This design comes from an exercise in tuning for small area, a short achievable clock period and few clock cycles on the open sky130 flow, not from production work. RTL that was checked went through simulation tests only; none was proved equivalent to the original. Not every run is shown, and edits may drop behaviour that the tests do not exercise. No functional check of the RTL was part of runs 2 to 6 and 10 to 15. Power and IR drop assume default switching activity.

File: design/flow/run.sh
#!/bin/bash
# synth_recipe.tcl (not shown) runs the flow's synth.tcl, then flattens the netlist and writes it again
# the make line also repeats each setting of config.mk as NAME=value (left out here)
make -C /OpenROAD-flow-scripts/flow DESIGN_CONFIG=/design/flow/config.mk WORK_HOME=/design/flow/orfs CLKGATE_MAP_FILE= SYNTH_SCRIPT=/design/flow/synth_recipe.tcl finish
File: design/flow/config.mk
export PLATFORM = sky130hd
export DESIGN_NAME = axi_lite_slave
export DESIGN_NICKNAME = axi_lite_slave
export VERILOG_FILES = /design/flow/design.v
export SDC_FILE = /design/flow/constraint.sdc
export NUM_CORES = 4
export LEC_CHECK = 0
export CAP_MARGIN = 20
export CORE_MARGIN = 2
export CORE_UTILIZATION = 40
export SLEW_MARGIN = 20
File: design/flow/constraint.sdc
create_clock -name core_clock -period 5.0 [get_ports {clk}]
set_input_delay 1.0000 -clock core_clock [delete_from_list [all_inputs] [get_ports {clk}]]
set_output_delay 1.0000 -clock core_clock [all_outputs]
set_load 0.01 [all_outputs]
File: design/flow/design.v
module axi_lite_slave #(
    parameter ADDR_WIDTH = 6,
    parameter DATA_WIDTH = 32
)(
    input  logic                   clk,
    input  logic                   resetn,
    input  logic [ADDR_WIDTH-1:0]  AWADDR,
    input  logic                   AWVALID,
    output logic                   AWREADY,
    input  logic [DATA_WIDTH-1:0]  WDATA,
    input  logic                   WVALID,
    output logic                   WREADY,
    output logic [1:0]             BRESP,
    output logic                   BVALID,
    input  logic                   BREADY,
    input  logic [ADDR_WIDTH-1:0]  ARADDR,
    input  logic                   ARVALID,
    output logic                   ARREADY,
    output logic [DATA_WIDTH-1:0]  RDATA,
    output logic [1:0]             RRESP,
    output logic                   RVALID,
    input  logic                   RREADY
);
    logic [DATA_WIDTH-1:0] mem[0:(1<<ADDR_WIDTH)-1];
    assign BRESP = 2'b00;
    assign RRESP = 2'b00;
    logic [ADDR_WIDTH-1:0] wa_q;
    logic [DATA_WIDTH-1:0] wd_q;
    logic                  wa_v, wd_v;
    logic [2:0]            bcnt;        
    wire aw_hs = AWVALID && AWREADY;
    wire w_hs  = WVALID && WREADY;
    wire b_hs  = BVALID && BREADY;
    wire wgo   = wa_v && wd_v;          
    wire wa_v_n = aw_hs || (wa_v && !wgo);
    wire wd_v_n = w_hs  || (wd_v && !wgo);
    wire [2:0] bcnt_n = bcnt + {2'b00, wa_v_n && wd_v_n} - {2'b00, b_hs};
    always_ff @(posedge clk) begin
        if (aw_hs) wa_q <= AWADDR;
        if (w_hs)  wd_q <= WDATA;
        if (wgo)   mem[wa_q] <= wd_q;
    end
    always_ff @(posedge clk or negedge resetn) begin
        if (!resetn) begin
            wa_v    <= 1'b0;
            wd_v    <= 1'b0;
            bcnt    <= 3'd0;
            BVALID  <= 1'b0;
            AWREADY <= 1'b0;
            WREADY  <= 1'b0;
        end else begin
            wa_v    <= wa_v_n;
            wd_v    <= wd_v_n;
            bcnt    <= bcnt_n;
            BVALID  <= (bcnt_n != 3'd0);
            AWREADY <= (!wa_v_n || wd_v_n) && (bcnt_n < 3'd4);
            WREADY  <= (!wd_v_n || wa_v_n) && (bcnt_n < 3'd4);
        end
    end
    logic [ADDR_WIDTH-1:0] q0, q1;
    logic                  q0_v, q1_v;
    wire ar_hs = ARVALID && ARREADY;
    wire rload = q0_v && (!RVALID || RREADY);
    wire q0_v_n = rload ? (q1_v || ar_hs) : (q0_v || ar_hs);
    wire q1_v_n = rload ? (q1_v && ar_hs) : (q1_v || (q0_v && ar_hs));
    wire rvalid_n = rload || (RVALID && !RREADY);
    wire [1:0] occ_n = {1'b0, q0_v_n} + {1'b0, q1_v_n} + {1'b0, rvalid_n};
    always_ff @(posedge clk) begin
        if (rload) RDATA <= mem[q0];
        if (rload || !q0_v) q0 <= q1_v ? q1 : ARADDR;
        if (ar_hs) q1 <= ARADDR;
    end
    always_ff @(posedge clk or negedge resetn) begin
        if (!resetn) begin
            q0_v    <= 1'b0;
            q1_v    <= 1'b0;
            RVALID  <= 1'b0;
            ARREADY <= 1'b0;
        end else begin
            q0_v    <= q0_v_n;
            q1_v    <= q1_v_n;
            RVALID  <= rvalid_n;
            ARREADY <= (occ_n != 2'd3);
        end
    end
endmodule
==> run summary, run 1 <==
met1 wire length 81,400 um; area delta synth->final 14.9%; top power group sequential cells; met3 usage 3.06%; htree depth 4; most common cell after layout, fill and taps aside edfxtp_1; multiplexer area fraction after synthesis approximately 16%; Syn Std Cell Area 0.0811 mm^2; most common cell in the netlist edfxtp_1; largest family of logic cells by synthesized area multiplexers; pre-CTS WS 1.21 ns; critical path arrival 4.17 ns; maximum clock rate 278 MHz; met2 routed WL 104,000 um; grt met1 use 27.3%; placed cells 6,172; tap cells around 2,700; CP top delay family multiplexers; status no timing/DRC/antenna violations; Layout Cells excl Fill approximately 6,600; total global routing overflow 0; grt met2 use 33.4%; R2R depth 6; fin nets roughly 3,800; leakage roughly 0.029 uW; max reg flops 2,048; Hold Fails Final Rpt 0
Testbench counts for the RTL of run 1, summed over its fixed seeds: cycles 3,216.
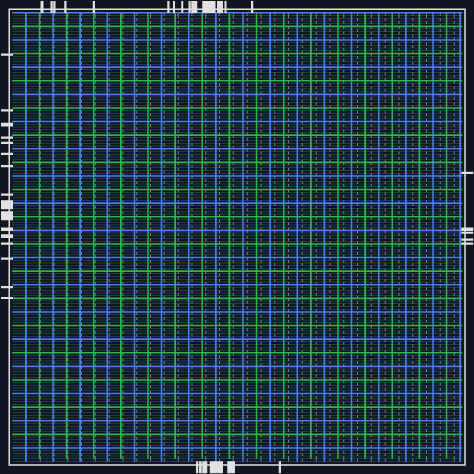
**Above:** run 1 (floorplan with the power grid).
(1 px per um) Pins as bars on the die edge. Tap cells in gray.
Key: VDD = green; VSS = blue
33 straps on met5. 92 signal pins sit on the boundary. The core has 165 rows. 166 met1 rails follow the rows.
Die X: 454 um
Die Ht: 454 um

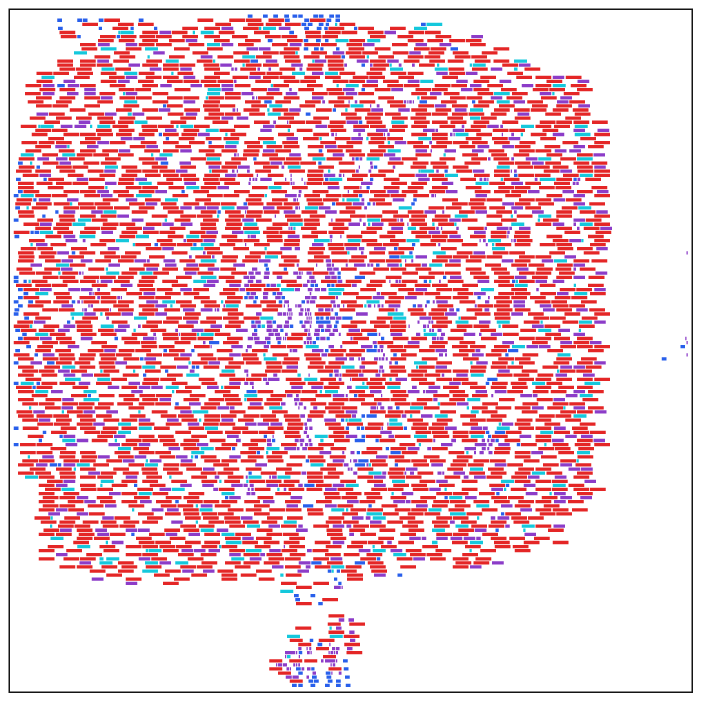
**Above:** run 1 (cells colored by class).
(1.5 px per um)
Key: remaining logic cells = purple [cells 1,082, share of their area 18%]; remaining buffers and delay cells = blue [cells 282, share of their area 3.0%]; clock drivers and dummy loads = cyan [cells 384, share of their area 7.4%]; sequential cells = red [cells 2,142, share of their area 72%]
cell row count: 165
Final Instance Area: 0.0932 mm^2
post-layout util: 46.2%
fraction of area in registers: 68.9%

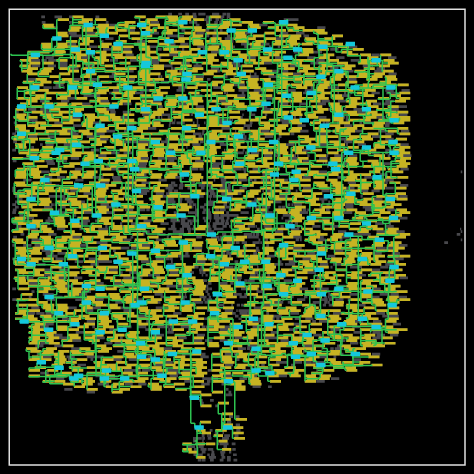
**Above:** run 1 (routed clock nets over the placement).
(1 px per um)
Key: clock-net drivers = cyan [count 207]; flip-flops = yellow [count 2,142]; clock wires = green [length 23.6 mm]
There are 208 routed clock nets.
Clk power: 15,400 uW
Clk pwr share: 31.4%
Worst Skew: 0.0792 ns
Worst-Skew Late Latency: 0.87 ns

## Run 2: what changed since run 1
--- a/design/flow/design.v
+++ b/design/flow/design.v
@@ -21,7 +21,8 @@
     output logic                   RVALID,
     input  logic                   RREADY
 );
-    logic [DATA_WIDTH-1:0] mem[0:(1<<ADDR_WIDTH)-1];
+    localparam NWORDS = 1 << ADDR_WIDTH;
+    logic [DATA_WIDTH-1:0] mem[0:NWORDS-1];
     assign BRESP = 2'b00;
     assign RRESP = 2'b00;
     logic [ADDR_WIDTH-1:0] wa_q;
@@ -34,12 +35,26 @@
     wire wgo   = wa_v && wd_v;          
     wire wa_v_n = aw_hs || (wa_v && !wgo);
     wire wd_v_n = w_hs  || (wd_v && !wgo);
-    wire [2:0] bcnt_n = bcnt + {2'b00, wa_v_n && wd_v_n} - {2'b00, b_hs};
+    wire pair   = wa_v_n && wd_v_n;     
+    logic [2:0] bcnt_n;
+    always_comb begin
+        case ({pair, b_hs})
+            2'b10:   bcnt_n = bcnt + 3'd1;
+            2'b01:   bcnt_n = bcnt - 3'd1;
+            default: bcnt_n = bcnt;
+        endcase
+    end
     always_ff @(posedge clk) begin
         if (aw_hs) wa_q <= AWADDR;
         if (w_hs)  wd_q <= WDATA;
-        if (wgo)   mem[wa_q] <= wd_q;
     end
+    genvar gi;
+    generate
+        for (gi = 0; gi < NWORDS; gi = gi + 1) begin : g_word
+            always_ff @(posedge clk)
+                if (wgo && wa_q == gi) mem[gi] <= wd_q;
+        end
+    endgenerate
     always_ff @(posedge clk or negedge resetn) begin
         if (!resetn) begin
             wa_v    <= 1'b0;
@@ -53,11 +68,12 @@
             wd_v    <= wd_v_n;
             bcnt    <= bcnt_n;
             BVALID  <= (bcnt_n != 3'd0);
-            AWREADY <= (!wa_v_n || wd_v_n) && (bcnt_n < 3'd4);
-            WREADY  <= (!wd_v_n || wa_v_n) && (bcnt_n < 3'd4);
+            AWREADY <= (!wa_v_n || wd_v_n) && !bcnt_n[2];
+            WREADY  <= (!wd_v_n || wa_v_n) && !bcnt_n[2];
         end
     end
-    logic [ADDR_WIDTH-1:0] q0, q1;
+    logic [NWORDS-1:0]     q0_oh;
+    logic [ADDR_WIDTH-1:0] q1;
     logic                  q0_v, q1_v;
     wire ar_hs = ARVALID && ARREADY;
     wire rload = q0_v && (!RVALID || RREADY);
@@ -65,9 +81,18 @@
     wire q1_v_n = rload ? (q1_v && ar_hs) : (q1_v || (q0_v && ar_hs));
     wire rvalid_n = rload || (RVALID && !RREADY);
     wire [1:0] occ_n = {1'b0, q0_v_n} + {1'b0, q1_v_n} + {1'b0, rvalid_n};
+    wire [ADDR_WIDTH-1:0] q0_src = q1_v ? q1 : ARADDR;
+    logic [DATA_WIDTH-1:0] rd;
+    always_comb begin
+        rd = '0;
+        for (int i = 0; i < NWORDS; i++)
+            rd = rd | ({DATA_WIDTH{q0_oh[i]}} & mem[i]);
+    end
     always_ff @(posedge clk) begin
-        if (rload) RDATA <= mem[q0];
-        if (rload || !q0_v) q0 <= q1_v ? q1 : ARADDR;
+        if (rload) RDATA <= rd;
+        if (rload || !q0_v)
+            for (int i = 0; i < NWORDS; i++)
+                q0_oh[i] <= (q0_src == i);
         if (ar_hs) q1 <= ARADDR;
     end
     always_ff @(posedge clk or negedge resetn) begin
--- a/design/flow/config.mk
+++ b/design/flow/config.mk
@@ -5,7 +5,9 @@
 export SDC_FILE = /design/flow/constraint.sdc
 export NUM_CORES = 4
 export LEC_CHECK = 0
+export ABC_CLOCK_PERIOD_IN_PS = 2400
 export CAP_MARGIN = 20
 export CORE_MARGIN = 2
 export CORE_UTILIZATION = 40
+export SETUP_SLACK_MARGIN = 2.6
 export SLEW_MARGIN = 20
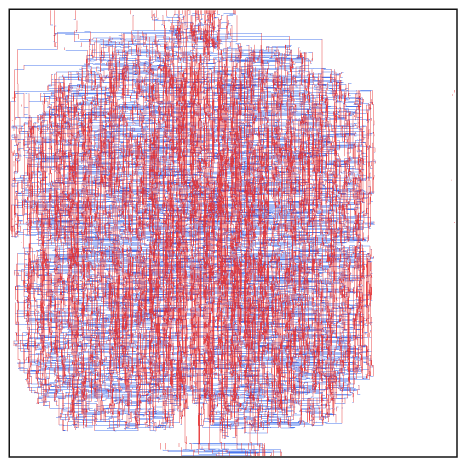
**Above:** run 2 (wiring by layer).
(1 px per um) Two of the layers only.
Key: M2 = red [wire length 111 mm]; M1 = blue [wire length 89.8 mm]

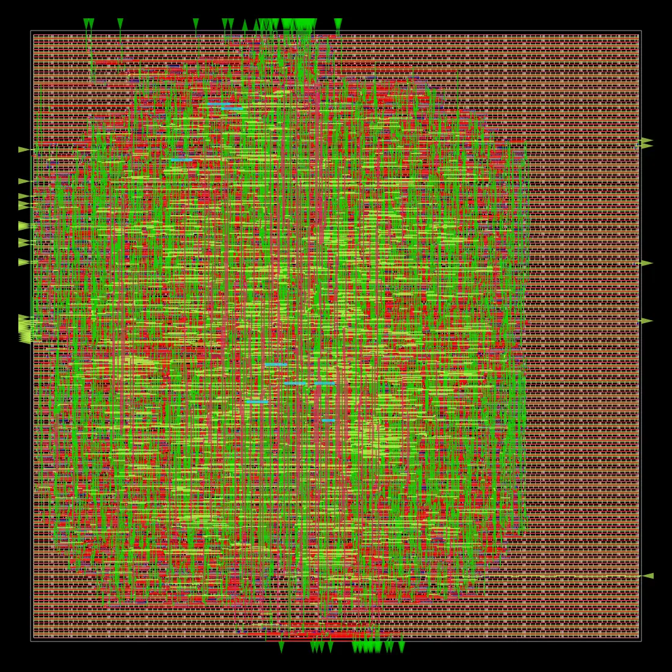
**Above:** run 2 (wires after detailed routing).
Global Route Usage Sum: 23.6%
max layer used: met5
wire per inst: 33.4 um
metal3 WL: 23,100 um
met2 routed WL: 111,000 um

==> run summary, run 2 <==
status no timing/DRC/antenna violations; clkbuf count 259; min Tclk post-route roughly 3 ns; CP Launch Type register; maximum clock rate 335 MHz; most common cell after layout, fill and taps aside edfxtp_1; met1 wire length 89,800 um; placed cells 6,509; post-layout util 48.0%; met3 usage 4.93%; Clk pwr share 31.6%; Worst-path clk slew around 0.06 ns; htree depth 4; grt met2 use approximately 37%; max-slew violation count 0; multiplexer area fraction after synthesis 0.0128%; fill count 15,900; Worst Skew between 0.05 and 0.06 ns; multi-input logic area 0.0125 mm^2; most common cell in the netlist edfxtp_1; compound-cell area share of the yosys netlist 11.7%; Die X 446 um; cell row count about 160; fraction of registers with async set/reset 0.545%; vias per cell 6.12; Initial DRC Count 5,933; RD Place Congestion 0.898; first-pass GRT wire length 328,000 um; area delta synth->final 19.3%; IO buf count 87; Worst Hold Depth 1; total global routing overflow 0; Syn Std Cell Area slightly below 0.08 mm^2; largest family of logic cells by synthesized area compound AO/OA/AOI/OAI gates; cts bufs inserted 205; max reg flops 2,048; Die Ht around 450 um; top power group sequential cells; fin nets about 4,400; Final Instance Area 0.0934 mm^2; fraction of area in registers 70.7%; RSZ-0062 raised after global routing true; CP top delay family simple AND/OR/NAND/NOR gates; YS warnings 2; Post-synth EDFFs 2,188; VDD IR max 0.504 mV; Worst-Skew Late Latency about 0.87 ns; Hold Fails Final Rpt 0; layout cells sized above 1 20.4%; Clk power 15,000 uW; sequential fraction of the synthesis area 84.3%; leakage 0.0293 uW; pre-CTS WS 1.47 ns; R2R depth 6; grt met1 use 31.1%; Layout Cells excl Fill a little over 7,000; critical path arrival ~3.6 ns; vias in the first global route 41,800; tap cells 2,624
## Run 3: what changed since run 2
==> design/flow/config.mk (replaced) <==
export PLATFORM = sky130hd
export DESIGN_NAME = axi_lite_slave
export DESIGN_NICKNAME = axi_lite_slave
export VERILOG_FILES = /design/flow/design.v
export SDC_FILE = /design/flow/constraint.sdc
export NUM_CORES = 4
export LEC_CHECK = 0
export CAP_MARGIN = 20
export CORE_MARGIN = 2
export CORE_UTILIZATION = 40
export SLEW_MARGIN = 20
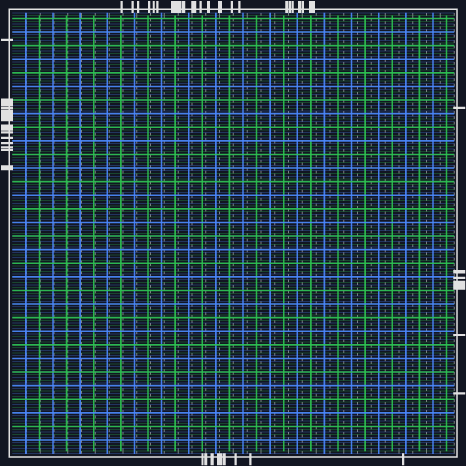
**Above:** run 3 (floorplan with the power grid).
(1 px per um) Pins as bars on the die edge. Tap cells in gray.
Key: VSS = blue; VDD = green
92 signal pins sit on the boundary. The core has 162 rows.
Die X: 446 um
VDD IR max: 0.334 mV
Die Ht: 446 um
Core ar.: 0.195 mm^2

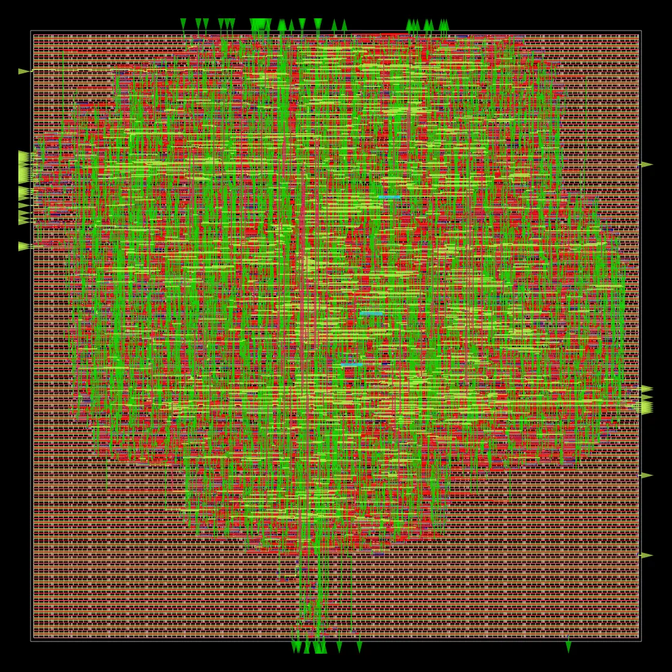
**Above:** run 3 (wires after detailed routing).
vias: 41,500
met2 routed WL: 101,000 um
total wire length: 216,000 um
wire per inst: 31.3 um

==> run summary, run 3 <==
status no timing/DRC/antenna violations; CP top delay family simple AND/OR/NAND/NOR gates; Worst Hold Depth 1; CP Launch Type register; metal3 WL roughly 20,000 um; fraction of area in multi-input gates 12.8%; max reg flops 2,048; Worst-Skew Late Latency ~0.85 ns; fraction of registers with async set/reset less than 1%; total global routing overflow 0; layout cells sized above 1 12.6%; Clk pwr share about a third; setup slack, reg-to-reg 1.82 ns; first-pass GRT wire length 302,000 um; grt met2 use 33.1%; R2R depth 4; largest family of logic cells by synthesized area compound AO/OA/AOI/OAI gates; area delta synth->final 15.0%; Global Route Usage Sum 21.3%; met3 usage 4.01%; tap cells 2,624; multiplexer area fraction after synthesis less than 1%; post-layout util 46.2%; cell row count about 160; critical path arrival 3.70 ns; maximum clock rate ~310 MHz; min Tclk post-route 3.18 ns; Initial DRC Count around 5,600; Hold Fails Final Rpt 0; Post-synth EDFFs 2,188; IO buf count just under 90; Syn Std Cell Area 0.0783 mm^2; crit path capture mem[9][1]; fin nets 4,153; compound-cell area share of the yosys netlist between 10% and 20%; htree depth 4; pre-CTS WS 1.54 ns; YS warnings 2; RD Place Congestion 0.852; fraction of area in registers 73.3%; RSZ-0062 raised after global routing false; clkbuf count 258; vias in the first global route ~39,000; leakage 0.0277 uW; multi-input logic area 0.0116 mm^2; Layout Cells excl Fill 6,905; top power group sequential cells; Worst-path clk slew roughly 0.060 ns; placed cells 6,502; max-slew violation count 0; max layer used met5
## Run 4: what changed since run 3
--- a/design/flow/design.v
+++ b/design/flow/design.v
@@ -89,11 +89,18 @@
             rd = rd | ({DATA_WIDTH{q0_oh[i]}} & mem[i]);
     end
     always_ff @(posedge clk) begin
-        if (rload) RDATA <= rd;
-        if (rload || !q0_v)
-            for (int i = 0; i < NWORDS; i++)
-                q0_oh[i] <= (q0_src == i);
         if (ar_hs) q1 <= ARADDR;
+    end
+    always_ff @(posedge clk or negedge resetn) begin
+        if (!resetn) begin
+            RDATA <= '0;
+            q0_oh <= '0;
+        end else begin
+            if (rload) RDATA <= rd;
+            if (rload || !q0_v)
+                for (int i = 0; i < NWORDS; i++)
+                    q0_oh[i] <= (q0_src == i);
+        end
     end
     always_ff @(posedge clk or negedge resetn) begin
         if (!resetn) begin
--- a/design/flow/config.mk
+++ b/design/flow/config.mk
@@ -5,7 +5,9 @@
 export SDC_FILE = /design/flow/constraint.sdc
 export NUM_CORES = 4
 export LEC_CHECK = 0
+export ABC_CLOCK_PERIOD_IN_PS = 2300
 export CAP_MARGIN = 20
 export CORE_MARGIN = 2
 export CORE_UTILIZATION = 40
+export SETUP_SLACK_MARGIN = 2.7
 export SLEW_MARGIN = 20
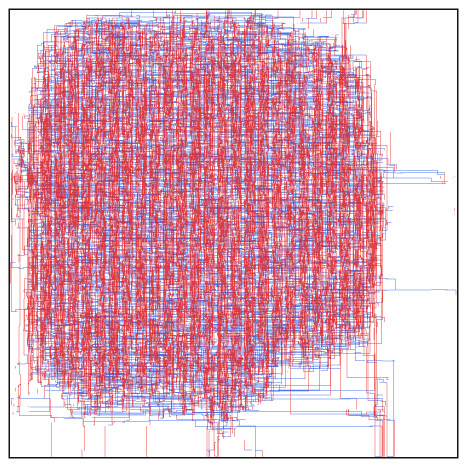
**Above:** run 4 (wiring by layer).
(1 px per um) Two of the layers only.
wire per inst: 46.2 um
Global Route Usage Sum: 33.8%
vias: 51,800

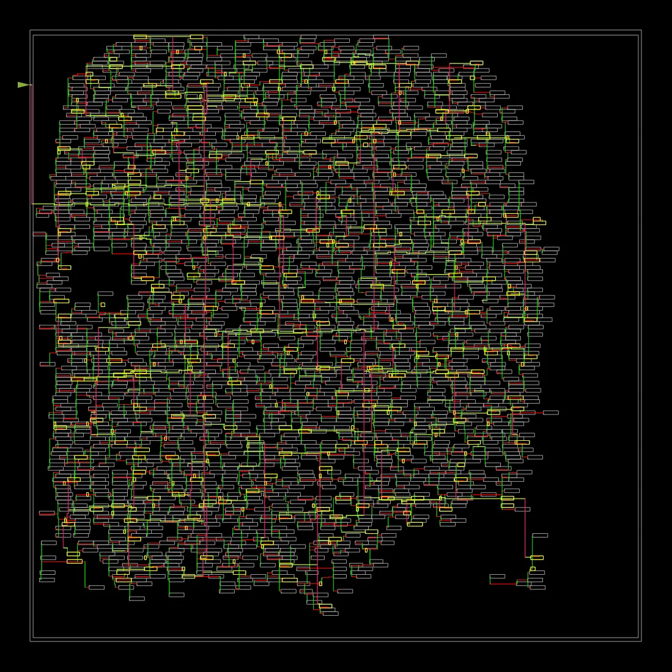
**Above:** run 4 (clock nets).
Clk power: 15,500 uW
Worst Skew: 0.0598 ns
Num Clock Sinks: 2,200
clkbuf count: 290
Worst-Skew Late Latency: 0.88 ns

==> run summary, run 4 <==
status no timing/DRC/antenna violations; area delta synth->final 19.7%; max layer used met5; cell row count 162; max-slew violation count 0; maximum clock rate 379 MHz; IO buf count 87; total wire length approximately 340,000 um; CP top delay family flip-flops; RD Place Congestion between 0.8 and 0.9; tap cells 2,624; metal3 WL 58,300 um; htree depth 4; cts bufs inserted 208; post-layout util 48.2%; first-pass GRT wire length 444,000 um; fill count 15,900; setup slack, reg-to-reg 2.57 ns; Die Ht 447 um; most common cell in the netlist edfxtp_1; multiplexer area fraction after synthesis 0.0127%; R2R depth 6; sequential fraction of the synthesis area 83.4%; grt met2 use 49.0%; pre-CTS WS 1.53 ns; met1 wire length 110,000 um; fraction of area in registers 69.9%; multi-input logic area approximately 0.013 mm^2
## Run 5: what changed since run 4
--- a/design/flow/design.v
+++ b/design/flow/design.v
@@ -48,11 +48,27 @@
         if (aw_hs) wa_q <= AWADDR;
         if (w_hs)  wd_q <= WDATA;
     end
+    localparam LO_W = ADDR_WIDTH / 2;
+    localparam HI_W = ADDR_WIDTH - LO_W;
+    wire [ADDR_WIDTH-1:0] wa_n = aw_hs ? AWADDR : wa_q;
+    logic [(1<<HI_W)-1:0] we_hi;        
+    logic [(1<<LO_W)-1:0] we_lo;        
+    always_ff @(posedge clk or negedge resetn) begin
+        if (!resetn) begin
+            we_hi <= '0;
+            we_lo <= '0;
+        end else begin
+            for (int j = 0; j < (1<<HI_W); j++)
+                we_hi[j] <= pair && (wa_n[ADDR_WIDTH-1:LO_W] == j);
+            for (int j = 0; j < (1<<LO_W); j++)
+                we_lo[j] <= (wa_n[LO_W-1:0] == j);
+        end
+    end
     genvar gi;
     generate
         for (gi = 0; gi < NWORDS; gi = gi + 1) begin : g_word
             always_ff @(posedge clk)
-                if (wgo && wa_q == gi) mem[gi] <= wd_q;
+                if (we_hi[gi >> LO_W] && we_lo[gi % (1<<LO_W)]) mem[gi] <= wd_q;
         end
     endgenerate
     always_ff @(posedge clk or negedge resetn) begin
--- a/design/flow/config.mk
+++ b/design/flow/config.mk
@@ -8,6 +8,8 @@
 export ABC_CLOCK_PERIOD_IN_PS = 2300
 export CAP_MARGIN = 20
 export CORE_MARGIN = 2
-export CORE_UTILIZATION = 40
+export CORE_UTILIZATION = 70
+export CTS_CLUSTER_DIAMETER = 50
+export CTS_CLUSTER_SIZE = 30
 export SETUP_SLACK_MARGIN = 2.7
 export SLEW_MARGIN = 20
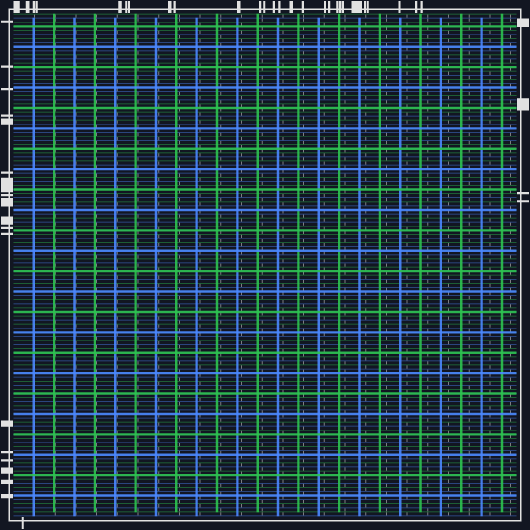
**Above:** run 5 (floorplan with the power grid).
(1.5 px per um) Pins as bars on the die edge. Tap cells in gray.
Key: VSS = blue; VDD = green
24 straps on met5. 1,500 tap cells. 92 signal pins sit on the boundary.
Core ar.: 0.112 mm^2
Die X: 340 um
Die Ht: 340 um
VDD IR max: 0.477 mV

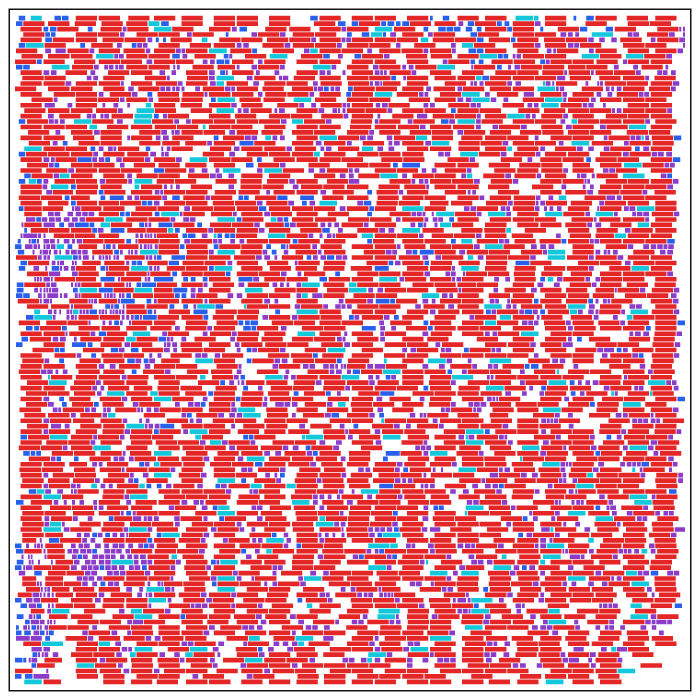
**Above:** run 5 (cells colored by class).
(2 px per um)
post-layout util: 79.6%
fraction of area in registers: 74.0%
cell row count: 123
Final Instance Area: 0.0893 mm^2

==> run summary, run 5 <==
fin nets 4,489; status no timing/DRC/antenna violations; multiplexer area fraction after synthesis 0.0902%; grt met2 use 74.8%; met1 wire length 90,100 um; tap cells approximately 1,500; Initial DRC Count 12,700; metal3 WL 71,400 um; most common cell in the netlist edfxtp_1; pre-CTS WS about 1.5 ns; fraction of area in multi-input gates 13.7%; area delta synth->final 13.0%; most common cell after layout, fill and taps aside edfxtp_1; compound-cell area share of the yosys netlist 11.6%; total wire length 324,000 um; sequential fraction of the synthesis area 83.3%; Syn Std Cell Area 0.0790 mm^2; layout cells sized above 1 17.5%; clkbuf count 166; YS warnings 2; Worst Skew 0.0296 ns; Clk pwr share roughly a third; Post-synth EDFFs 2,086; CP Launch Type register; vias per cell 8.67; setup slack, reg-to-reg roughly 2.6 ns; RSZ-0062 raised after global routing true; fraction of registers with async set/reset 5.60%
## Run 6: what changed since run 5
--- a/design/flow/config.mk
+++ b/design/flow/config.mk
@@ -8,8 +8,8 @@
 export ABC_CLOCK_PERIOD_IN_PS = 2300
 export CAP_MARGIN = 20
 export CORE_MARGIN = 2
-export CORE_UTILIZATION = 70
-export CTS_CLUSTER_DIAMETER = 50
-export CTS_CLUSTER_SIZE = 30
+export CORE_UTILIZATION = 65
+export CTS_CLUSTER_DIAMETER = 60
+export CTS_CLUSTER_SIZE = 20
 export SETUP_SLACK_MARGIN = 2.7
 export SLEW_MARGIN = 20
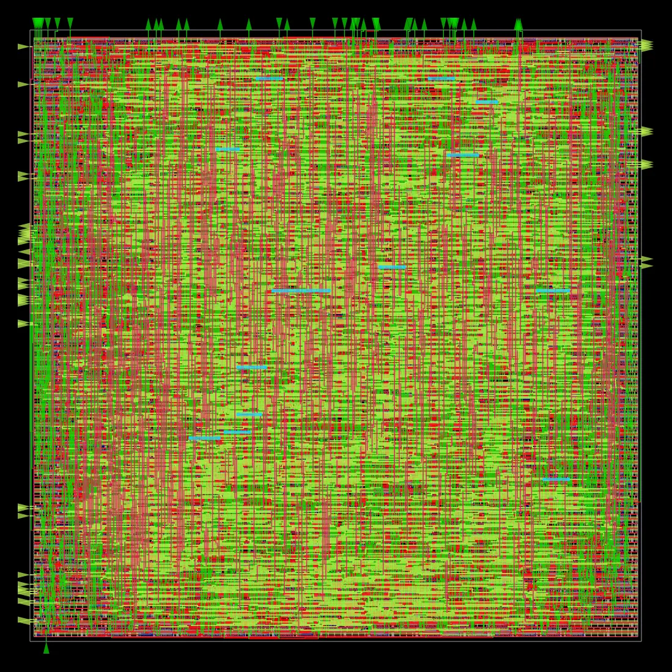
**Above:** run 6 (wires after detailed routing).
wire per inst: 53.5 um
total wire length: 329,000 um
met1 wire length: 97,200 um
metal3 WL: 68,600 um

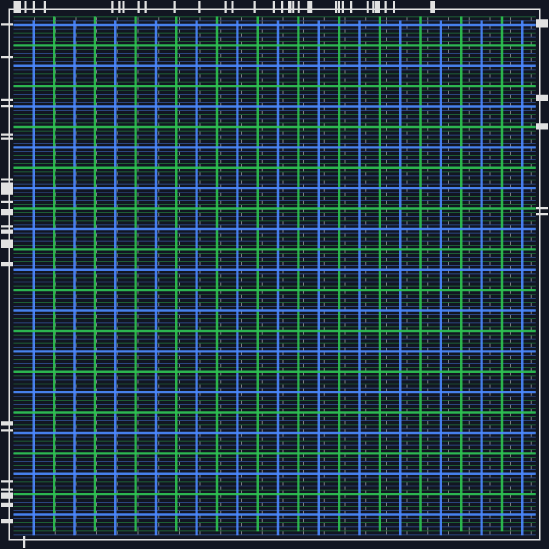
**Above:** run 6 (floorplan with the power grid).
(1.5 px per um) Pins as bars on the die edge. Tap cells in gray.
Die X: 353 um
Die Ht: 353 um
VDD IR max: 0.409 mV
Core ar.: 0.120 mm^2

==> run summary, run 6 <==
status no timing/DRC/antenna violations; pre-CTS WS 1.55 ns; period utilisation layout a little over 50%; max reg flops 2,048; maximum clock rate 396 MHz; post-layout util 73.5%; Num Clock Sinks around 2,200; top power group sequential cells; multiplexer area fraction after synthesis 0.0902%; fraction of area in registers 74.7%; vias per cell 8.44; total global routing overflow 0; Worst-Skew Late Latency around 0.80 ns; Global Route Usage Sum 52.1%; Simple-Gate Fraction of Synth Area under 10%; max-slew violation count 0; leakage 0.0281 uW; crit path capture RDATA[23]; RSZ-0062 raised after global routing true; R2R depth 5; Worst Skew 0.0234 ns; min Tclk post-route 2.53 ns; Syn Std Cell Area 0.0790 mm^2; largest family of logic cells by synthesized area compound AO/OA/AOI/OAI gates; Buffers excl. clock 372; grt met2 use 70.2%; setup slack, reg-to-reg 2.57 ns; vias 51,800; fraction of area in multi-input gates 13.8%; most common cell in the netlist edfxtp_1; Hold Fails Final Rpt 0; Top Registers mem (2048), q0_oh (64); fill count just over 7,000; max layer used met5; Final Instance Area 0.0885 mm^2; multi-input logic area 0.0122 mm^2; vias in the first global route 46,900; most common cell after layout, fill and taps aside edfxtp_1; cell row count 127; CP Launch Type register; grt met1 use 67.7%; cts bufs inserted ~140; Post-synth EDFFs 2,086; non-clock buffer share of cell area 4.01%; RD Place Congestion 0.907; Clk pwr share 31.2%; sequential fraction of the synthesis area between 80% and 90%; Max-Cap Viols 0; CP top delay family flip-flops; fin nets 4,468; placed cells 5,791; fraction of registers with async set/reset 5.60%; critical path arrival 1.53 ns; met3 usage about a quarter; IO buf count 87; htree depth 4; Clk power between 10,000 and 15,000 uW; YS warnings 2; area delta synth->final 11.9%; layout cells sized above 1 16.0%
## Run 7: what changed since run 6
--- a/design/flow/design.v
+++ b/design/flow/design.v
@@ -88,8 +88,8 @@
             WREADY  <= (!wd_v_n || wa_v_n) && !bcnt_n[2];
         end
     end
+    logic [ADDR_WIDTH-1:0] q0, q1;
     logic [NWORDS-1:0]     q0_oh;
-    logic [ADDR_WIDTH-1:0] q1;
     logic                  q0_v, q1_v;
     wire ar_hs = ARVALID && ARREADY;
     wire rload = q0_v && (!RVALID || RREADY);
@@ -97,7 +97,7 @@
     wire q1_v_n = rload ? (q1_v && ar_hs) : (q1_v || (q0_v && ar_hs));
     wire rvalid_n = rload || (RVALID && !RREADY);
     wire [1:0] occ_n = {1'b0, q0_v_n} + {1'b0, q1_v_n} + {1'b0, rvalid_n};
-    wire [ADDR_WIDTH-1:0] q0_src = q1_v ? q1 : ARADDR;
+    wire [ADDR_WIDTH-1:0] q0_n = (rload || !q0_v) ? (q1_v ? q1 : ARADDR) : q0;
     logic [DATA_WIDTH-1:0] rd;
     always_comb begin
         rd = '0;
@@ -105,18 +105,16 @@
             rd = rd | ({DATA_WIDTH{q0_oh[i]}} & mem[i]);
     end
     always_ff @(posedge clk) begin
+        q0 <= q0_n;
+        for (int i = 0; i < NWORDS; i++)
+            q0_oh[i] <= (q0_n == i);
         if (ar_hs) q1 <= ARADDR;
     end
     always_ff @(posedge clk or negedge resetn) begin
-        if (!resetn) begin
+        if (!resetn)
             RDATA <= '0;
-            q0_oh <= '0;
-        end else begin
-            if (rload) RDATA <= rd;
-            if (rload || !q0_v)
-                for (int i = 0; i < NWORDS; i++)
-                    q0_oh[i] <= (q0_src == i);
-        end
+        else if (rload)
+            RDATA <= rd;
     end
     always_ff @(posedge clk or negedge resetn) begin
         if (!resetn) begin
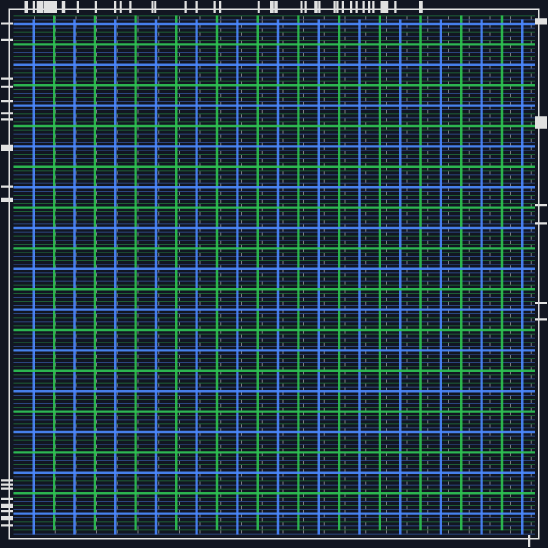
**Above:** run 7 (floorplan with the power grid).
(1.5 px per um) Pins as bars on the die edge. Tap cells in gray.
Key: VDD = green; VSS = blue
92 signal pins sit on the boundary. 128 met1 rails follow the rows. 25 straps on met4. 1,612 tap cells. 25 straps on met5.

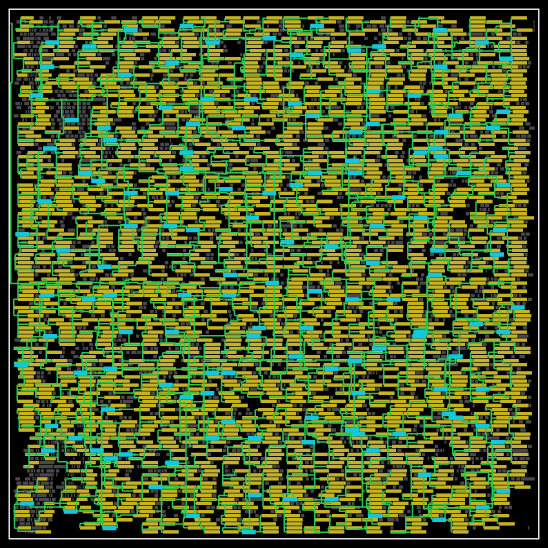
**Above:** run 7 (routed clock nets over the placement).
(1.5 px per um)
Key: clock wires = green [length 20.9 mm]; clock-net drivers = cyan [count 144]; flip-flops = yellow [count 2,222]
Position of the flops: widely spread. There are 145 routed clock nets.

==> run summary, run 7 <==
status no timing/DRC/antenna violations; Die Ht roughly 350 um; leakage between 0.02 and 0.03 uW; Num Clock Sinks 2,222; total global routing overflow 0; met2 routed WL 131,000 um; VDD IR max 0.466 mV; Syn Std Cell Area about 0.08 mm^2; period utilisation layout 49.9%; Die X around 350 um; CP Launch Type register; Global Route Usage Sum 51.7%; Layout Cells excl Fill 6,065; largest family of logic cells by synthesized area compound AO/OA/AOI/OAI gates; most common cell after layout, fill and taps aside edfxtp_1; Worst-Skew Late Latency roughly 0.80 ns; fraction of area in registers 74.9%; IO buf count a little under 90; sequential fraction of the synthesis area 83.4%; top power group sequential cells; setup slack, reg-to-reg 2.58 ns; critical path arrival 1.50 ns; max layer used met5; Top Registers mem (2048), q0_oh (64); pre-CTS WS between 1 and 1.5 ns; Core ar. 0.120 mm^2; layout cells sized above 1 16.3%; most common cell in the netlist edfxtp_1; multiplexer area fraction after synthesis less than 1%; compound-cell area share of the yosys netlist 11.5%; non-clock buffer share of cell area ~3.1%; R2R depth 6; Hold Fails Final Rpt 0; Final Instance Area between 0.08 and 0.09 mm^2; Worst Skew 0.0302 ns; clkbuf count 187; area delta synth->final 11.6%; Initial DRC Count 11,900; fin nets around 4,400; max-slew violation count 0; Clk pwr share 31.1%; Simple-Gate Fraction of Synth Area approximately 3.4%; wire per inst 53.0 um; cts bufs inserted roughly 140; vias per cell 8.42; max reg flops around 2,000
Testbench counts for the RTL of run 7, summed over its fixed seeds: cycles 3,216.
## Run 8: what changed since run 7
--- a/design/flow/config.mk
+++ b/design/flow/config.mk
@@ -11,5 +11,5 @@
 export CORE_UTILIZATION = 65
 export CTS_CLUSTER_DIAMETER = 60
 export CTS_CLUSTER_SIZE = 20
-export SETUP_SLACK_MARGIN = 2.7
+export SETUP_SLACK_MARGIN = 3.0
 export SLEW_MARGIN = 20
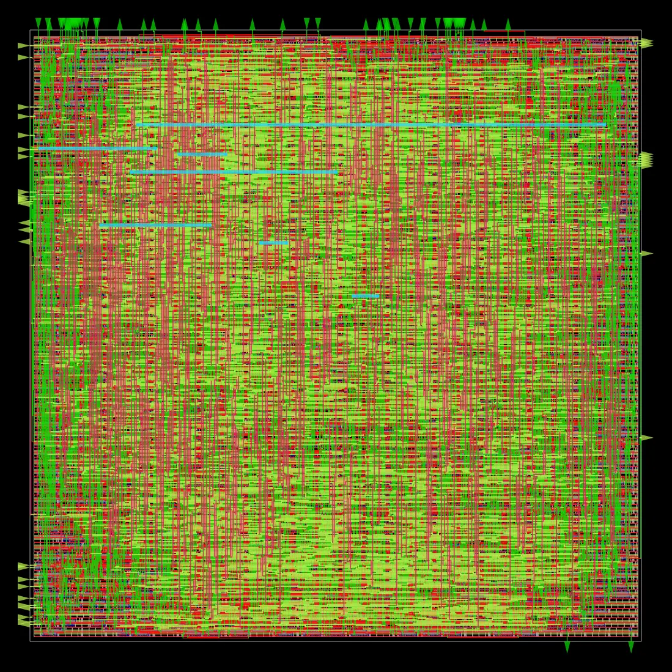
**Above:** run 8 (wires after detailed routing).
total wire length: 339,000 um
met1 wire length: 96,600 um
met2 routed WL: 136,000 um

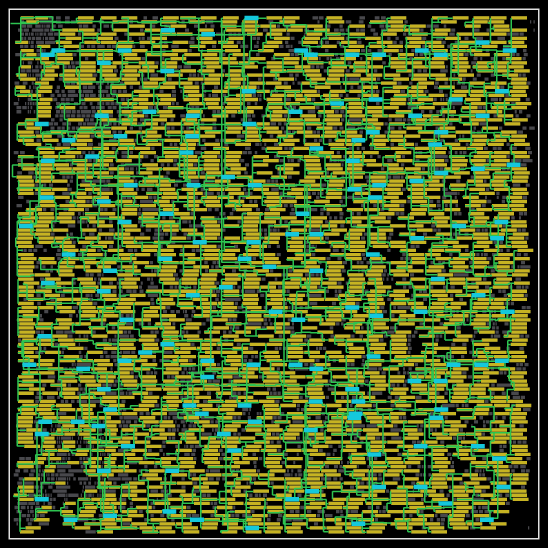
**Above:** run 8 (routed clock nets over the placement).
(1.5 px per um)
Worst Skew: 0.0211 ns
Worst-Skew Late Latency: 0.79 ns

==> run summary, run 8 <==
status no timing/DRC/antenna violations; Layout Cells excl Fill 6,258; vias per cell 8.47; fraction of area in multi-input gates 13.9%; cell row count 127; fin nets about 4,600; leakage 0.0291 uW; YS warnings 2; fraction of area in registers between 70% and 80%; grt met1 use 66.9%; Simple-Gate Fraction of Synth Area around 3.4%; multiplexer area fraction after synthesis 0.183%; Syn Std Cell Area 0.0788 mm^2; tap cells 1,612; Clk pwr share 30.1%; Worst-path clk slew 0.08 ns; vias 53,000; compound-cell area share of the yosys netlist 11.5%; largest family of logic cells by synthesized area compound AO/OA/AOI/OAI gates; vias in the first global route 47,700; area delta synth->final 15.2%; most common cell after layout, fill and taps aside edfxtp_1; first-pass GRT wire length 430,000 um; Initial DRC Count 13,100; most common cell in the netlist edfxtp_1; Hold Fails Final Rpt 0; placed cells between 5,000 and 6,000; Core ar. 0.120 mm^2; grt met2 use 71.9%; crit path capture RDATA[7]; R2R depth 2; max reg flops 2,048; max layer used met5; cts bufs inserted 144; IO buf count 87; setup slack, reg-to-reg around 2.6 ns; period utilisation layout between 50% and 60%; top power group sequential cells
## Run 9: what changed since run 8
--- a/design/flow/config.mk
+++ b/design/flow/config.mk
@@ -8,8 +8,8 @@
 export ABC_CLOCK_PERIOD_IN_PS = 2300
 export CAP_MARGIN = 20
 export CORE_MARGIN = 2
-export CORE_UTILIZATION = 65
+export CORE_UTILIZATION = 60
 export CTS_CLUSTER_DIAMETER = 60
 export CTS_CLUSTER_SIZE = 20
-export SETUP_SLACK_MARGIN = 3.0
+export SETUP_SLACK_MARGIN = 2.55
 export SLEW_MARGIN = 20
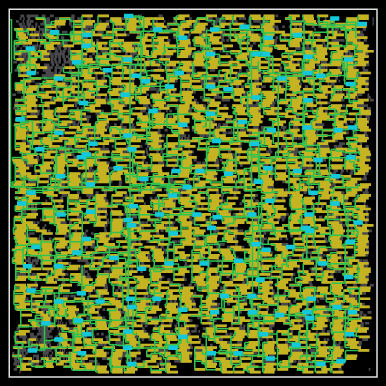
**Above:** run 9 (routed clock nets over the placement).
(1 px per um)
Clk power: 12,800 uW
Worst Skew: 0.0244 ns
Clk pwr share: 31.1%
Worst-Skew Late Latency: 0.82 ns

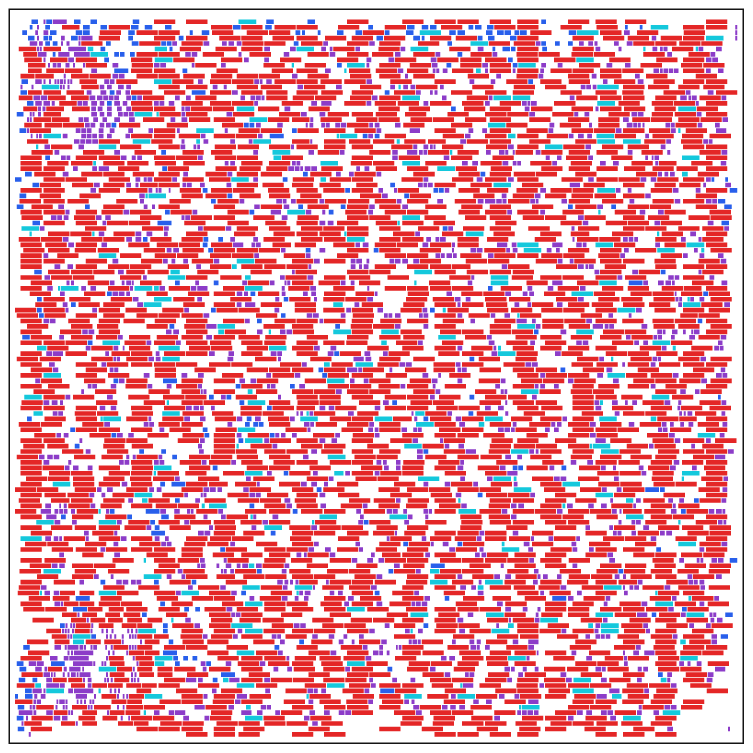
**Above:** run 9 (cells colored by class).
(2 px per um)
Key: remaining buffers and delay cells = blue [cells 292, share of their area 3.0%]; clock drivers and dummy loads = cyan [cells 263, share of their area 5.7%]; sequential cells = red [cells 2,222, share of their area 77%]; remaining logic cells = purple [cells 1,639, share of their area 14%]
post-layout util: 67.5%
fraction of area in registers: 75.0%
Final Instance Area: 0.0877 mm^2

==> run summary, run 9 <==
status no timing/DRC/antenna violations; fraction of registers with async set/reset between 2 and 3%; Top Registers mem (2048), q0_oh (64); tap cells 1,742; leakage 0.0276 uW; period utilisation layout 51.5%; IO buf count 87; VDD IR max about 0.4 mV; area delta synth->final 11.3%; fin nets 4,353; met1 wire length just over 100,000 um; pre-CTS WS 1.49 ns; first-pass GRT wire length 424,000 um; Layout Cells excl Fill 6,177; cts bufs inserted 144; Num Clock Sinks 2,222; Die X 366 um; R2R depth 2; met2 routed WL 138,000 um; met3 usage 16.2%; multi-input logic area 0.0121 mm^2; htree depth 4; CP Launch Type register; total wire length 328,000 um; RSZ-0062 raised after global routing true; maximum clock rate 388 MHz; Initial DRC Count around 12,000; largest family of logic cells by synthesized area compound AO/OA/AOI/OAI gates; max-slew violation count 0; Global Route Usage Sum 48.6%; min Tclk post-route ~2.6 ns; most common cell after layout, fill and taps aside edfxtp_1; metal3 WL 57,800 um; Syn Std Cell Area 0.0788 mm^2; RD Place Congestion a little over 0.9; vias in the first global route 46,000; sequential fraction of the synthesis area 83.4%; grt met2 use 68.7%
## Run 10: what changed since run 9
--- a/design/flow/design.v
+++ b/design/flow/design.v
@@ -91,12 +91,16 @@
     logic [ADDR_WIDTH-1:0] q0, q1;
     logic [NWORDS-1:0]     q0_oh;
     logic                  q0_v, q1_v;
+    logic [DATA_WIDTH-1:0] rd_q;
+    logic                  rd_v;
     wire ar_hs = ARVALID && ARREADY;
-    wire rload = q0_v && (!RVALID || RREADY);
+    wire rmove = rd_v && (!RVALID || RREADY);      
+    wire rload = q0_v && (!rd_v || rmove);         
     wire q0_v_n = rload ? (q1_v || ar_hs) : (q0_v || ar_hs);
     wire q1_v_n = rload ? (q1_v && ar_hs) : (q1_v || (q0_v && ar_hs));
-    wire rvalid_n = rload || (RVALID && !RREADY);
-    wire [1:0] occ_n = {1'b0, q0_v_n} + {1'b0, q1_v_n} + {1'b0, rvalid_n};
+    wire rd_v_n = rload || (rd_v && !rmove);
+    wire rvalid_n = rmove || (RVALID && !RREADY);
+    wire [2:0] occ_n = {2'b00, q0_v_n} + {2'b00, q1_v_n} + {2'b00, rd_v_n} + {2'b00, rvalid_n};
     wire [ADDR_WIDTH-1:0] q0_n = (rload || !q0_v) ? (q1_v ? q1 : ARADDR) : q0;
     logic [DATA_WIDTH-1:0] rd;
     always_comb begin
@@ -109,24 +113,27 @@
         for (int i = 0; i < NWORDS; i++)
             q0_oh[i] <= (q0_n == i);
         if (ar_hs) q1 <= ARADDR;
+        if (rload) rd_q <= rd;
     end
     always_ff @(posedge clk or negedge resetn) begin
         if (!resetn)
             RDATA <= '0;
-        else if (rload)
-            RDATA <= rd;
+        else if (rmove)
+            RDATA <= rd_q;
     end
     always_ff @(posedge clk or negedge resetn) begin
         if (!resetn) begin
             q0_v    <= 1'b0;
             q1_v    <= 1'b0;
+            rd_v    <= 1'b0;
             RVALID  <= 1'b0;
             ARREADY <= 1'b0;
         end else begin
             q0_v    <= q0_v_n;
             q1_v    <= q1_v_n;
+            rd_v    <= rd_v_n;
             RVALID  <= rvalid_n;
-            ARREADY <= (occ_n != 2'd3);
+            ARREADY <= (occ_n != 3'd4);
         end
     end
 endmodule
--- a/design/flow/config.mk
+++ b/design/flow/config.mk
@@ -8,8 +8,8 @@
 export ABC_CLOCK_PERIOD_IN_PS = 2300
 export CAP_MARGIN = 20
 export CORE_MARGIN = 2
-export CORE_UTILIZATION = 60
+export CORE_UTILIZATION = 65
 export CTS_CLUSTER_DIAMETER = 60
 export CTS_CLUSTER_SIZE = 20
-export SETUP_SLACK_MARGIN = 2.55
+export SETUP_SLACK_MARGIN = 2.7
 export SLEW_MARGIN = 20
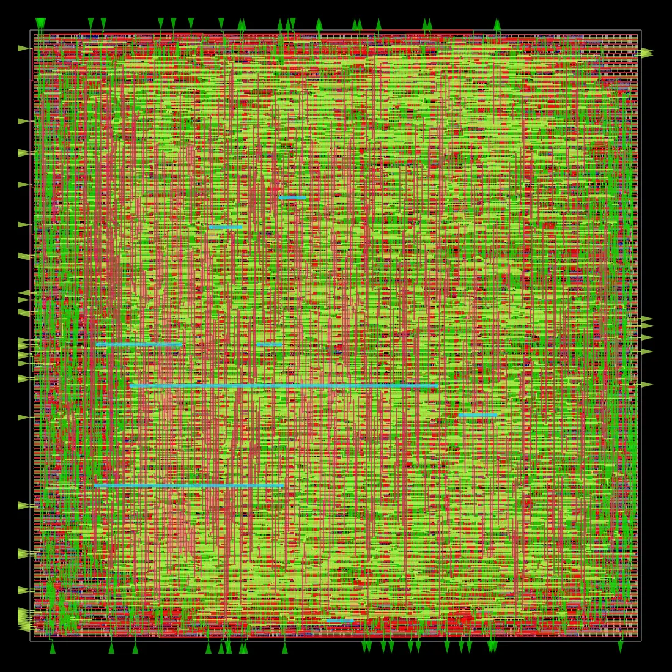
**Above:** run 10 (wires after detailed routing).
vias: 51,400
met1 wire length: 97,500 um
total wire length: 325,000 um

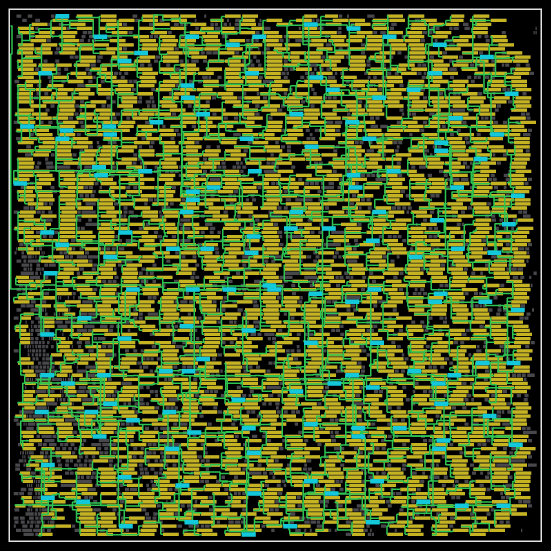
**Above:** run 10 (routed clock nets over the placement).
(1.5 px per um)
Clk power: 12,000 uW
Worst Skew: 0.0224 ns

==> run summary, run 10 <==
status no timing/DRC/antenna violations; vias per cell 8.58; Die Ht 354 um; Layout Cells excl Fill roughly 6,000; maximum clock rate between 300 and 400 MHz; most common cell after layout, fill and taps aside edfxtp_1; max reg flops 2,048; tap cells 1,625; largest family of logic cells by synthesized area compound AO/OA/AOI/OAI gates; met2 routed WL between 100,000 and 150,000 um; Top Registers mem (2048), q0_oh (64); critical path arrival between 2 and 3 ns; grt met2 use 69.3%; post-layout util around three quarters; area delta synth->final 12.9%; fraction of area in registers between 70 and 80%; multiplexer area fraction after synthesis 0.664%; Buffers excl. clock ~350; Clk pwr share 29.0%; non-clock buffer share of cell area 4.43%; Core ar. 0.122 mm^2; setup slack, reg-to-reg ~2.4 ns; placed cells 5,622; met3 usage 23.7%; wire per inst about 54 um; fin nets roughly 4,300; RSZ-0062 raised after global routing true; clkbuf count ~190; Hold Fails Final Rpt 0; Simple-Gate Fraction of Synth Area between 2 and 3%; fraction of area in multi-input gates 13.9%; cell row count 128; Worst-path clk slew 0.08 ns; metal3 WL slightly below 70,000 um; sequential fraction of the synthesis area 83.9%; Syn Std Cell Area 0.0795 mm^2; VDD IR max 0.480 mV; most common cell in the netlist edfxtp_1; max layer used met5; first-pass GRT wire length 417,000 um; multi-input logic area approximately 0.012 mm^2; max-slew violation count 0
## Run 11: what changed since run 10
--- a/design/flow/design.v
+++ b/design/flow/design.v
@@ -91,49 +91,73 @@
     logic [ADDR_WIDTH-1:0] q0, q1;
     logic [NWORDS-1:0]     q0_oh;
     logic                  q0_v, q1_v;
-    logic [DATA_WIDTH-1:0] rd_q;
-    logic                  rd_v;
     wire ar_hs = ARVALID && ARREADY;
-    wire rmove = rd_v && (!RVALID || RREADY);      
-    wire rload = q0_v && (!rd_v || rmove);         
+    wire rload = q0_v && (!RVALID || RREADY);
     wire q0_v_n = rload ? (q1_v || ar_hs) : (q0_v || ar_hs);
     wire q1_v_n = rload ? (q1_v && ar_hs) : (q1_v || (q0_v && ar_hs));
-    wire rd_v_n = rload || (rd_v && !rmove);
-    wire rvalid_n = rmove || (RVALID && !RREADY);
-    wire [2:0] occ_n = {2'b00, q0_v_n} + {2'b00, q1_v_n} + {2'b00, rd_v_n} + {2'b00, rvalid_n};
+    wire rvalid_n = rload || (RVALID && !RREADY);
+    wire [1:0] occ_n = {1'b0, q0_v_n} + {1'b0, q1_v_n} + {1'b0, rvalid_n};
     wire [ADDR_WIDTH-1:0] q0_n = (rload || !q0_v) ? (q1_v ? q1 : ARADDR) : q0;
+    localparam NG = (NWORDS + 2) / 3;
     logic [DATA_WIDTH-1:0] rd;
-    always_comb begin
-        rd = '0;
-        for (int i = 0; i < NWORDS; i++)
-            rd = rd | ({DATA_WIDTH{q0_oh[i]}} & mem[i]);
-    end
+    logic [NG-1:0]         rd_n [DATA_WIDTH];
+    genvar gb, gg;
+    generate
+        for (gb = 0; gb < DATA_WIDTH; gb = gb + 1) begin : g_rbit
+            for (gg = 0; gg < NG; gg = gg + 1) begin : g_grp
+                if (3*gg + 2 < NWORDS) begin : g3
+                    rd_aoi3 u_aoi (
+                        .s0(q0_oh[3*gg]),   .d0(mem[3*gg][gb]),
+                        .s1(q0_oh[3*gg+1]), .d1(mem[3*gg+1][gb]),
+                        .s2(q0_oh[3*gg+2]), .d2(mem[3*gg+2][gb]),
+                        .y(rd_n[gb][gg]));
+                end else if (3*gg + 1 < NWORDS) begin : g2
+                    rd_aoi2 u_aoi (
+                        .s0(q0_oh[3*gg]),   .d0(mem[3*gg][gb]),
+                        .s1(q0_oh[3*gg+1]), .d1(mem[3*gg+1][gb]),
+                        .y(rd_n[gb][gg]));
+                end else begin : g1
+                    assign rd_n[gb][gg] = !(q0_oh[3*gg] && mem[3*gg][gb]);
+                end
+            end
+            assign rd[gb] = !(&rd_n[gb]);
+        end
+    endgenerate
     always_ff @(posedge clk) begin
         q0 <= q0_n;
         for (int i = 0; i < NWORDS; i++)
             q0_oh[i] <= (q0_n == i);
         if (ar_hs) q1 <= ARADDR;
-        if (rload) rd_q <= rd;
     end
     always_ff @(posedge clk or negedge resetn) begin
         if (!resetn)
             RDATA <= '0;
-        else if (rmove)
-            RDATA <= rd_q;
+        else if (rload)
+            RDATA <= rd;
     end
     always_ff @(posedge clk or negedge resetn) begin
         if (!resetn) begin
             q0_v    <= 1'b0;
             q1_v    <= 1'b0;
-            rd_v    <= 1'b0;
             RVALID  <= 1'b0;
             ARREADY <= 1'b0;
         end else begin
             q0_v    <= q0_v_n;
             q1_v    <= q1_v_n;
-            rd_v    <= rd_v_n;
             RVALID  <= rvalid_n;
-            ARREADY <= (occ_n != 3'd4);
+            ARREADY <= (occ_n != 2'd3);
         end
     end
 endmodule
+module rd_aoi3 (
+    input  logic s0, d0, s1, d1, s2, d2,
+    output logic y
+);
+    assign y = !((s0 && d0) || (s1 && d1) || (s2 && d2));
+endmodule
+module rd_aoi2 (
+    input  logic s0, d0, s1, d1,
+    output logic y
+);
+    assign y = !((s0 && d0) || (s1 && d1));
+endmodule
--- a/design/flow/config.mk
+++ b/design/flow/config.mk
@@ -13,3 +13,4 @@
 export CTS_CLUSTER_SIZE = 20
 export SETUP_SLACK_MARGIN = 2.7
 export SLEW_MARGIN = 20
+export SYNTH_HIERARCHICAL = 1
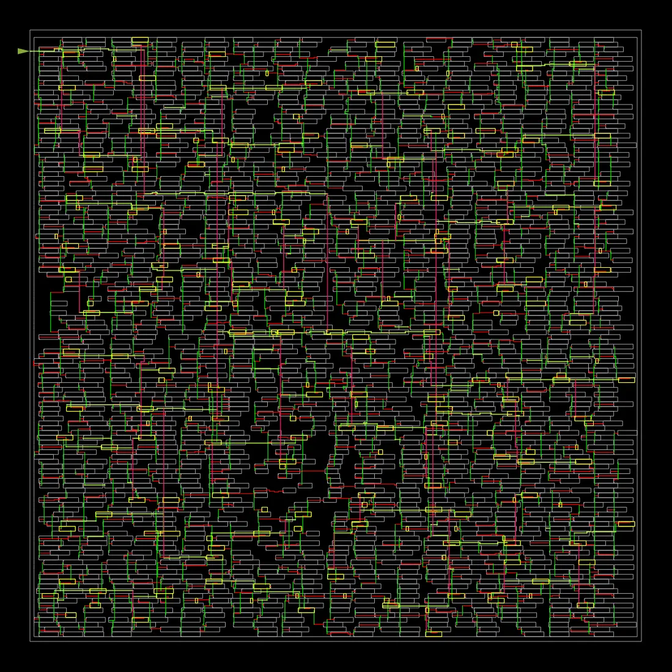
**Above:** run 11 (clock nets).
cts bufs inserted: 141
Worst Skew: 0.0337 ns
Worst-Skew Late Latency: 0.78 ns
clkbuf count: 177

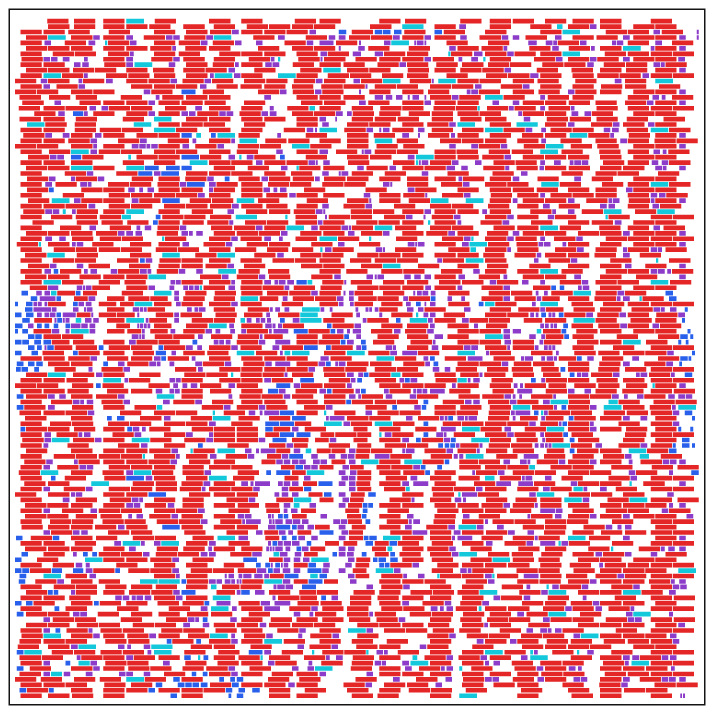
**Above:** run 11 (cells colored by class).
(2 px per um)
Core ar.: 0.116 mm^2
Final Instance Area: 0.0859 mm^2
cell row count: 125

==> run summary, run 11 <==
status no timing/DRC/antenna violations; max-slew violation count 0; placed cells about 5,200; Max-Cap Viols 0; first-pass GRT wire length 306,000 um; Top Registers mem (2048), q0_oh (64); vias per cell between 7 and 8; RD Place Congestion 0.904; post-layout util 73.9%; leakage approximately 0.027 uW; max layer used met5; vias in the first global route 40,500; vias approximately 43,000; Initial DRC Count 10,300; period utilisation layout between 50% and 60%; fraction of area in multi-input gates ~13%; VDD IR max 0.414 mV; CP top delay family simple AND/OR/NAND/NOR gates; Layout Cells excl Fill 5,486; met3 usage between 10% and 20%; grt met1 use 52.3%; Simple-Gate Fraction of Synth Area 2.66%; maximum clock rate between 300 and 400 MHz; max reg flops about 2,000; largest family of logic cells by synthesized area compound AO/OA/AOI/OAI gates; Die X ~350 um; non-clock buffer share of cell area between 3 and 4%; pre-CTS WS 1.13 ns; wire per inst 41.3 um; IO buf count 87; Clk pwr share between 20% and 30%; Buffers excl. clock 275; min Tclk post-route 2.52 ns; htree depth 4
## Run 12: what changed since run 11
--- a/design/flow/config.mk
+++ b/design/flow/config.mk
@@ -11,6 +11,7 @@
 export CORE_UTILIZATION = 65
 export CTS_CLUSTER_DIAMETER = 60
 export CTS_CLUSTER_SIZE = 20
+export PLACE_DENSITY = 0.8
 export SETUP_SLACK_MARGIN = 2.7
 export SLEW_MARGIN = 20
 export SYNTH_HIERARCHICAL = 1
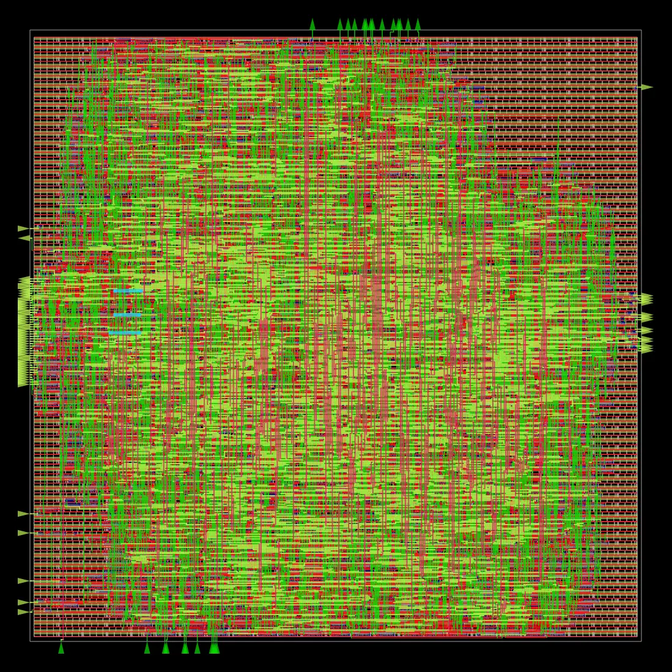
**Above:** run 12 (wires after detailed routing).
Global Route Usage Sum: 35.9%
total wire length: 229,000 um

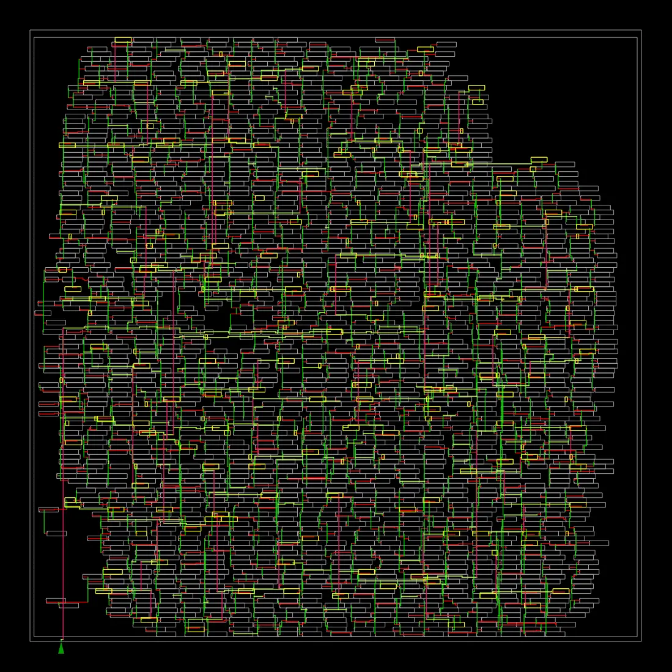
**Above:** run 12 (clock nets).
Clk power: 11,300 uW
cts bufs inserted: 133
num sequential: 2,222
Num Clock Sinks: 2,222

==> run summary, run 12 <==
multi-input logic area 0.0112 mm^2; multiplexer area fraction after synthesis 0.224%; RSZ-0062 raised after global routing true; status no timing/DRC/antenna violations; met3 usage a little under an eighth; Final Instance Area 0.0862 mm^2; Die Ht about 350 um; top power group sequential cells; max reg flops 2,048; Worst-path clk slew roughly 0.09 ns; layout cells sized above 1 16.0%; crit path capture RDATA[3]; Simple-Gate Fraction of Synth Area 2.66%; Hold Fails Final Rpt 0; Die X 347 um; area delta synth->final 12.7%; wire per inst 41.5 um; fill count 6,038; YS warnings 11; Layout Cells excl Fill 5,517; Max-Cap Viols 0; Initial DRC Count 13,000; CP top delay family simple AND/OR/NAND/NOR gates; fraction of registers with async set/reset between 2 and 3%; vias about 45,000; critical path arrival 3.32 ns; Worst-Skew Late Latency 0.80 ns; Clk pwr share between 20 and 30%; VDD IR max 0.441 mV; leakage 0.0269 uW; pre-CTS WS 1.12 ns; vias per cell 8.20; most common cell in the netlist edfxtp_1; IO buf count 87; R2R depth 5; grt met2 use 53.3%; Core ar. 0.116 mm^2; CP Launch Type register; fin nets 3,965; maximum clock rate 369 MHz; first-pass GRT wire length a little over 300,000 um; fraction of area in multi-input gates 13.0%; grt met1 use 48.9%; Top Registers mem (2048), q0_oh (64)
--- run 13 (changed files replaced; the others as in run 12) ---
==> design/flow/design.v <==
module axi_lite_slave #(
    parameter ADDR_WIDTH = 6,
    parameter DATA_WIDTH = 32
)(
    input  logic                   clk,
    input  logic                   resetn,
    input  logic [ADDR_WIDTH-1:0]  AWADDR,
    input  logic                   AWVALID,
    output logic                   AWREADY,
    input  logic [DATA_WIDTH-1:0]  WDATA,
    input  logic                   WVALID,
    output logic                   WREADY,
    output logic [1:0]             BRESP,
    output logic                   BVALID,
    input  logic                   BREADY,
    input  logic [ADDR_WIDTH-1:0]  ARADDR,
    input  logic                   ARVALID,
    output logic                   ARREADY,
    output logic [DATA_WIDTH-1:0]  RDATA,
    output logic [1:0]             RRESP,
    output logic                   RVALID,
    input  logic                   RREADY
);
    localparam NWORDS = 1 << ADDR_WIDTH;
    logic [DATA_WIDTH-1:0] mem[0:NWORDS-1];
    assign BRESP = 2'b00;
    assign RRESP = 2'b00;
    localparam LO_W = ADDR_WIDTH / 2;
    localparam HI_W = ADDR_WIDTH - LO_W;
    logic                  wh_v;        
    logic [(1<<HI_W)-1:0]  we_hi;       
    logic [(1<<LO_W)-1:0]  we_lo;       
    logic [ADDR_WIDTH-1:0] wa1;
    logic                  wa1_v;
    logic [2:0]            bcnt;        
    wire aw_hs = AWVALID && AWREADY;
    wire w_hs  = WVALID && WREADY;
    wire b_hs  = BVALID && BREADY;
    logic [2:0] bcnt_n;
    always_comb begin
        case ({w_hs, b_hs})
            2'b10:   bcnt_n = bcnt + 3'd1;
            2'b01:   bcnt_n = bcnt - 3'd1;
            default: bcnt_n = bcnt;
        endcase
    end
    wire wpop    = w_hs || !wh_v;       
    wire wh_v_n  = wpop ? (wa1_v || aw_hs) : 1'b1;
    wire wa1_v_n = wpop ? (wa1_v && aw_hs) : (wa1_v || aw_hs);
    wire [ADDR_WIDTH-1:0] wh_a_n = wa1_v ? wa1 : AWADDR;
    wire wready_n = wh_v_n && !bcnt_n[2];
    always_ff @(posedge clk) begin
        if (aw_hs && !(wpop && !wa1_v)) wa1 <= AWADDR;
    end
    always_ff @(posedge clk or negedge resetn) begin
        if (!resetn) begin
            we_hi <= '0;
            we_lo <= '0;
        end else if (wpop) begin
            for (int j = 0; j < (1<<HI_W); j++)
                we_hi[j] <= (wh_a_n[ADDR_WIDTH-1:LO_W] == j);
            for (int j = 0; j < (1<<LO_W); j++)
                we_lo[j] <= (wh_a_n[LO_W-1:0] == j);
        end
    end
    genvar gi;
    generate
        for (gi = 0; gi < NWORDS; gi = gi + 1) begin : g_word
            always_ff @(posedge clk)
                if (w_hs && we_hi[gi >> LO_W] && we_lo[gi % (1<<LO_W)]) mem[gi] <= WDATA;
        end
    endgenerate
    always_ff @(posedge clk or negedge resetn) begin
        if (!resetn) begin
            wh_v    <= 1'b0;
            wa1_v   <= 1'b0;
            bcnt    <= 3'd0;
            BVALID  <= 1'b0;
            AWREADY <= 1'b0;
            WREADY  <= 1'b0;
        end else begin
            wh_v    <= wh_v_n;
            wa1_v   <= wa1_v_n;
            bcnt    <= bcnt_n;
            BVALID  <= (bcnt_n != 3'd0);
            AWREADY <= !wa1_v_n;
            WREADY  <= wready_n;
        end
    end
    logic [ADDR_WIDTH-1:0] q0, q1;
    logic [NWORDS-1:0]     q0_oh;
    logic                  q0_v, q1_v;
    wire ar_hs = ARVALID && ARREADY;
    wire rload = q0_v && (!RVALID || RREADY);
    wire q0_v_n = rload ? (q1_v || ar_hs) : (q0_v || ar_hs);
    wire q1_v_n = rload ? (q1_v && ar_hs) : (q1_v || (q0_v && ar_hs));
    wire rvalid_n = rload || (RVALID && !RREADY);
    wire [1:0] occ_n = {1'b0, q0_v_n} + {1'b0, q1_v_n} + {1'b0, rvalid_n};
    wire [ADDR_WIDTH-1:0] q0_n = (rload || !q0_v) ? (q1_v ? q1 : ARADDR) : q0;
    logic [DATA_WIDTH-1:0] rd;
    always_comb begin
        rd = '0;
        for (int i = 0; i < NWORDS; i++)
            rd = rd | ({DATA_WIDTH{q0_oh[i]}} & mem[i]);
    end
    always_ff @(posedge clk) begin
        q0 <= q0_n;
        for (int i = 0; i < NWORDS; i++)
            q0_oh[i] <= (q0_n == i);
        if (ar_hs) q1 <= ARADDR;
    end
    always_ff @(posedge clk or negedge resetn) begin
        if (!resetn)
            RDATA <= '0;
        else if (rload)
            RDATA <= rd;
    end
    always_ff @(posedge clk or negedge resetn) begin
        if (!resetn) begin
            q0_v    <= 1'b0;
            q1_v    <= 1'b0;
            RVALID  <= 1'b0;
            ARREADY <= 1'b0;
        end else begin
            q0_v    <= q0_v_n;
            q1_v    <= q1_v_n;
            RVALID  <= rvalid_n;
            ARREADY <= (occ_n != 2'd3);
        end
    end
endmodule
==> design/flow/config.mk <==
export PLATFORM = sky130hd
export DESIGN_NAME = axi_lite_slave
export DESIGN_NICKNAME = axi_lite_slave
export VERILOG_FILES = /design/flow/design.v
export SDC_FILE = /design/flow/constraint.sdc
export NUM_CORES = 4
export LEC_CHECK = 0
export ABC_CLOCK_PERIOD_IN_PS = 2300
export CAP_MARGIN = 20
export CORE_MARGIN = 2
export CORE_UTILIZATION = 65
export CTS_CLUSTER_DIAMETER = 60
export CTS_CLUSTER_SIZE = 20
export SETUP_SLACK_MARGIN = 2.7
export SLEW_MARGIN = 20
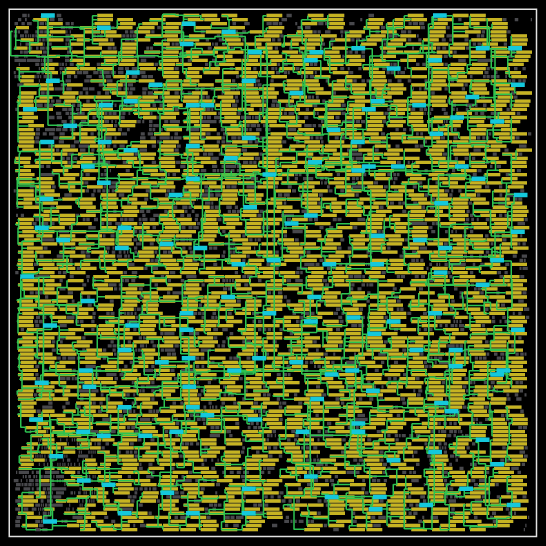
**Above:** run 13 (routed clock nets over the placement).
(1.5 px per um)
Key: clock-net drivers = cyan [count 143]; flip-flops = yellow [count 2,190]; clock wires = green [length 21.0 mm]
Position of the flops: widely spread.

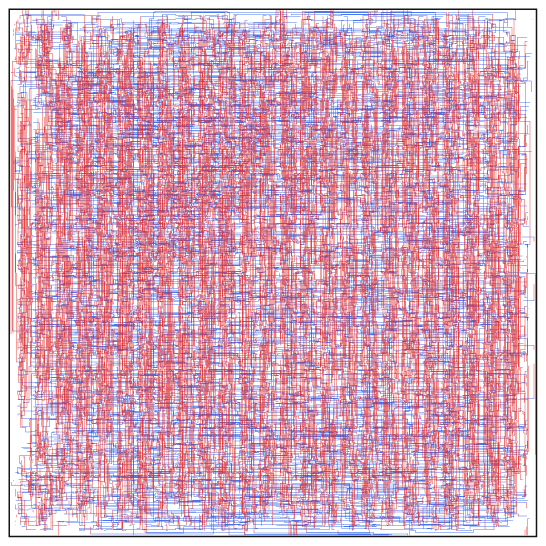
**Above:** run 13 (wiring by layer).
(1.5 px per um) Two of the layers only.
Key: M2 = red [wire length 130 mm]; M1 = blue [wire length 98.4 mm]
Global Route Usage Sum: 52.3%
vias: 51,700
wire per inst: 54.2 um
total wire length: 328,000 um

==> run summary, run 13 <==
status no timing/DRC/antenna violations; Clk power 12,500 uW; max reg flops 2,048; clkbuf count 181; cell row count roughly 130; top power group sequential cells; num sequential roughly 2,200; post-layout util 73.4%; met1 wire length between 90,000 and 100,000 um; fraction of area in multi-input gates 15.2%; tap cells 1,612; Final Instance Area 0.0877 mm^2; Syn Std Cell Area 0.0780 mm^2; multi-input logic area between 0.01 and 0.015 mm^2; IO buf count between 80 and 90; VDD IR max 0.393 mV; CP top delay family flip-flops; htree depth 4; pre-CTS WS 1.11 ns; layout cells sized above 1 17.5%; Worst-Skew Late Latency about 0.8 ns; fin nets 4,369; Layout Cells excl Fill ~6,100; max-slew violation count 0; vias in the first global route 46,500; first-pass GRT wire length 415,000 um; Buffers excl. clock between 200 and 300; fraction of registers with async set/reset 2.74%; Die X approximately 350 um; met3 usage 25.8%; Die Ht 350 um; RSZ-0062 raised after global routing true; largest family of logic cells by synthesized area compound AO/OA/AOI/OAI gates; CP Launch Type register; RD Place Congestion roughly 0.94; Core ar. ~0.12 mm^2; Clk pwr share 31.0%; Num Clock Sinks ~2,200; min Tclk post-route 2.61 ns; total global routing overflow 0; Top Registers mem (2048), q0_oh (64), RDATA (32); area delta synth->final 12.3%; YS warnings 2; Initial DRC Count 12,400; multiplexer area fraction after synthesis 0.144%; setup slack, reg-to-reg between 2 and 2.5 ns; fraction of area in registers between 70 and 80%; placed cells between 5,000 and 6,000; maximum clock rate 383 MHz; max layer used met5; grt met2 use a little over two thirds; crit path capture mem[14][18]; R2R depth 1
## Run 14: what changed since run 13
--- a/design/flow/config.mk
+++ b/design/flow/config.mk
@@ -11,5 +11,5 @@
 export CORE_UTILIZATION = 65
 export CTS_CLUSTER_DIAMETER = 60
 export CTS_CLUSTER_SIZE = 20
-export SETUP_SLACK_MARGIN = 2.7
+export SETUP_SLACK_MARGIN = 2.55
 export SLEW_MARGIN = 20
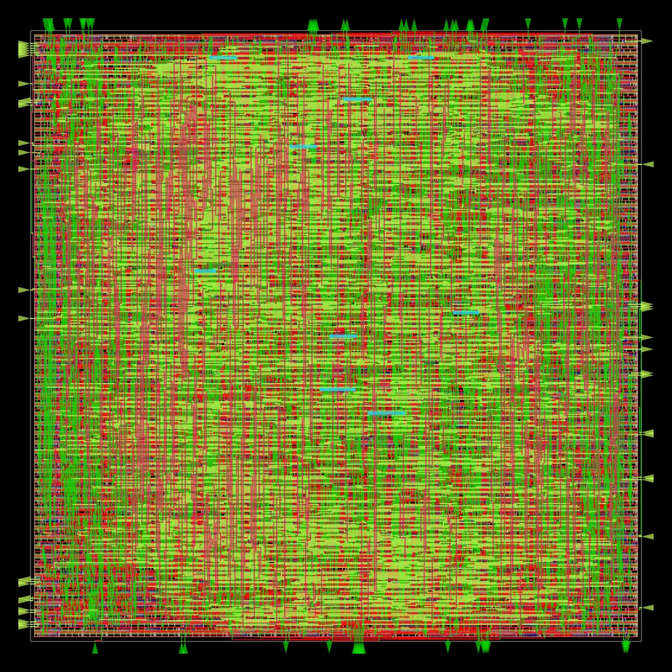
**Above:** run 14 (wires after detailed routing).
metal3 WL: 58,000 um
wire per inst: 51.3 um

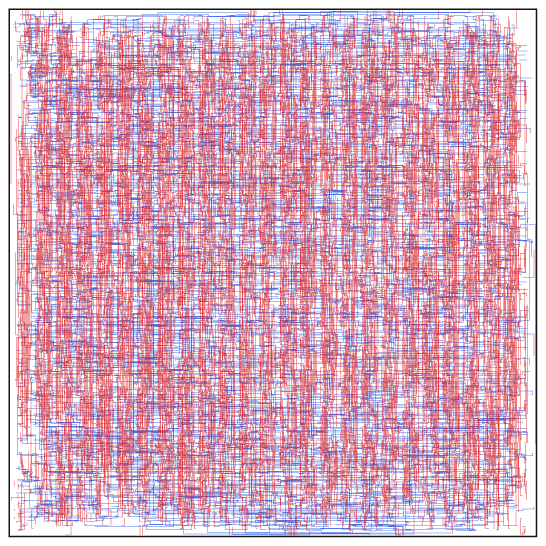
**Above:** run 14 (wiring by layer).
(1.5 px per um) Two of the layers only.
Key: M1 = blue [wire length 96.6 mm]; M2 = red [wire length 127 mm]

==> run summary, run 14 <==
Initial DRC Count 11,300; critical path arrival 3.07 ns; RD Place Congestion 0.899; cell row count 127; fraction of area in multi-input gates 14.7%; multi-input logic area between 0.01 and 0.015 mm^2; met2 routed WL 127,000 um; met1 wire length roughly 97,000 um; pre-CTS WS 1.23 ns; post-layout util between 70% and 80%; fin nets 4,272; vias between 40,000 and 50,000; Final Instance Area ~0.086 mm^2; CP top delay family simple AND/OR/NAND/NOR gates; crit path capture mem[58][5]; RSZ-0062 raised after global routing true; fraction of area in registers approximately three quarters; status no timing/DRC/antenna violations; Buffers excl. clock 223; layout cells sized above 1 15.2%; setup slack, reg-to-reg 2.40 ns; non-clock buffer share of cell area 2.06%; Clk power between 10,000 and 15,000 uW; Top Registers mem (2048), q0_oh (64), RDATA (32); Worst-Skew Late Latency around 0.8 ns; Core ar. ~0.12 mm^2; Simple-Gate Fraction of Synth Area 3.41%; total wire length roughly 310,000 um; met3 usage 21.5%; Post-synth EDFFs 2,060; top power group sequential cells; largest family of logic cells by synthesized area compound AO/OA/AOI/OAI gates; vias per cell 8.28; min Tclk post-route 2.64 ns; fraction of registers with async set/reset 2.74%; max reg flops 2,048; grt met2 use 69.3%; max layer used met5; period utilisation layout 52.8%; Layout Cells excl Fill 5,956; sequential fraction of the synthesis area a little over 80%; grt met1 use 66.6%; placed cells 5,657; Syn Std Cell Area between 0.07 and 0.08 mm^2; compound-cell area share of the yosys netlist approximately an eighth; leakage 0.0269 uW; maximum clock rate 379 MHz; R2R depth 6; IO buf count 87; Num Clock Sinks around 2,200; most common cell after layout, fill and taps aside edfxtp_1; total global routing overflow 0; tap cells 1,612; clkbuf count about 190; YS warnings 2; Global Route Usage Sum 50.1%; fill count 7,328
## Run 15: what changed since run 14
--- a/design/flow/config.mk
+++ b/design/flow/config.mk
@@ -11,5 +11,5 @@
 export CORE_UTILIZATION = 65
 export CTS_CLUSTER_DIAMETER = 60
 export CTS_CLUSTER_SIZE = 20
-export SETUP_SLACK_MARGIN = 2.55
+export SETUP_SLACK_MARGIN = 3.0
 export SLEW_MARGIN = 20
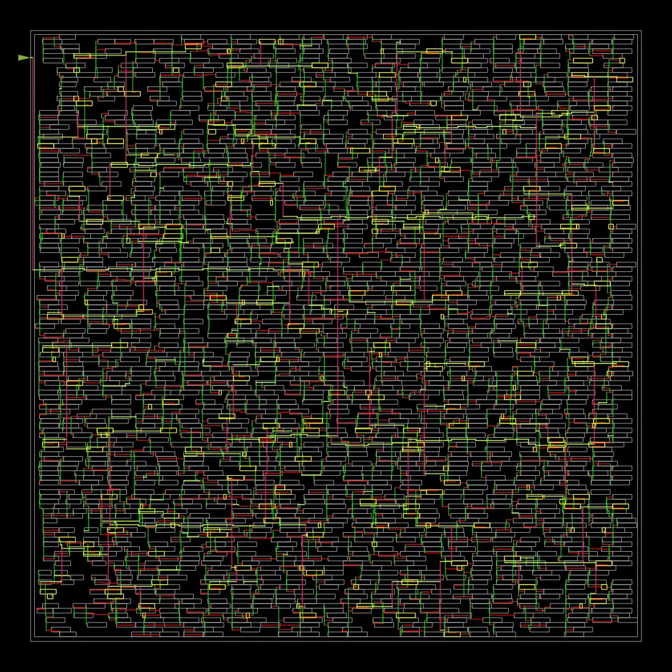
**Above:** run 15 (clock nets).
Worst Skew: 0.0474 ns
clkbuf count: 182

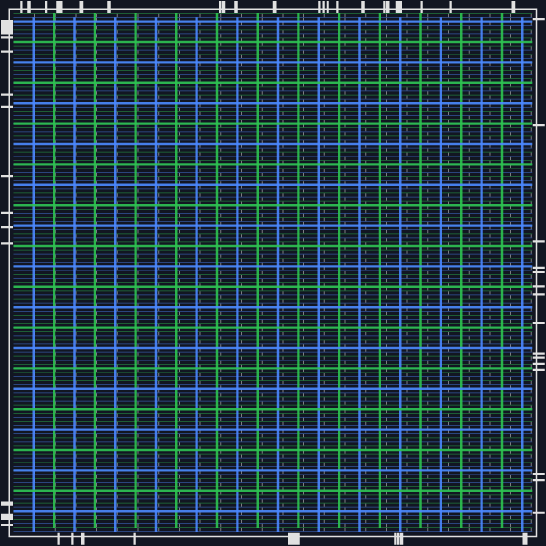
**Above:** run 15 (floorplan with the power grid).
(1.5 px per um) Pins as bars on the die edge. Tap cells in gray.
Key: VSS = blue; VDD = green
25 straps on met4. 92 signal pins sit on the boundary. 1,612 tap cells.

==> run summary, run 15 <==
Worst-path clk slew 0.09 ns; fraction of registers with async set/reset 2.74%; post-layout util 77.3%; Clk pwr share around 31%; compound-cell area share of the yosys netlist 11.8%; RD Place Congestion 0.921; CP Launch Type register; cell row count 127; min Tclk post-route between 2 and 3 ns; Num Clock Sinks 2,190; Syn Std Cell Area 0.0780 mm^2; crit path capture RDATA[23]; max-slew violation count 0; wire per inst 54.3 um; grt met1 use between 60% and 70%; Global Route Usage Sum between 50% and 60%; Simple-Gate Fraction of Synth Area 3.41%; cts bufs inserted 144; num sequential approximately 2,200; Post-synth EDFFs 2,060; total wire length about 340,000 um; VDD IR max 0.521 mV; vias around 54,000; IO buf count between 80 and 90; met1 wire length 98,300 um; non-clock buffer share of cell area around 6.6%; multiplexer area fraction after synthesis less than 1%; YS warnings 2; metal3 WL 71,200 um; sequential fraction of the synthesis area 83.0%; status no timing/DRC/antenna violations; placed cells 5,656; area delta synth->final 18.4%; critical path arrival 1.61 ns; Hold Fails Final Rpt 0

==> notes/layouts.md <==
Pictures saved along the way, in no particular order.

Wiring by layer.
Plate I
(1.5 px per um) Two of the layers only.
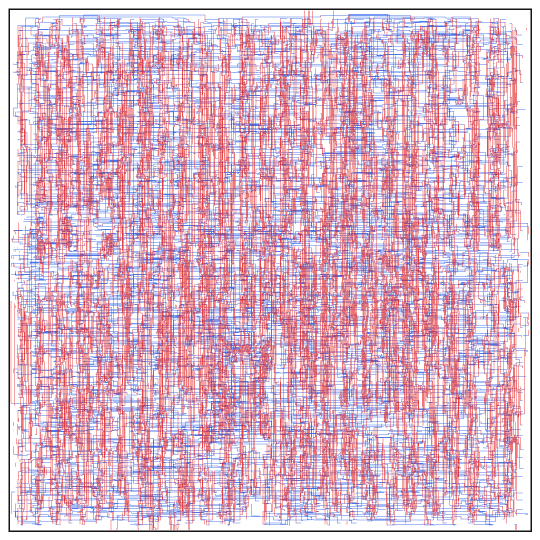
Plate II
(1.5 px per um) Two of the layers only.
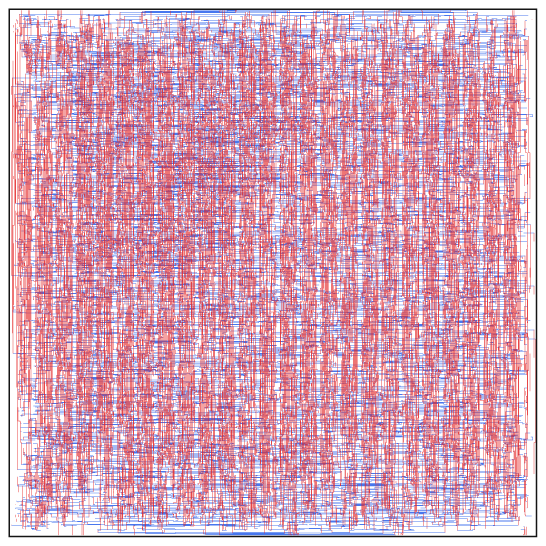
Plate III
(1.5 px per um) Two of the layers only.
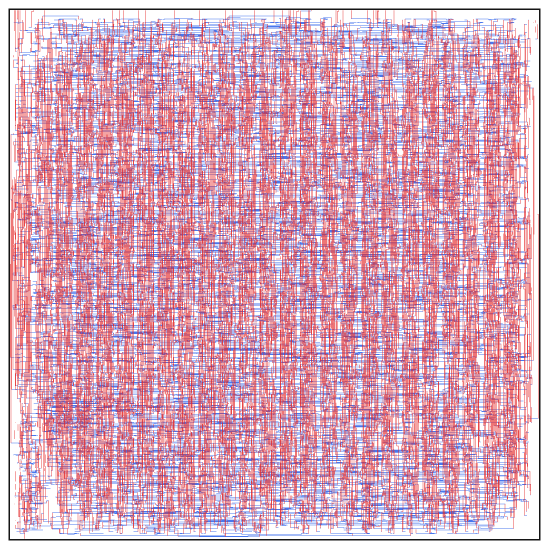
Plate IV
(1.5 px per um) Two of the layers only.
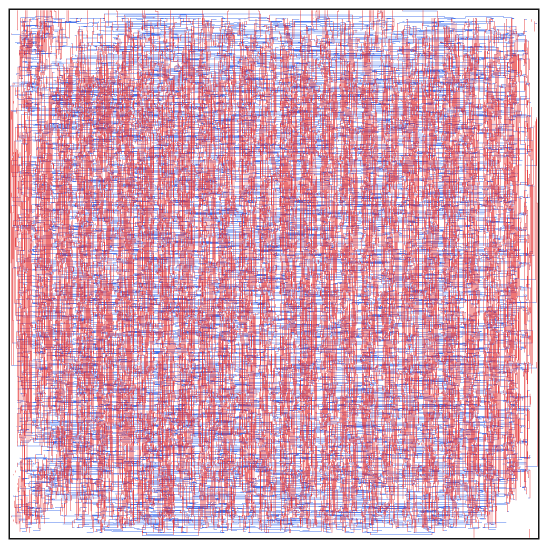
Plate V
(1 px per um) Two of the layers only.
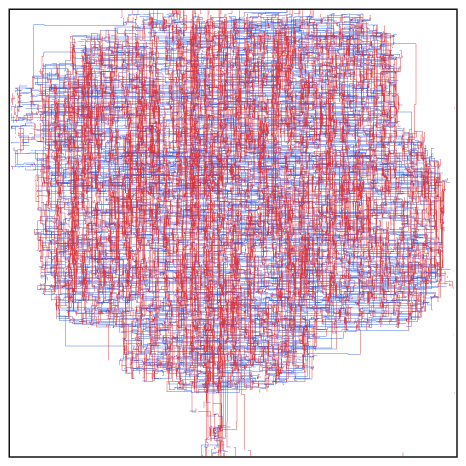
Plate VI
(1.5 px per um) Two of the layers only.
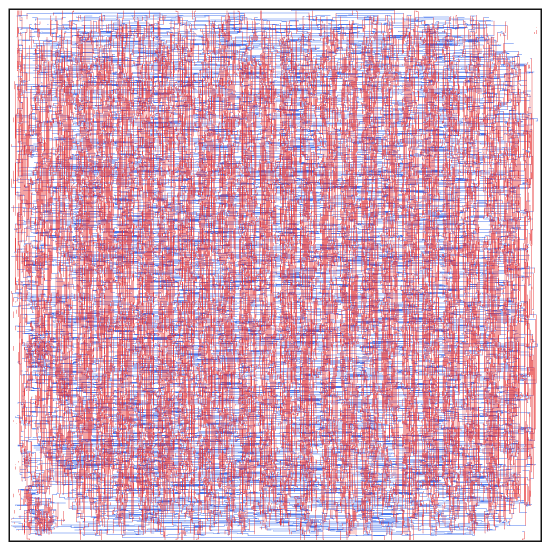
Plate I -> run 11
Plate III -> run 6
Plate V -> run 3
Plate II -> run 15
Plate VI -> run 10
Plate IV -> run 8
The one with the largest die is Plate V.

Key to Plate VI:
Key: M1 = blue [wire length 97.5 mm]; M2 = red [wire length 131 mm]


## Gallery

Clock nets.
panel A
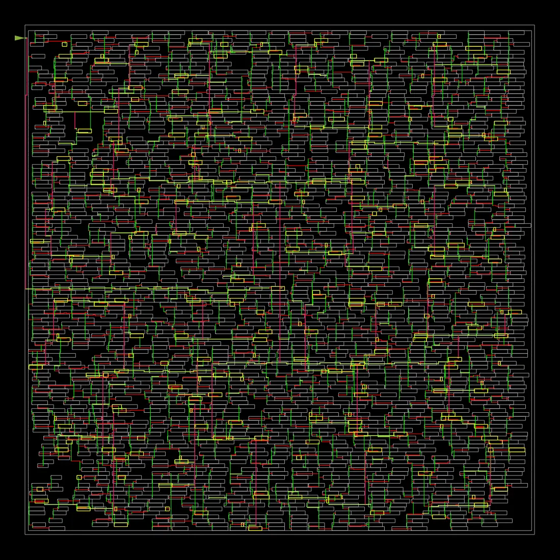
panel B
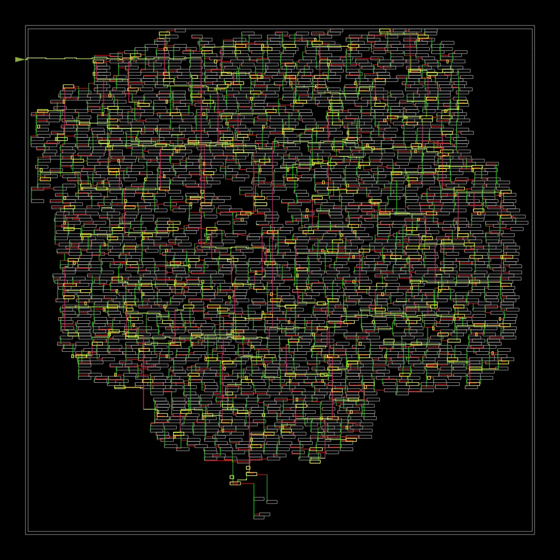
panel C
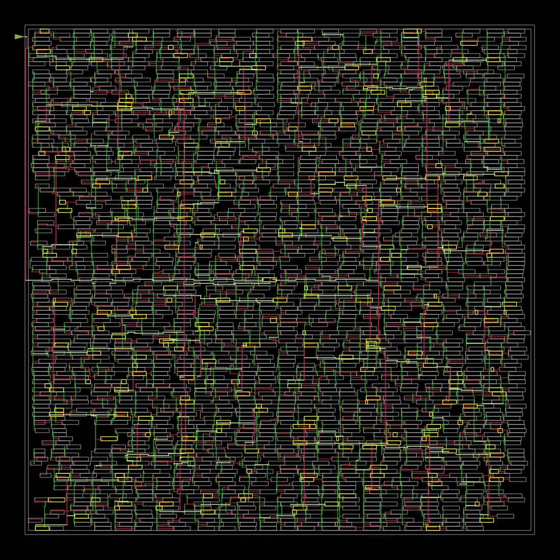
panel D
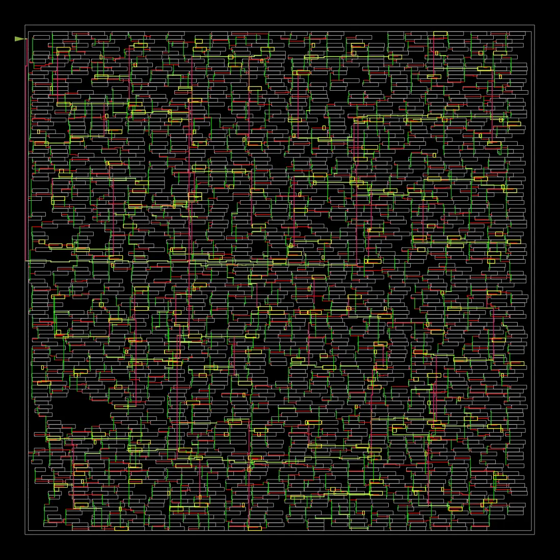
panel E
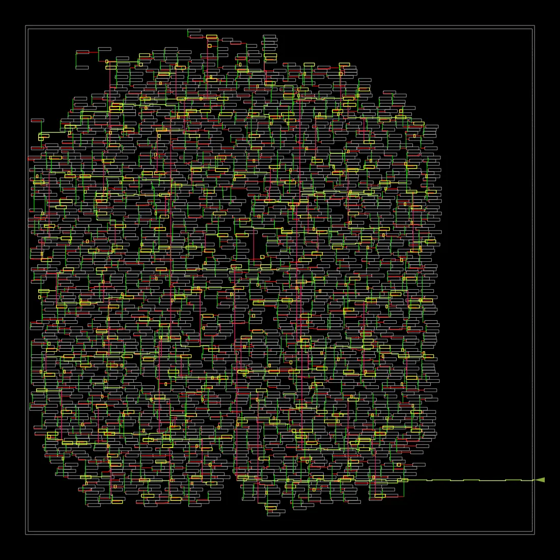
panel F
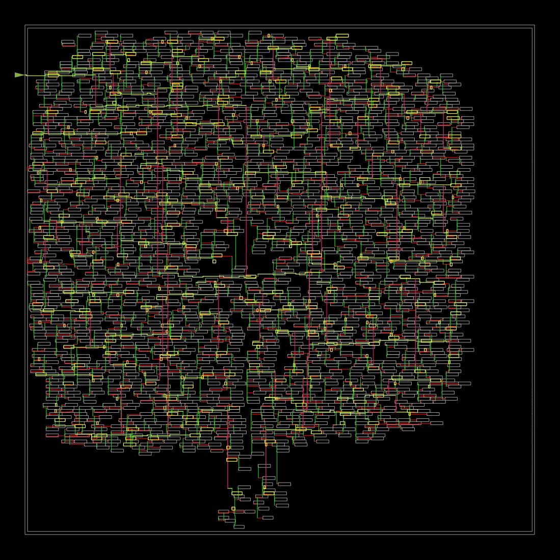
- panel A = run 7
- panel D = run 6
- panel F = run 1
- panel B = run 3
- panel C = run 5
- panel E = run 2

-- separate check: timing with driven ports --
No port has a modelled driver above. Below, the same layouts with a new extraction and two added sets of constraints.
Step 1 assumes that a clkbuf_16 drives the clock port and a buf_2 every other input.
Step 2 times the ports against the registers' clock, not the clock port: input delays grow and output delays shrink by t, the midpoint of the rising clock arrivals with the driver on.
a / b / c = ideal ports / drivers / drivers and shift; a / b = the first two.
run	t (ns)	setup slack, ns	worst data-port slew with drivers (ns)
run 1	0.921	1.404 / 1.404 / 1.247	0.07
run 2	0.935	2.013 / 2.013 / 1.884	0.15
run 3	0.921	1.824 / 1.824 / 1.511	0.21
run 4	0.947	2.360 / 2.273 / 1.786	0.10
run 5	0.876	2.473 / 2.393 / 1.886	0.12
run 6	0.869	2.473 / 2.393 / 1.939	0.09
run 7	0.861	2.503 / 2.420 / 1.802	0.05
run 8	0.865	2.494 / 2.410 / 1.908	0.07
run 9	0.885	2.425 / 2.385 / 1.798	0.07
run 10	0.859	2.449 / 2.449 / 1.933	0.05
run 11	0.844	2.475 / 2.475 / 1.827	0.07
run 12	0.856	2.289 / 2.289 / 1.683	0.10
run 13	0.879	2.389 / 2.389 / 1.697	0.24
run 14	0.887	2.361 / 2.400 / 1.536	0.27
run 15	0.901	2.394 / 2.310 / 1.985	0.29
After both steps every run listed still meets setup and hold. The setup slack of run 14, which loses most, moves by +0.039 ns with the drivers and by -0.825 ns with both steps.
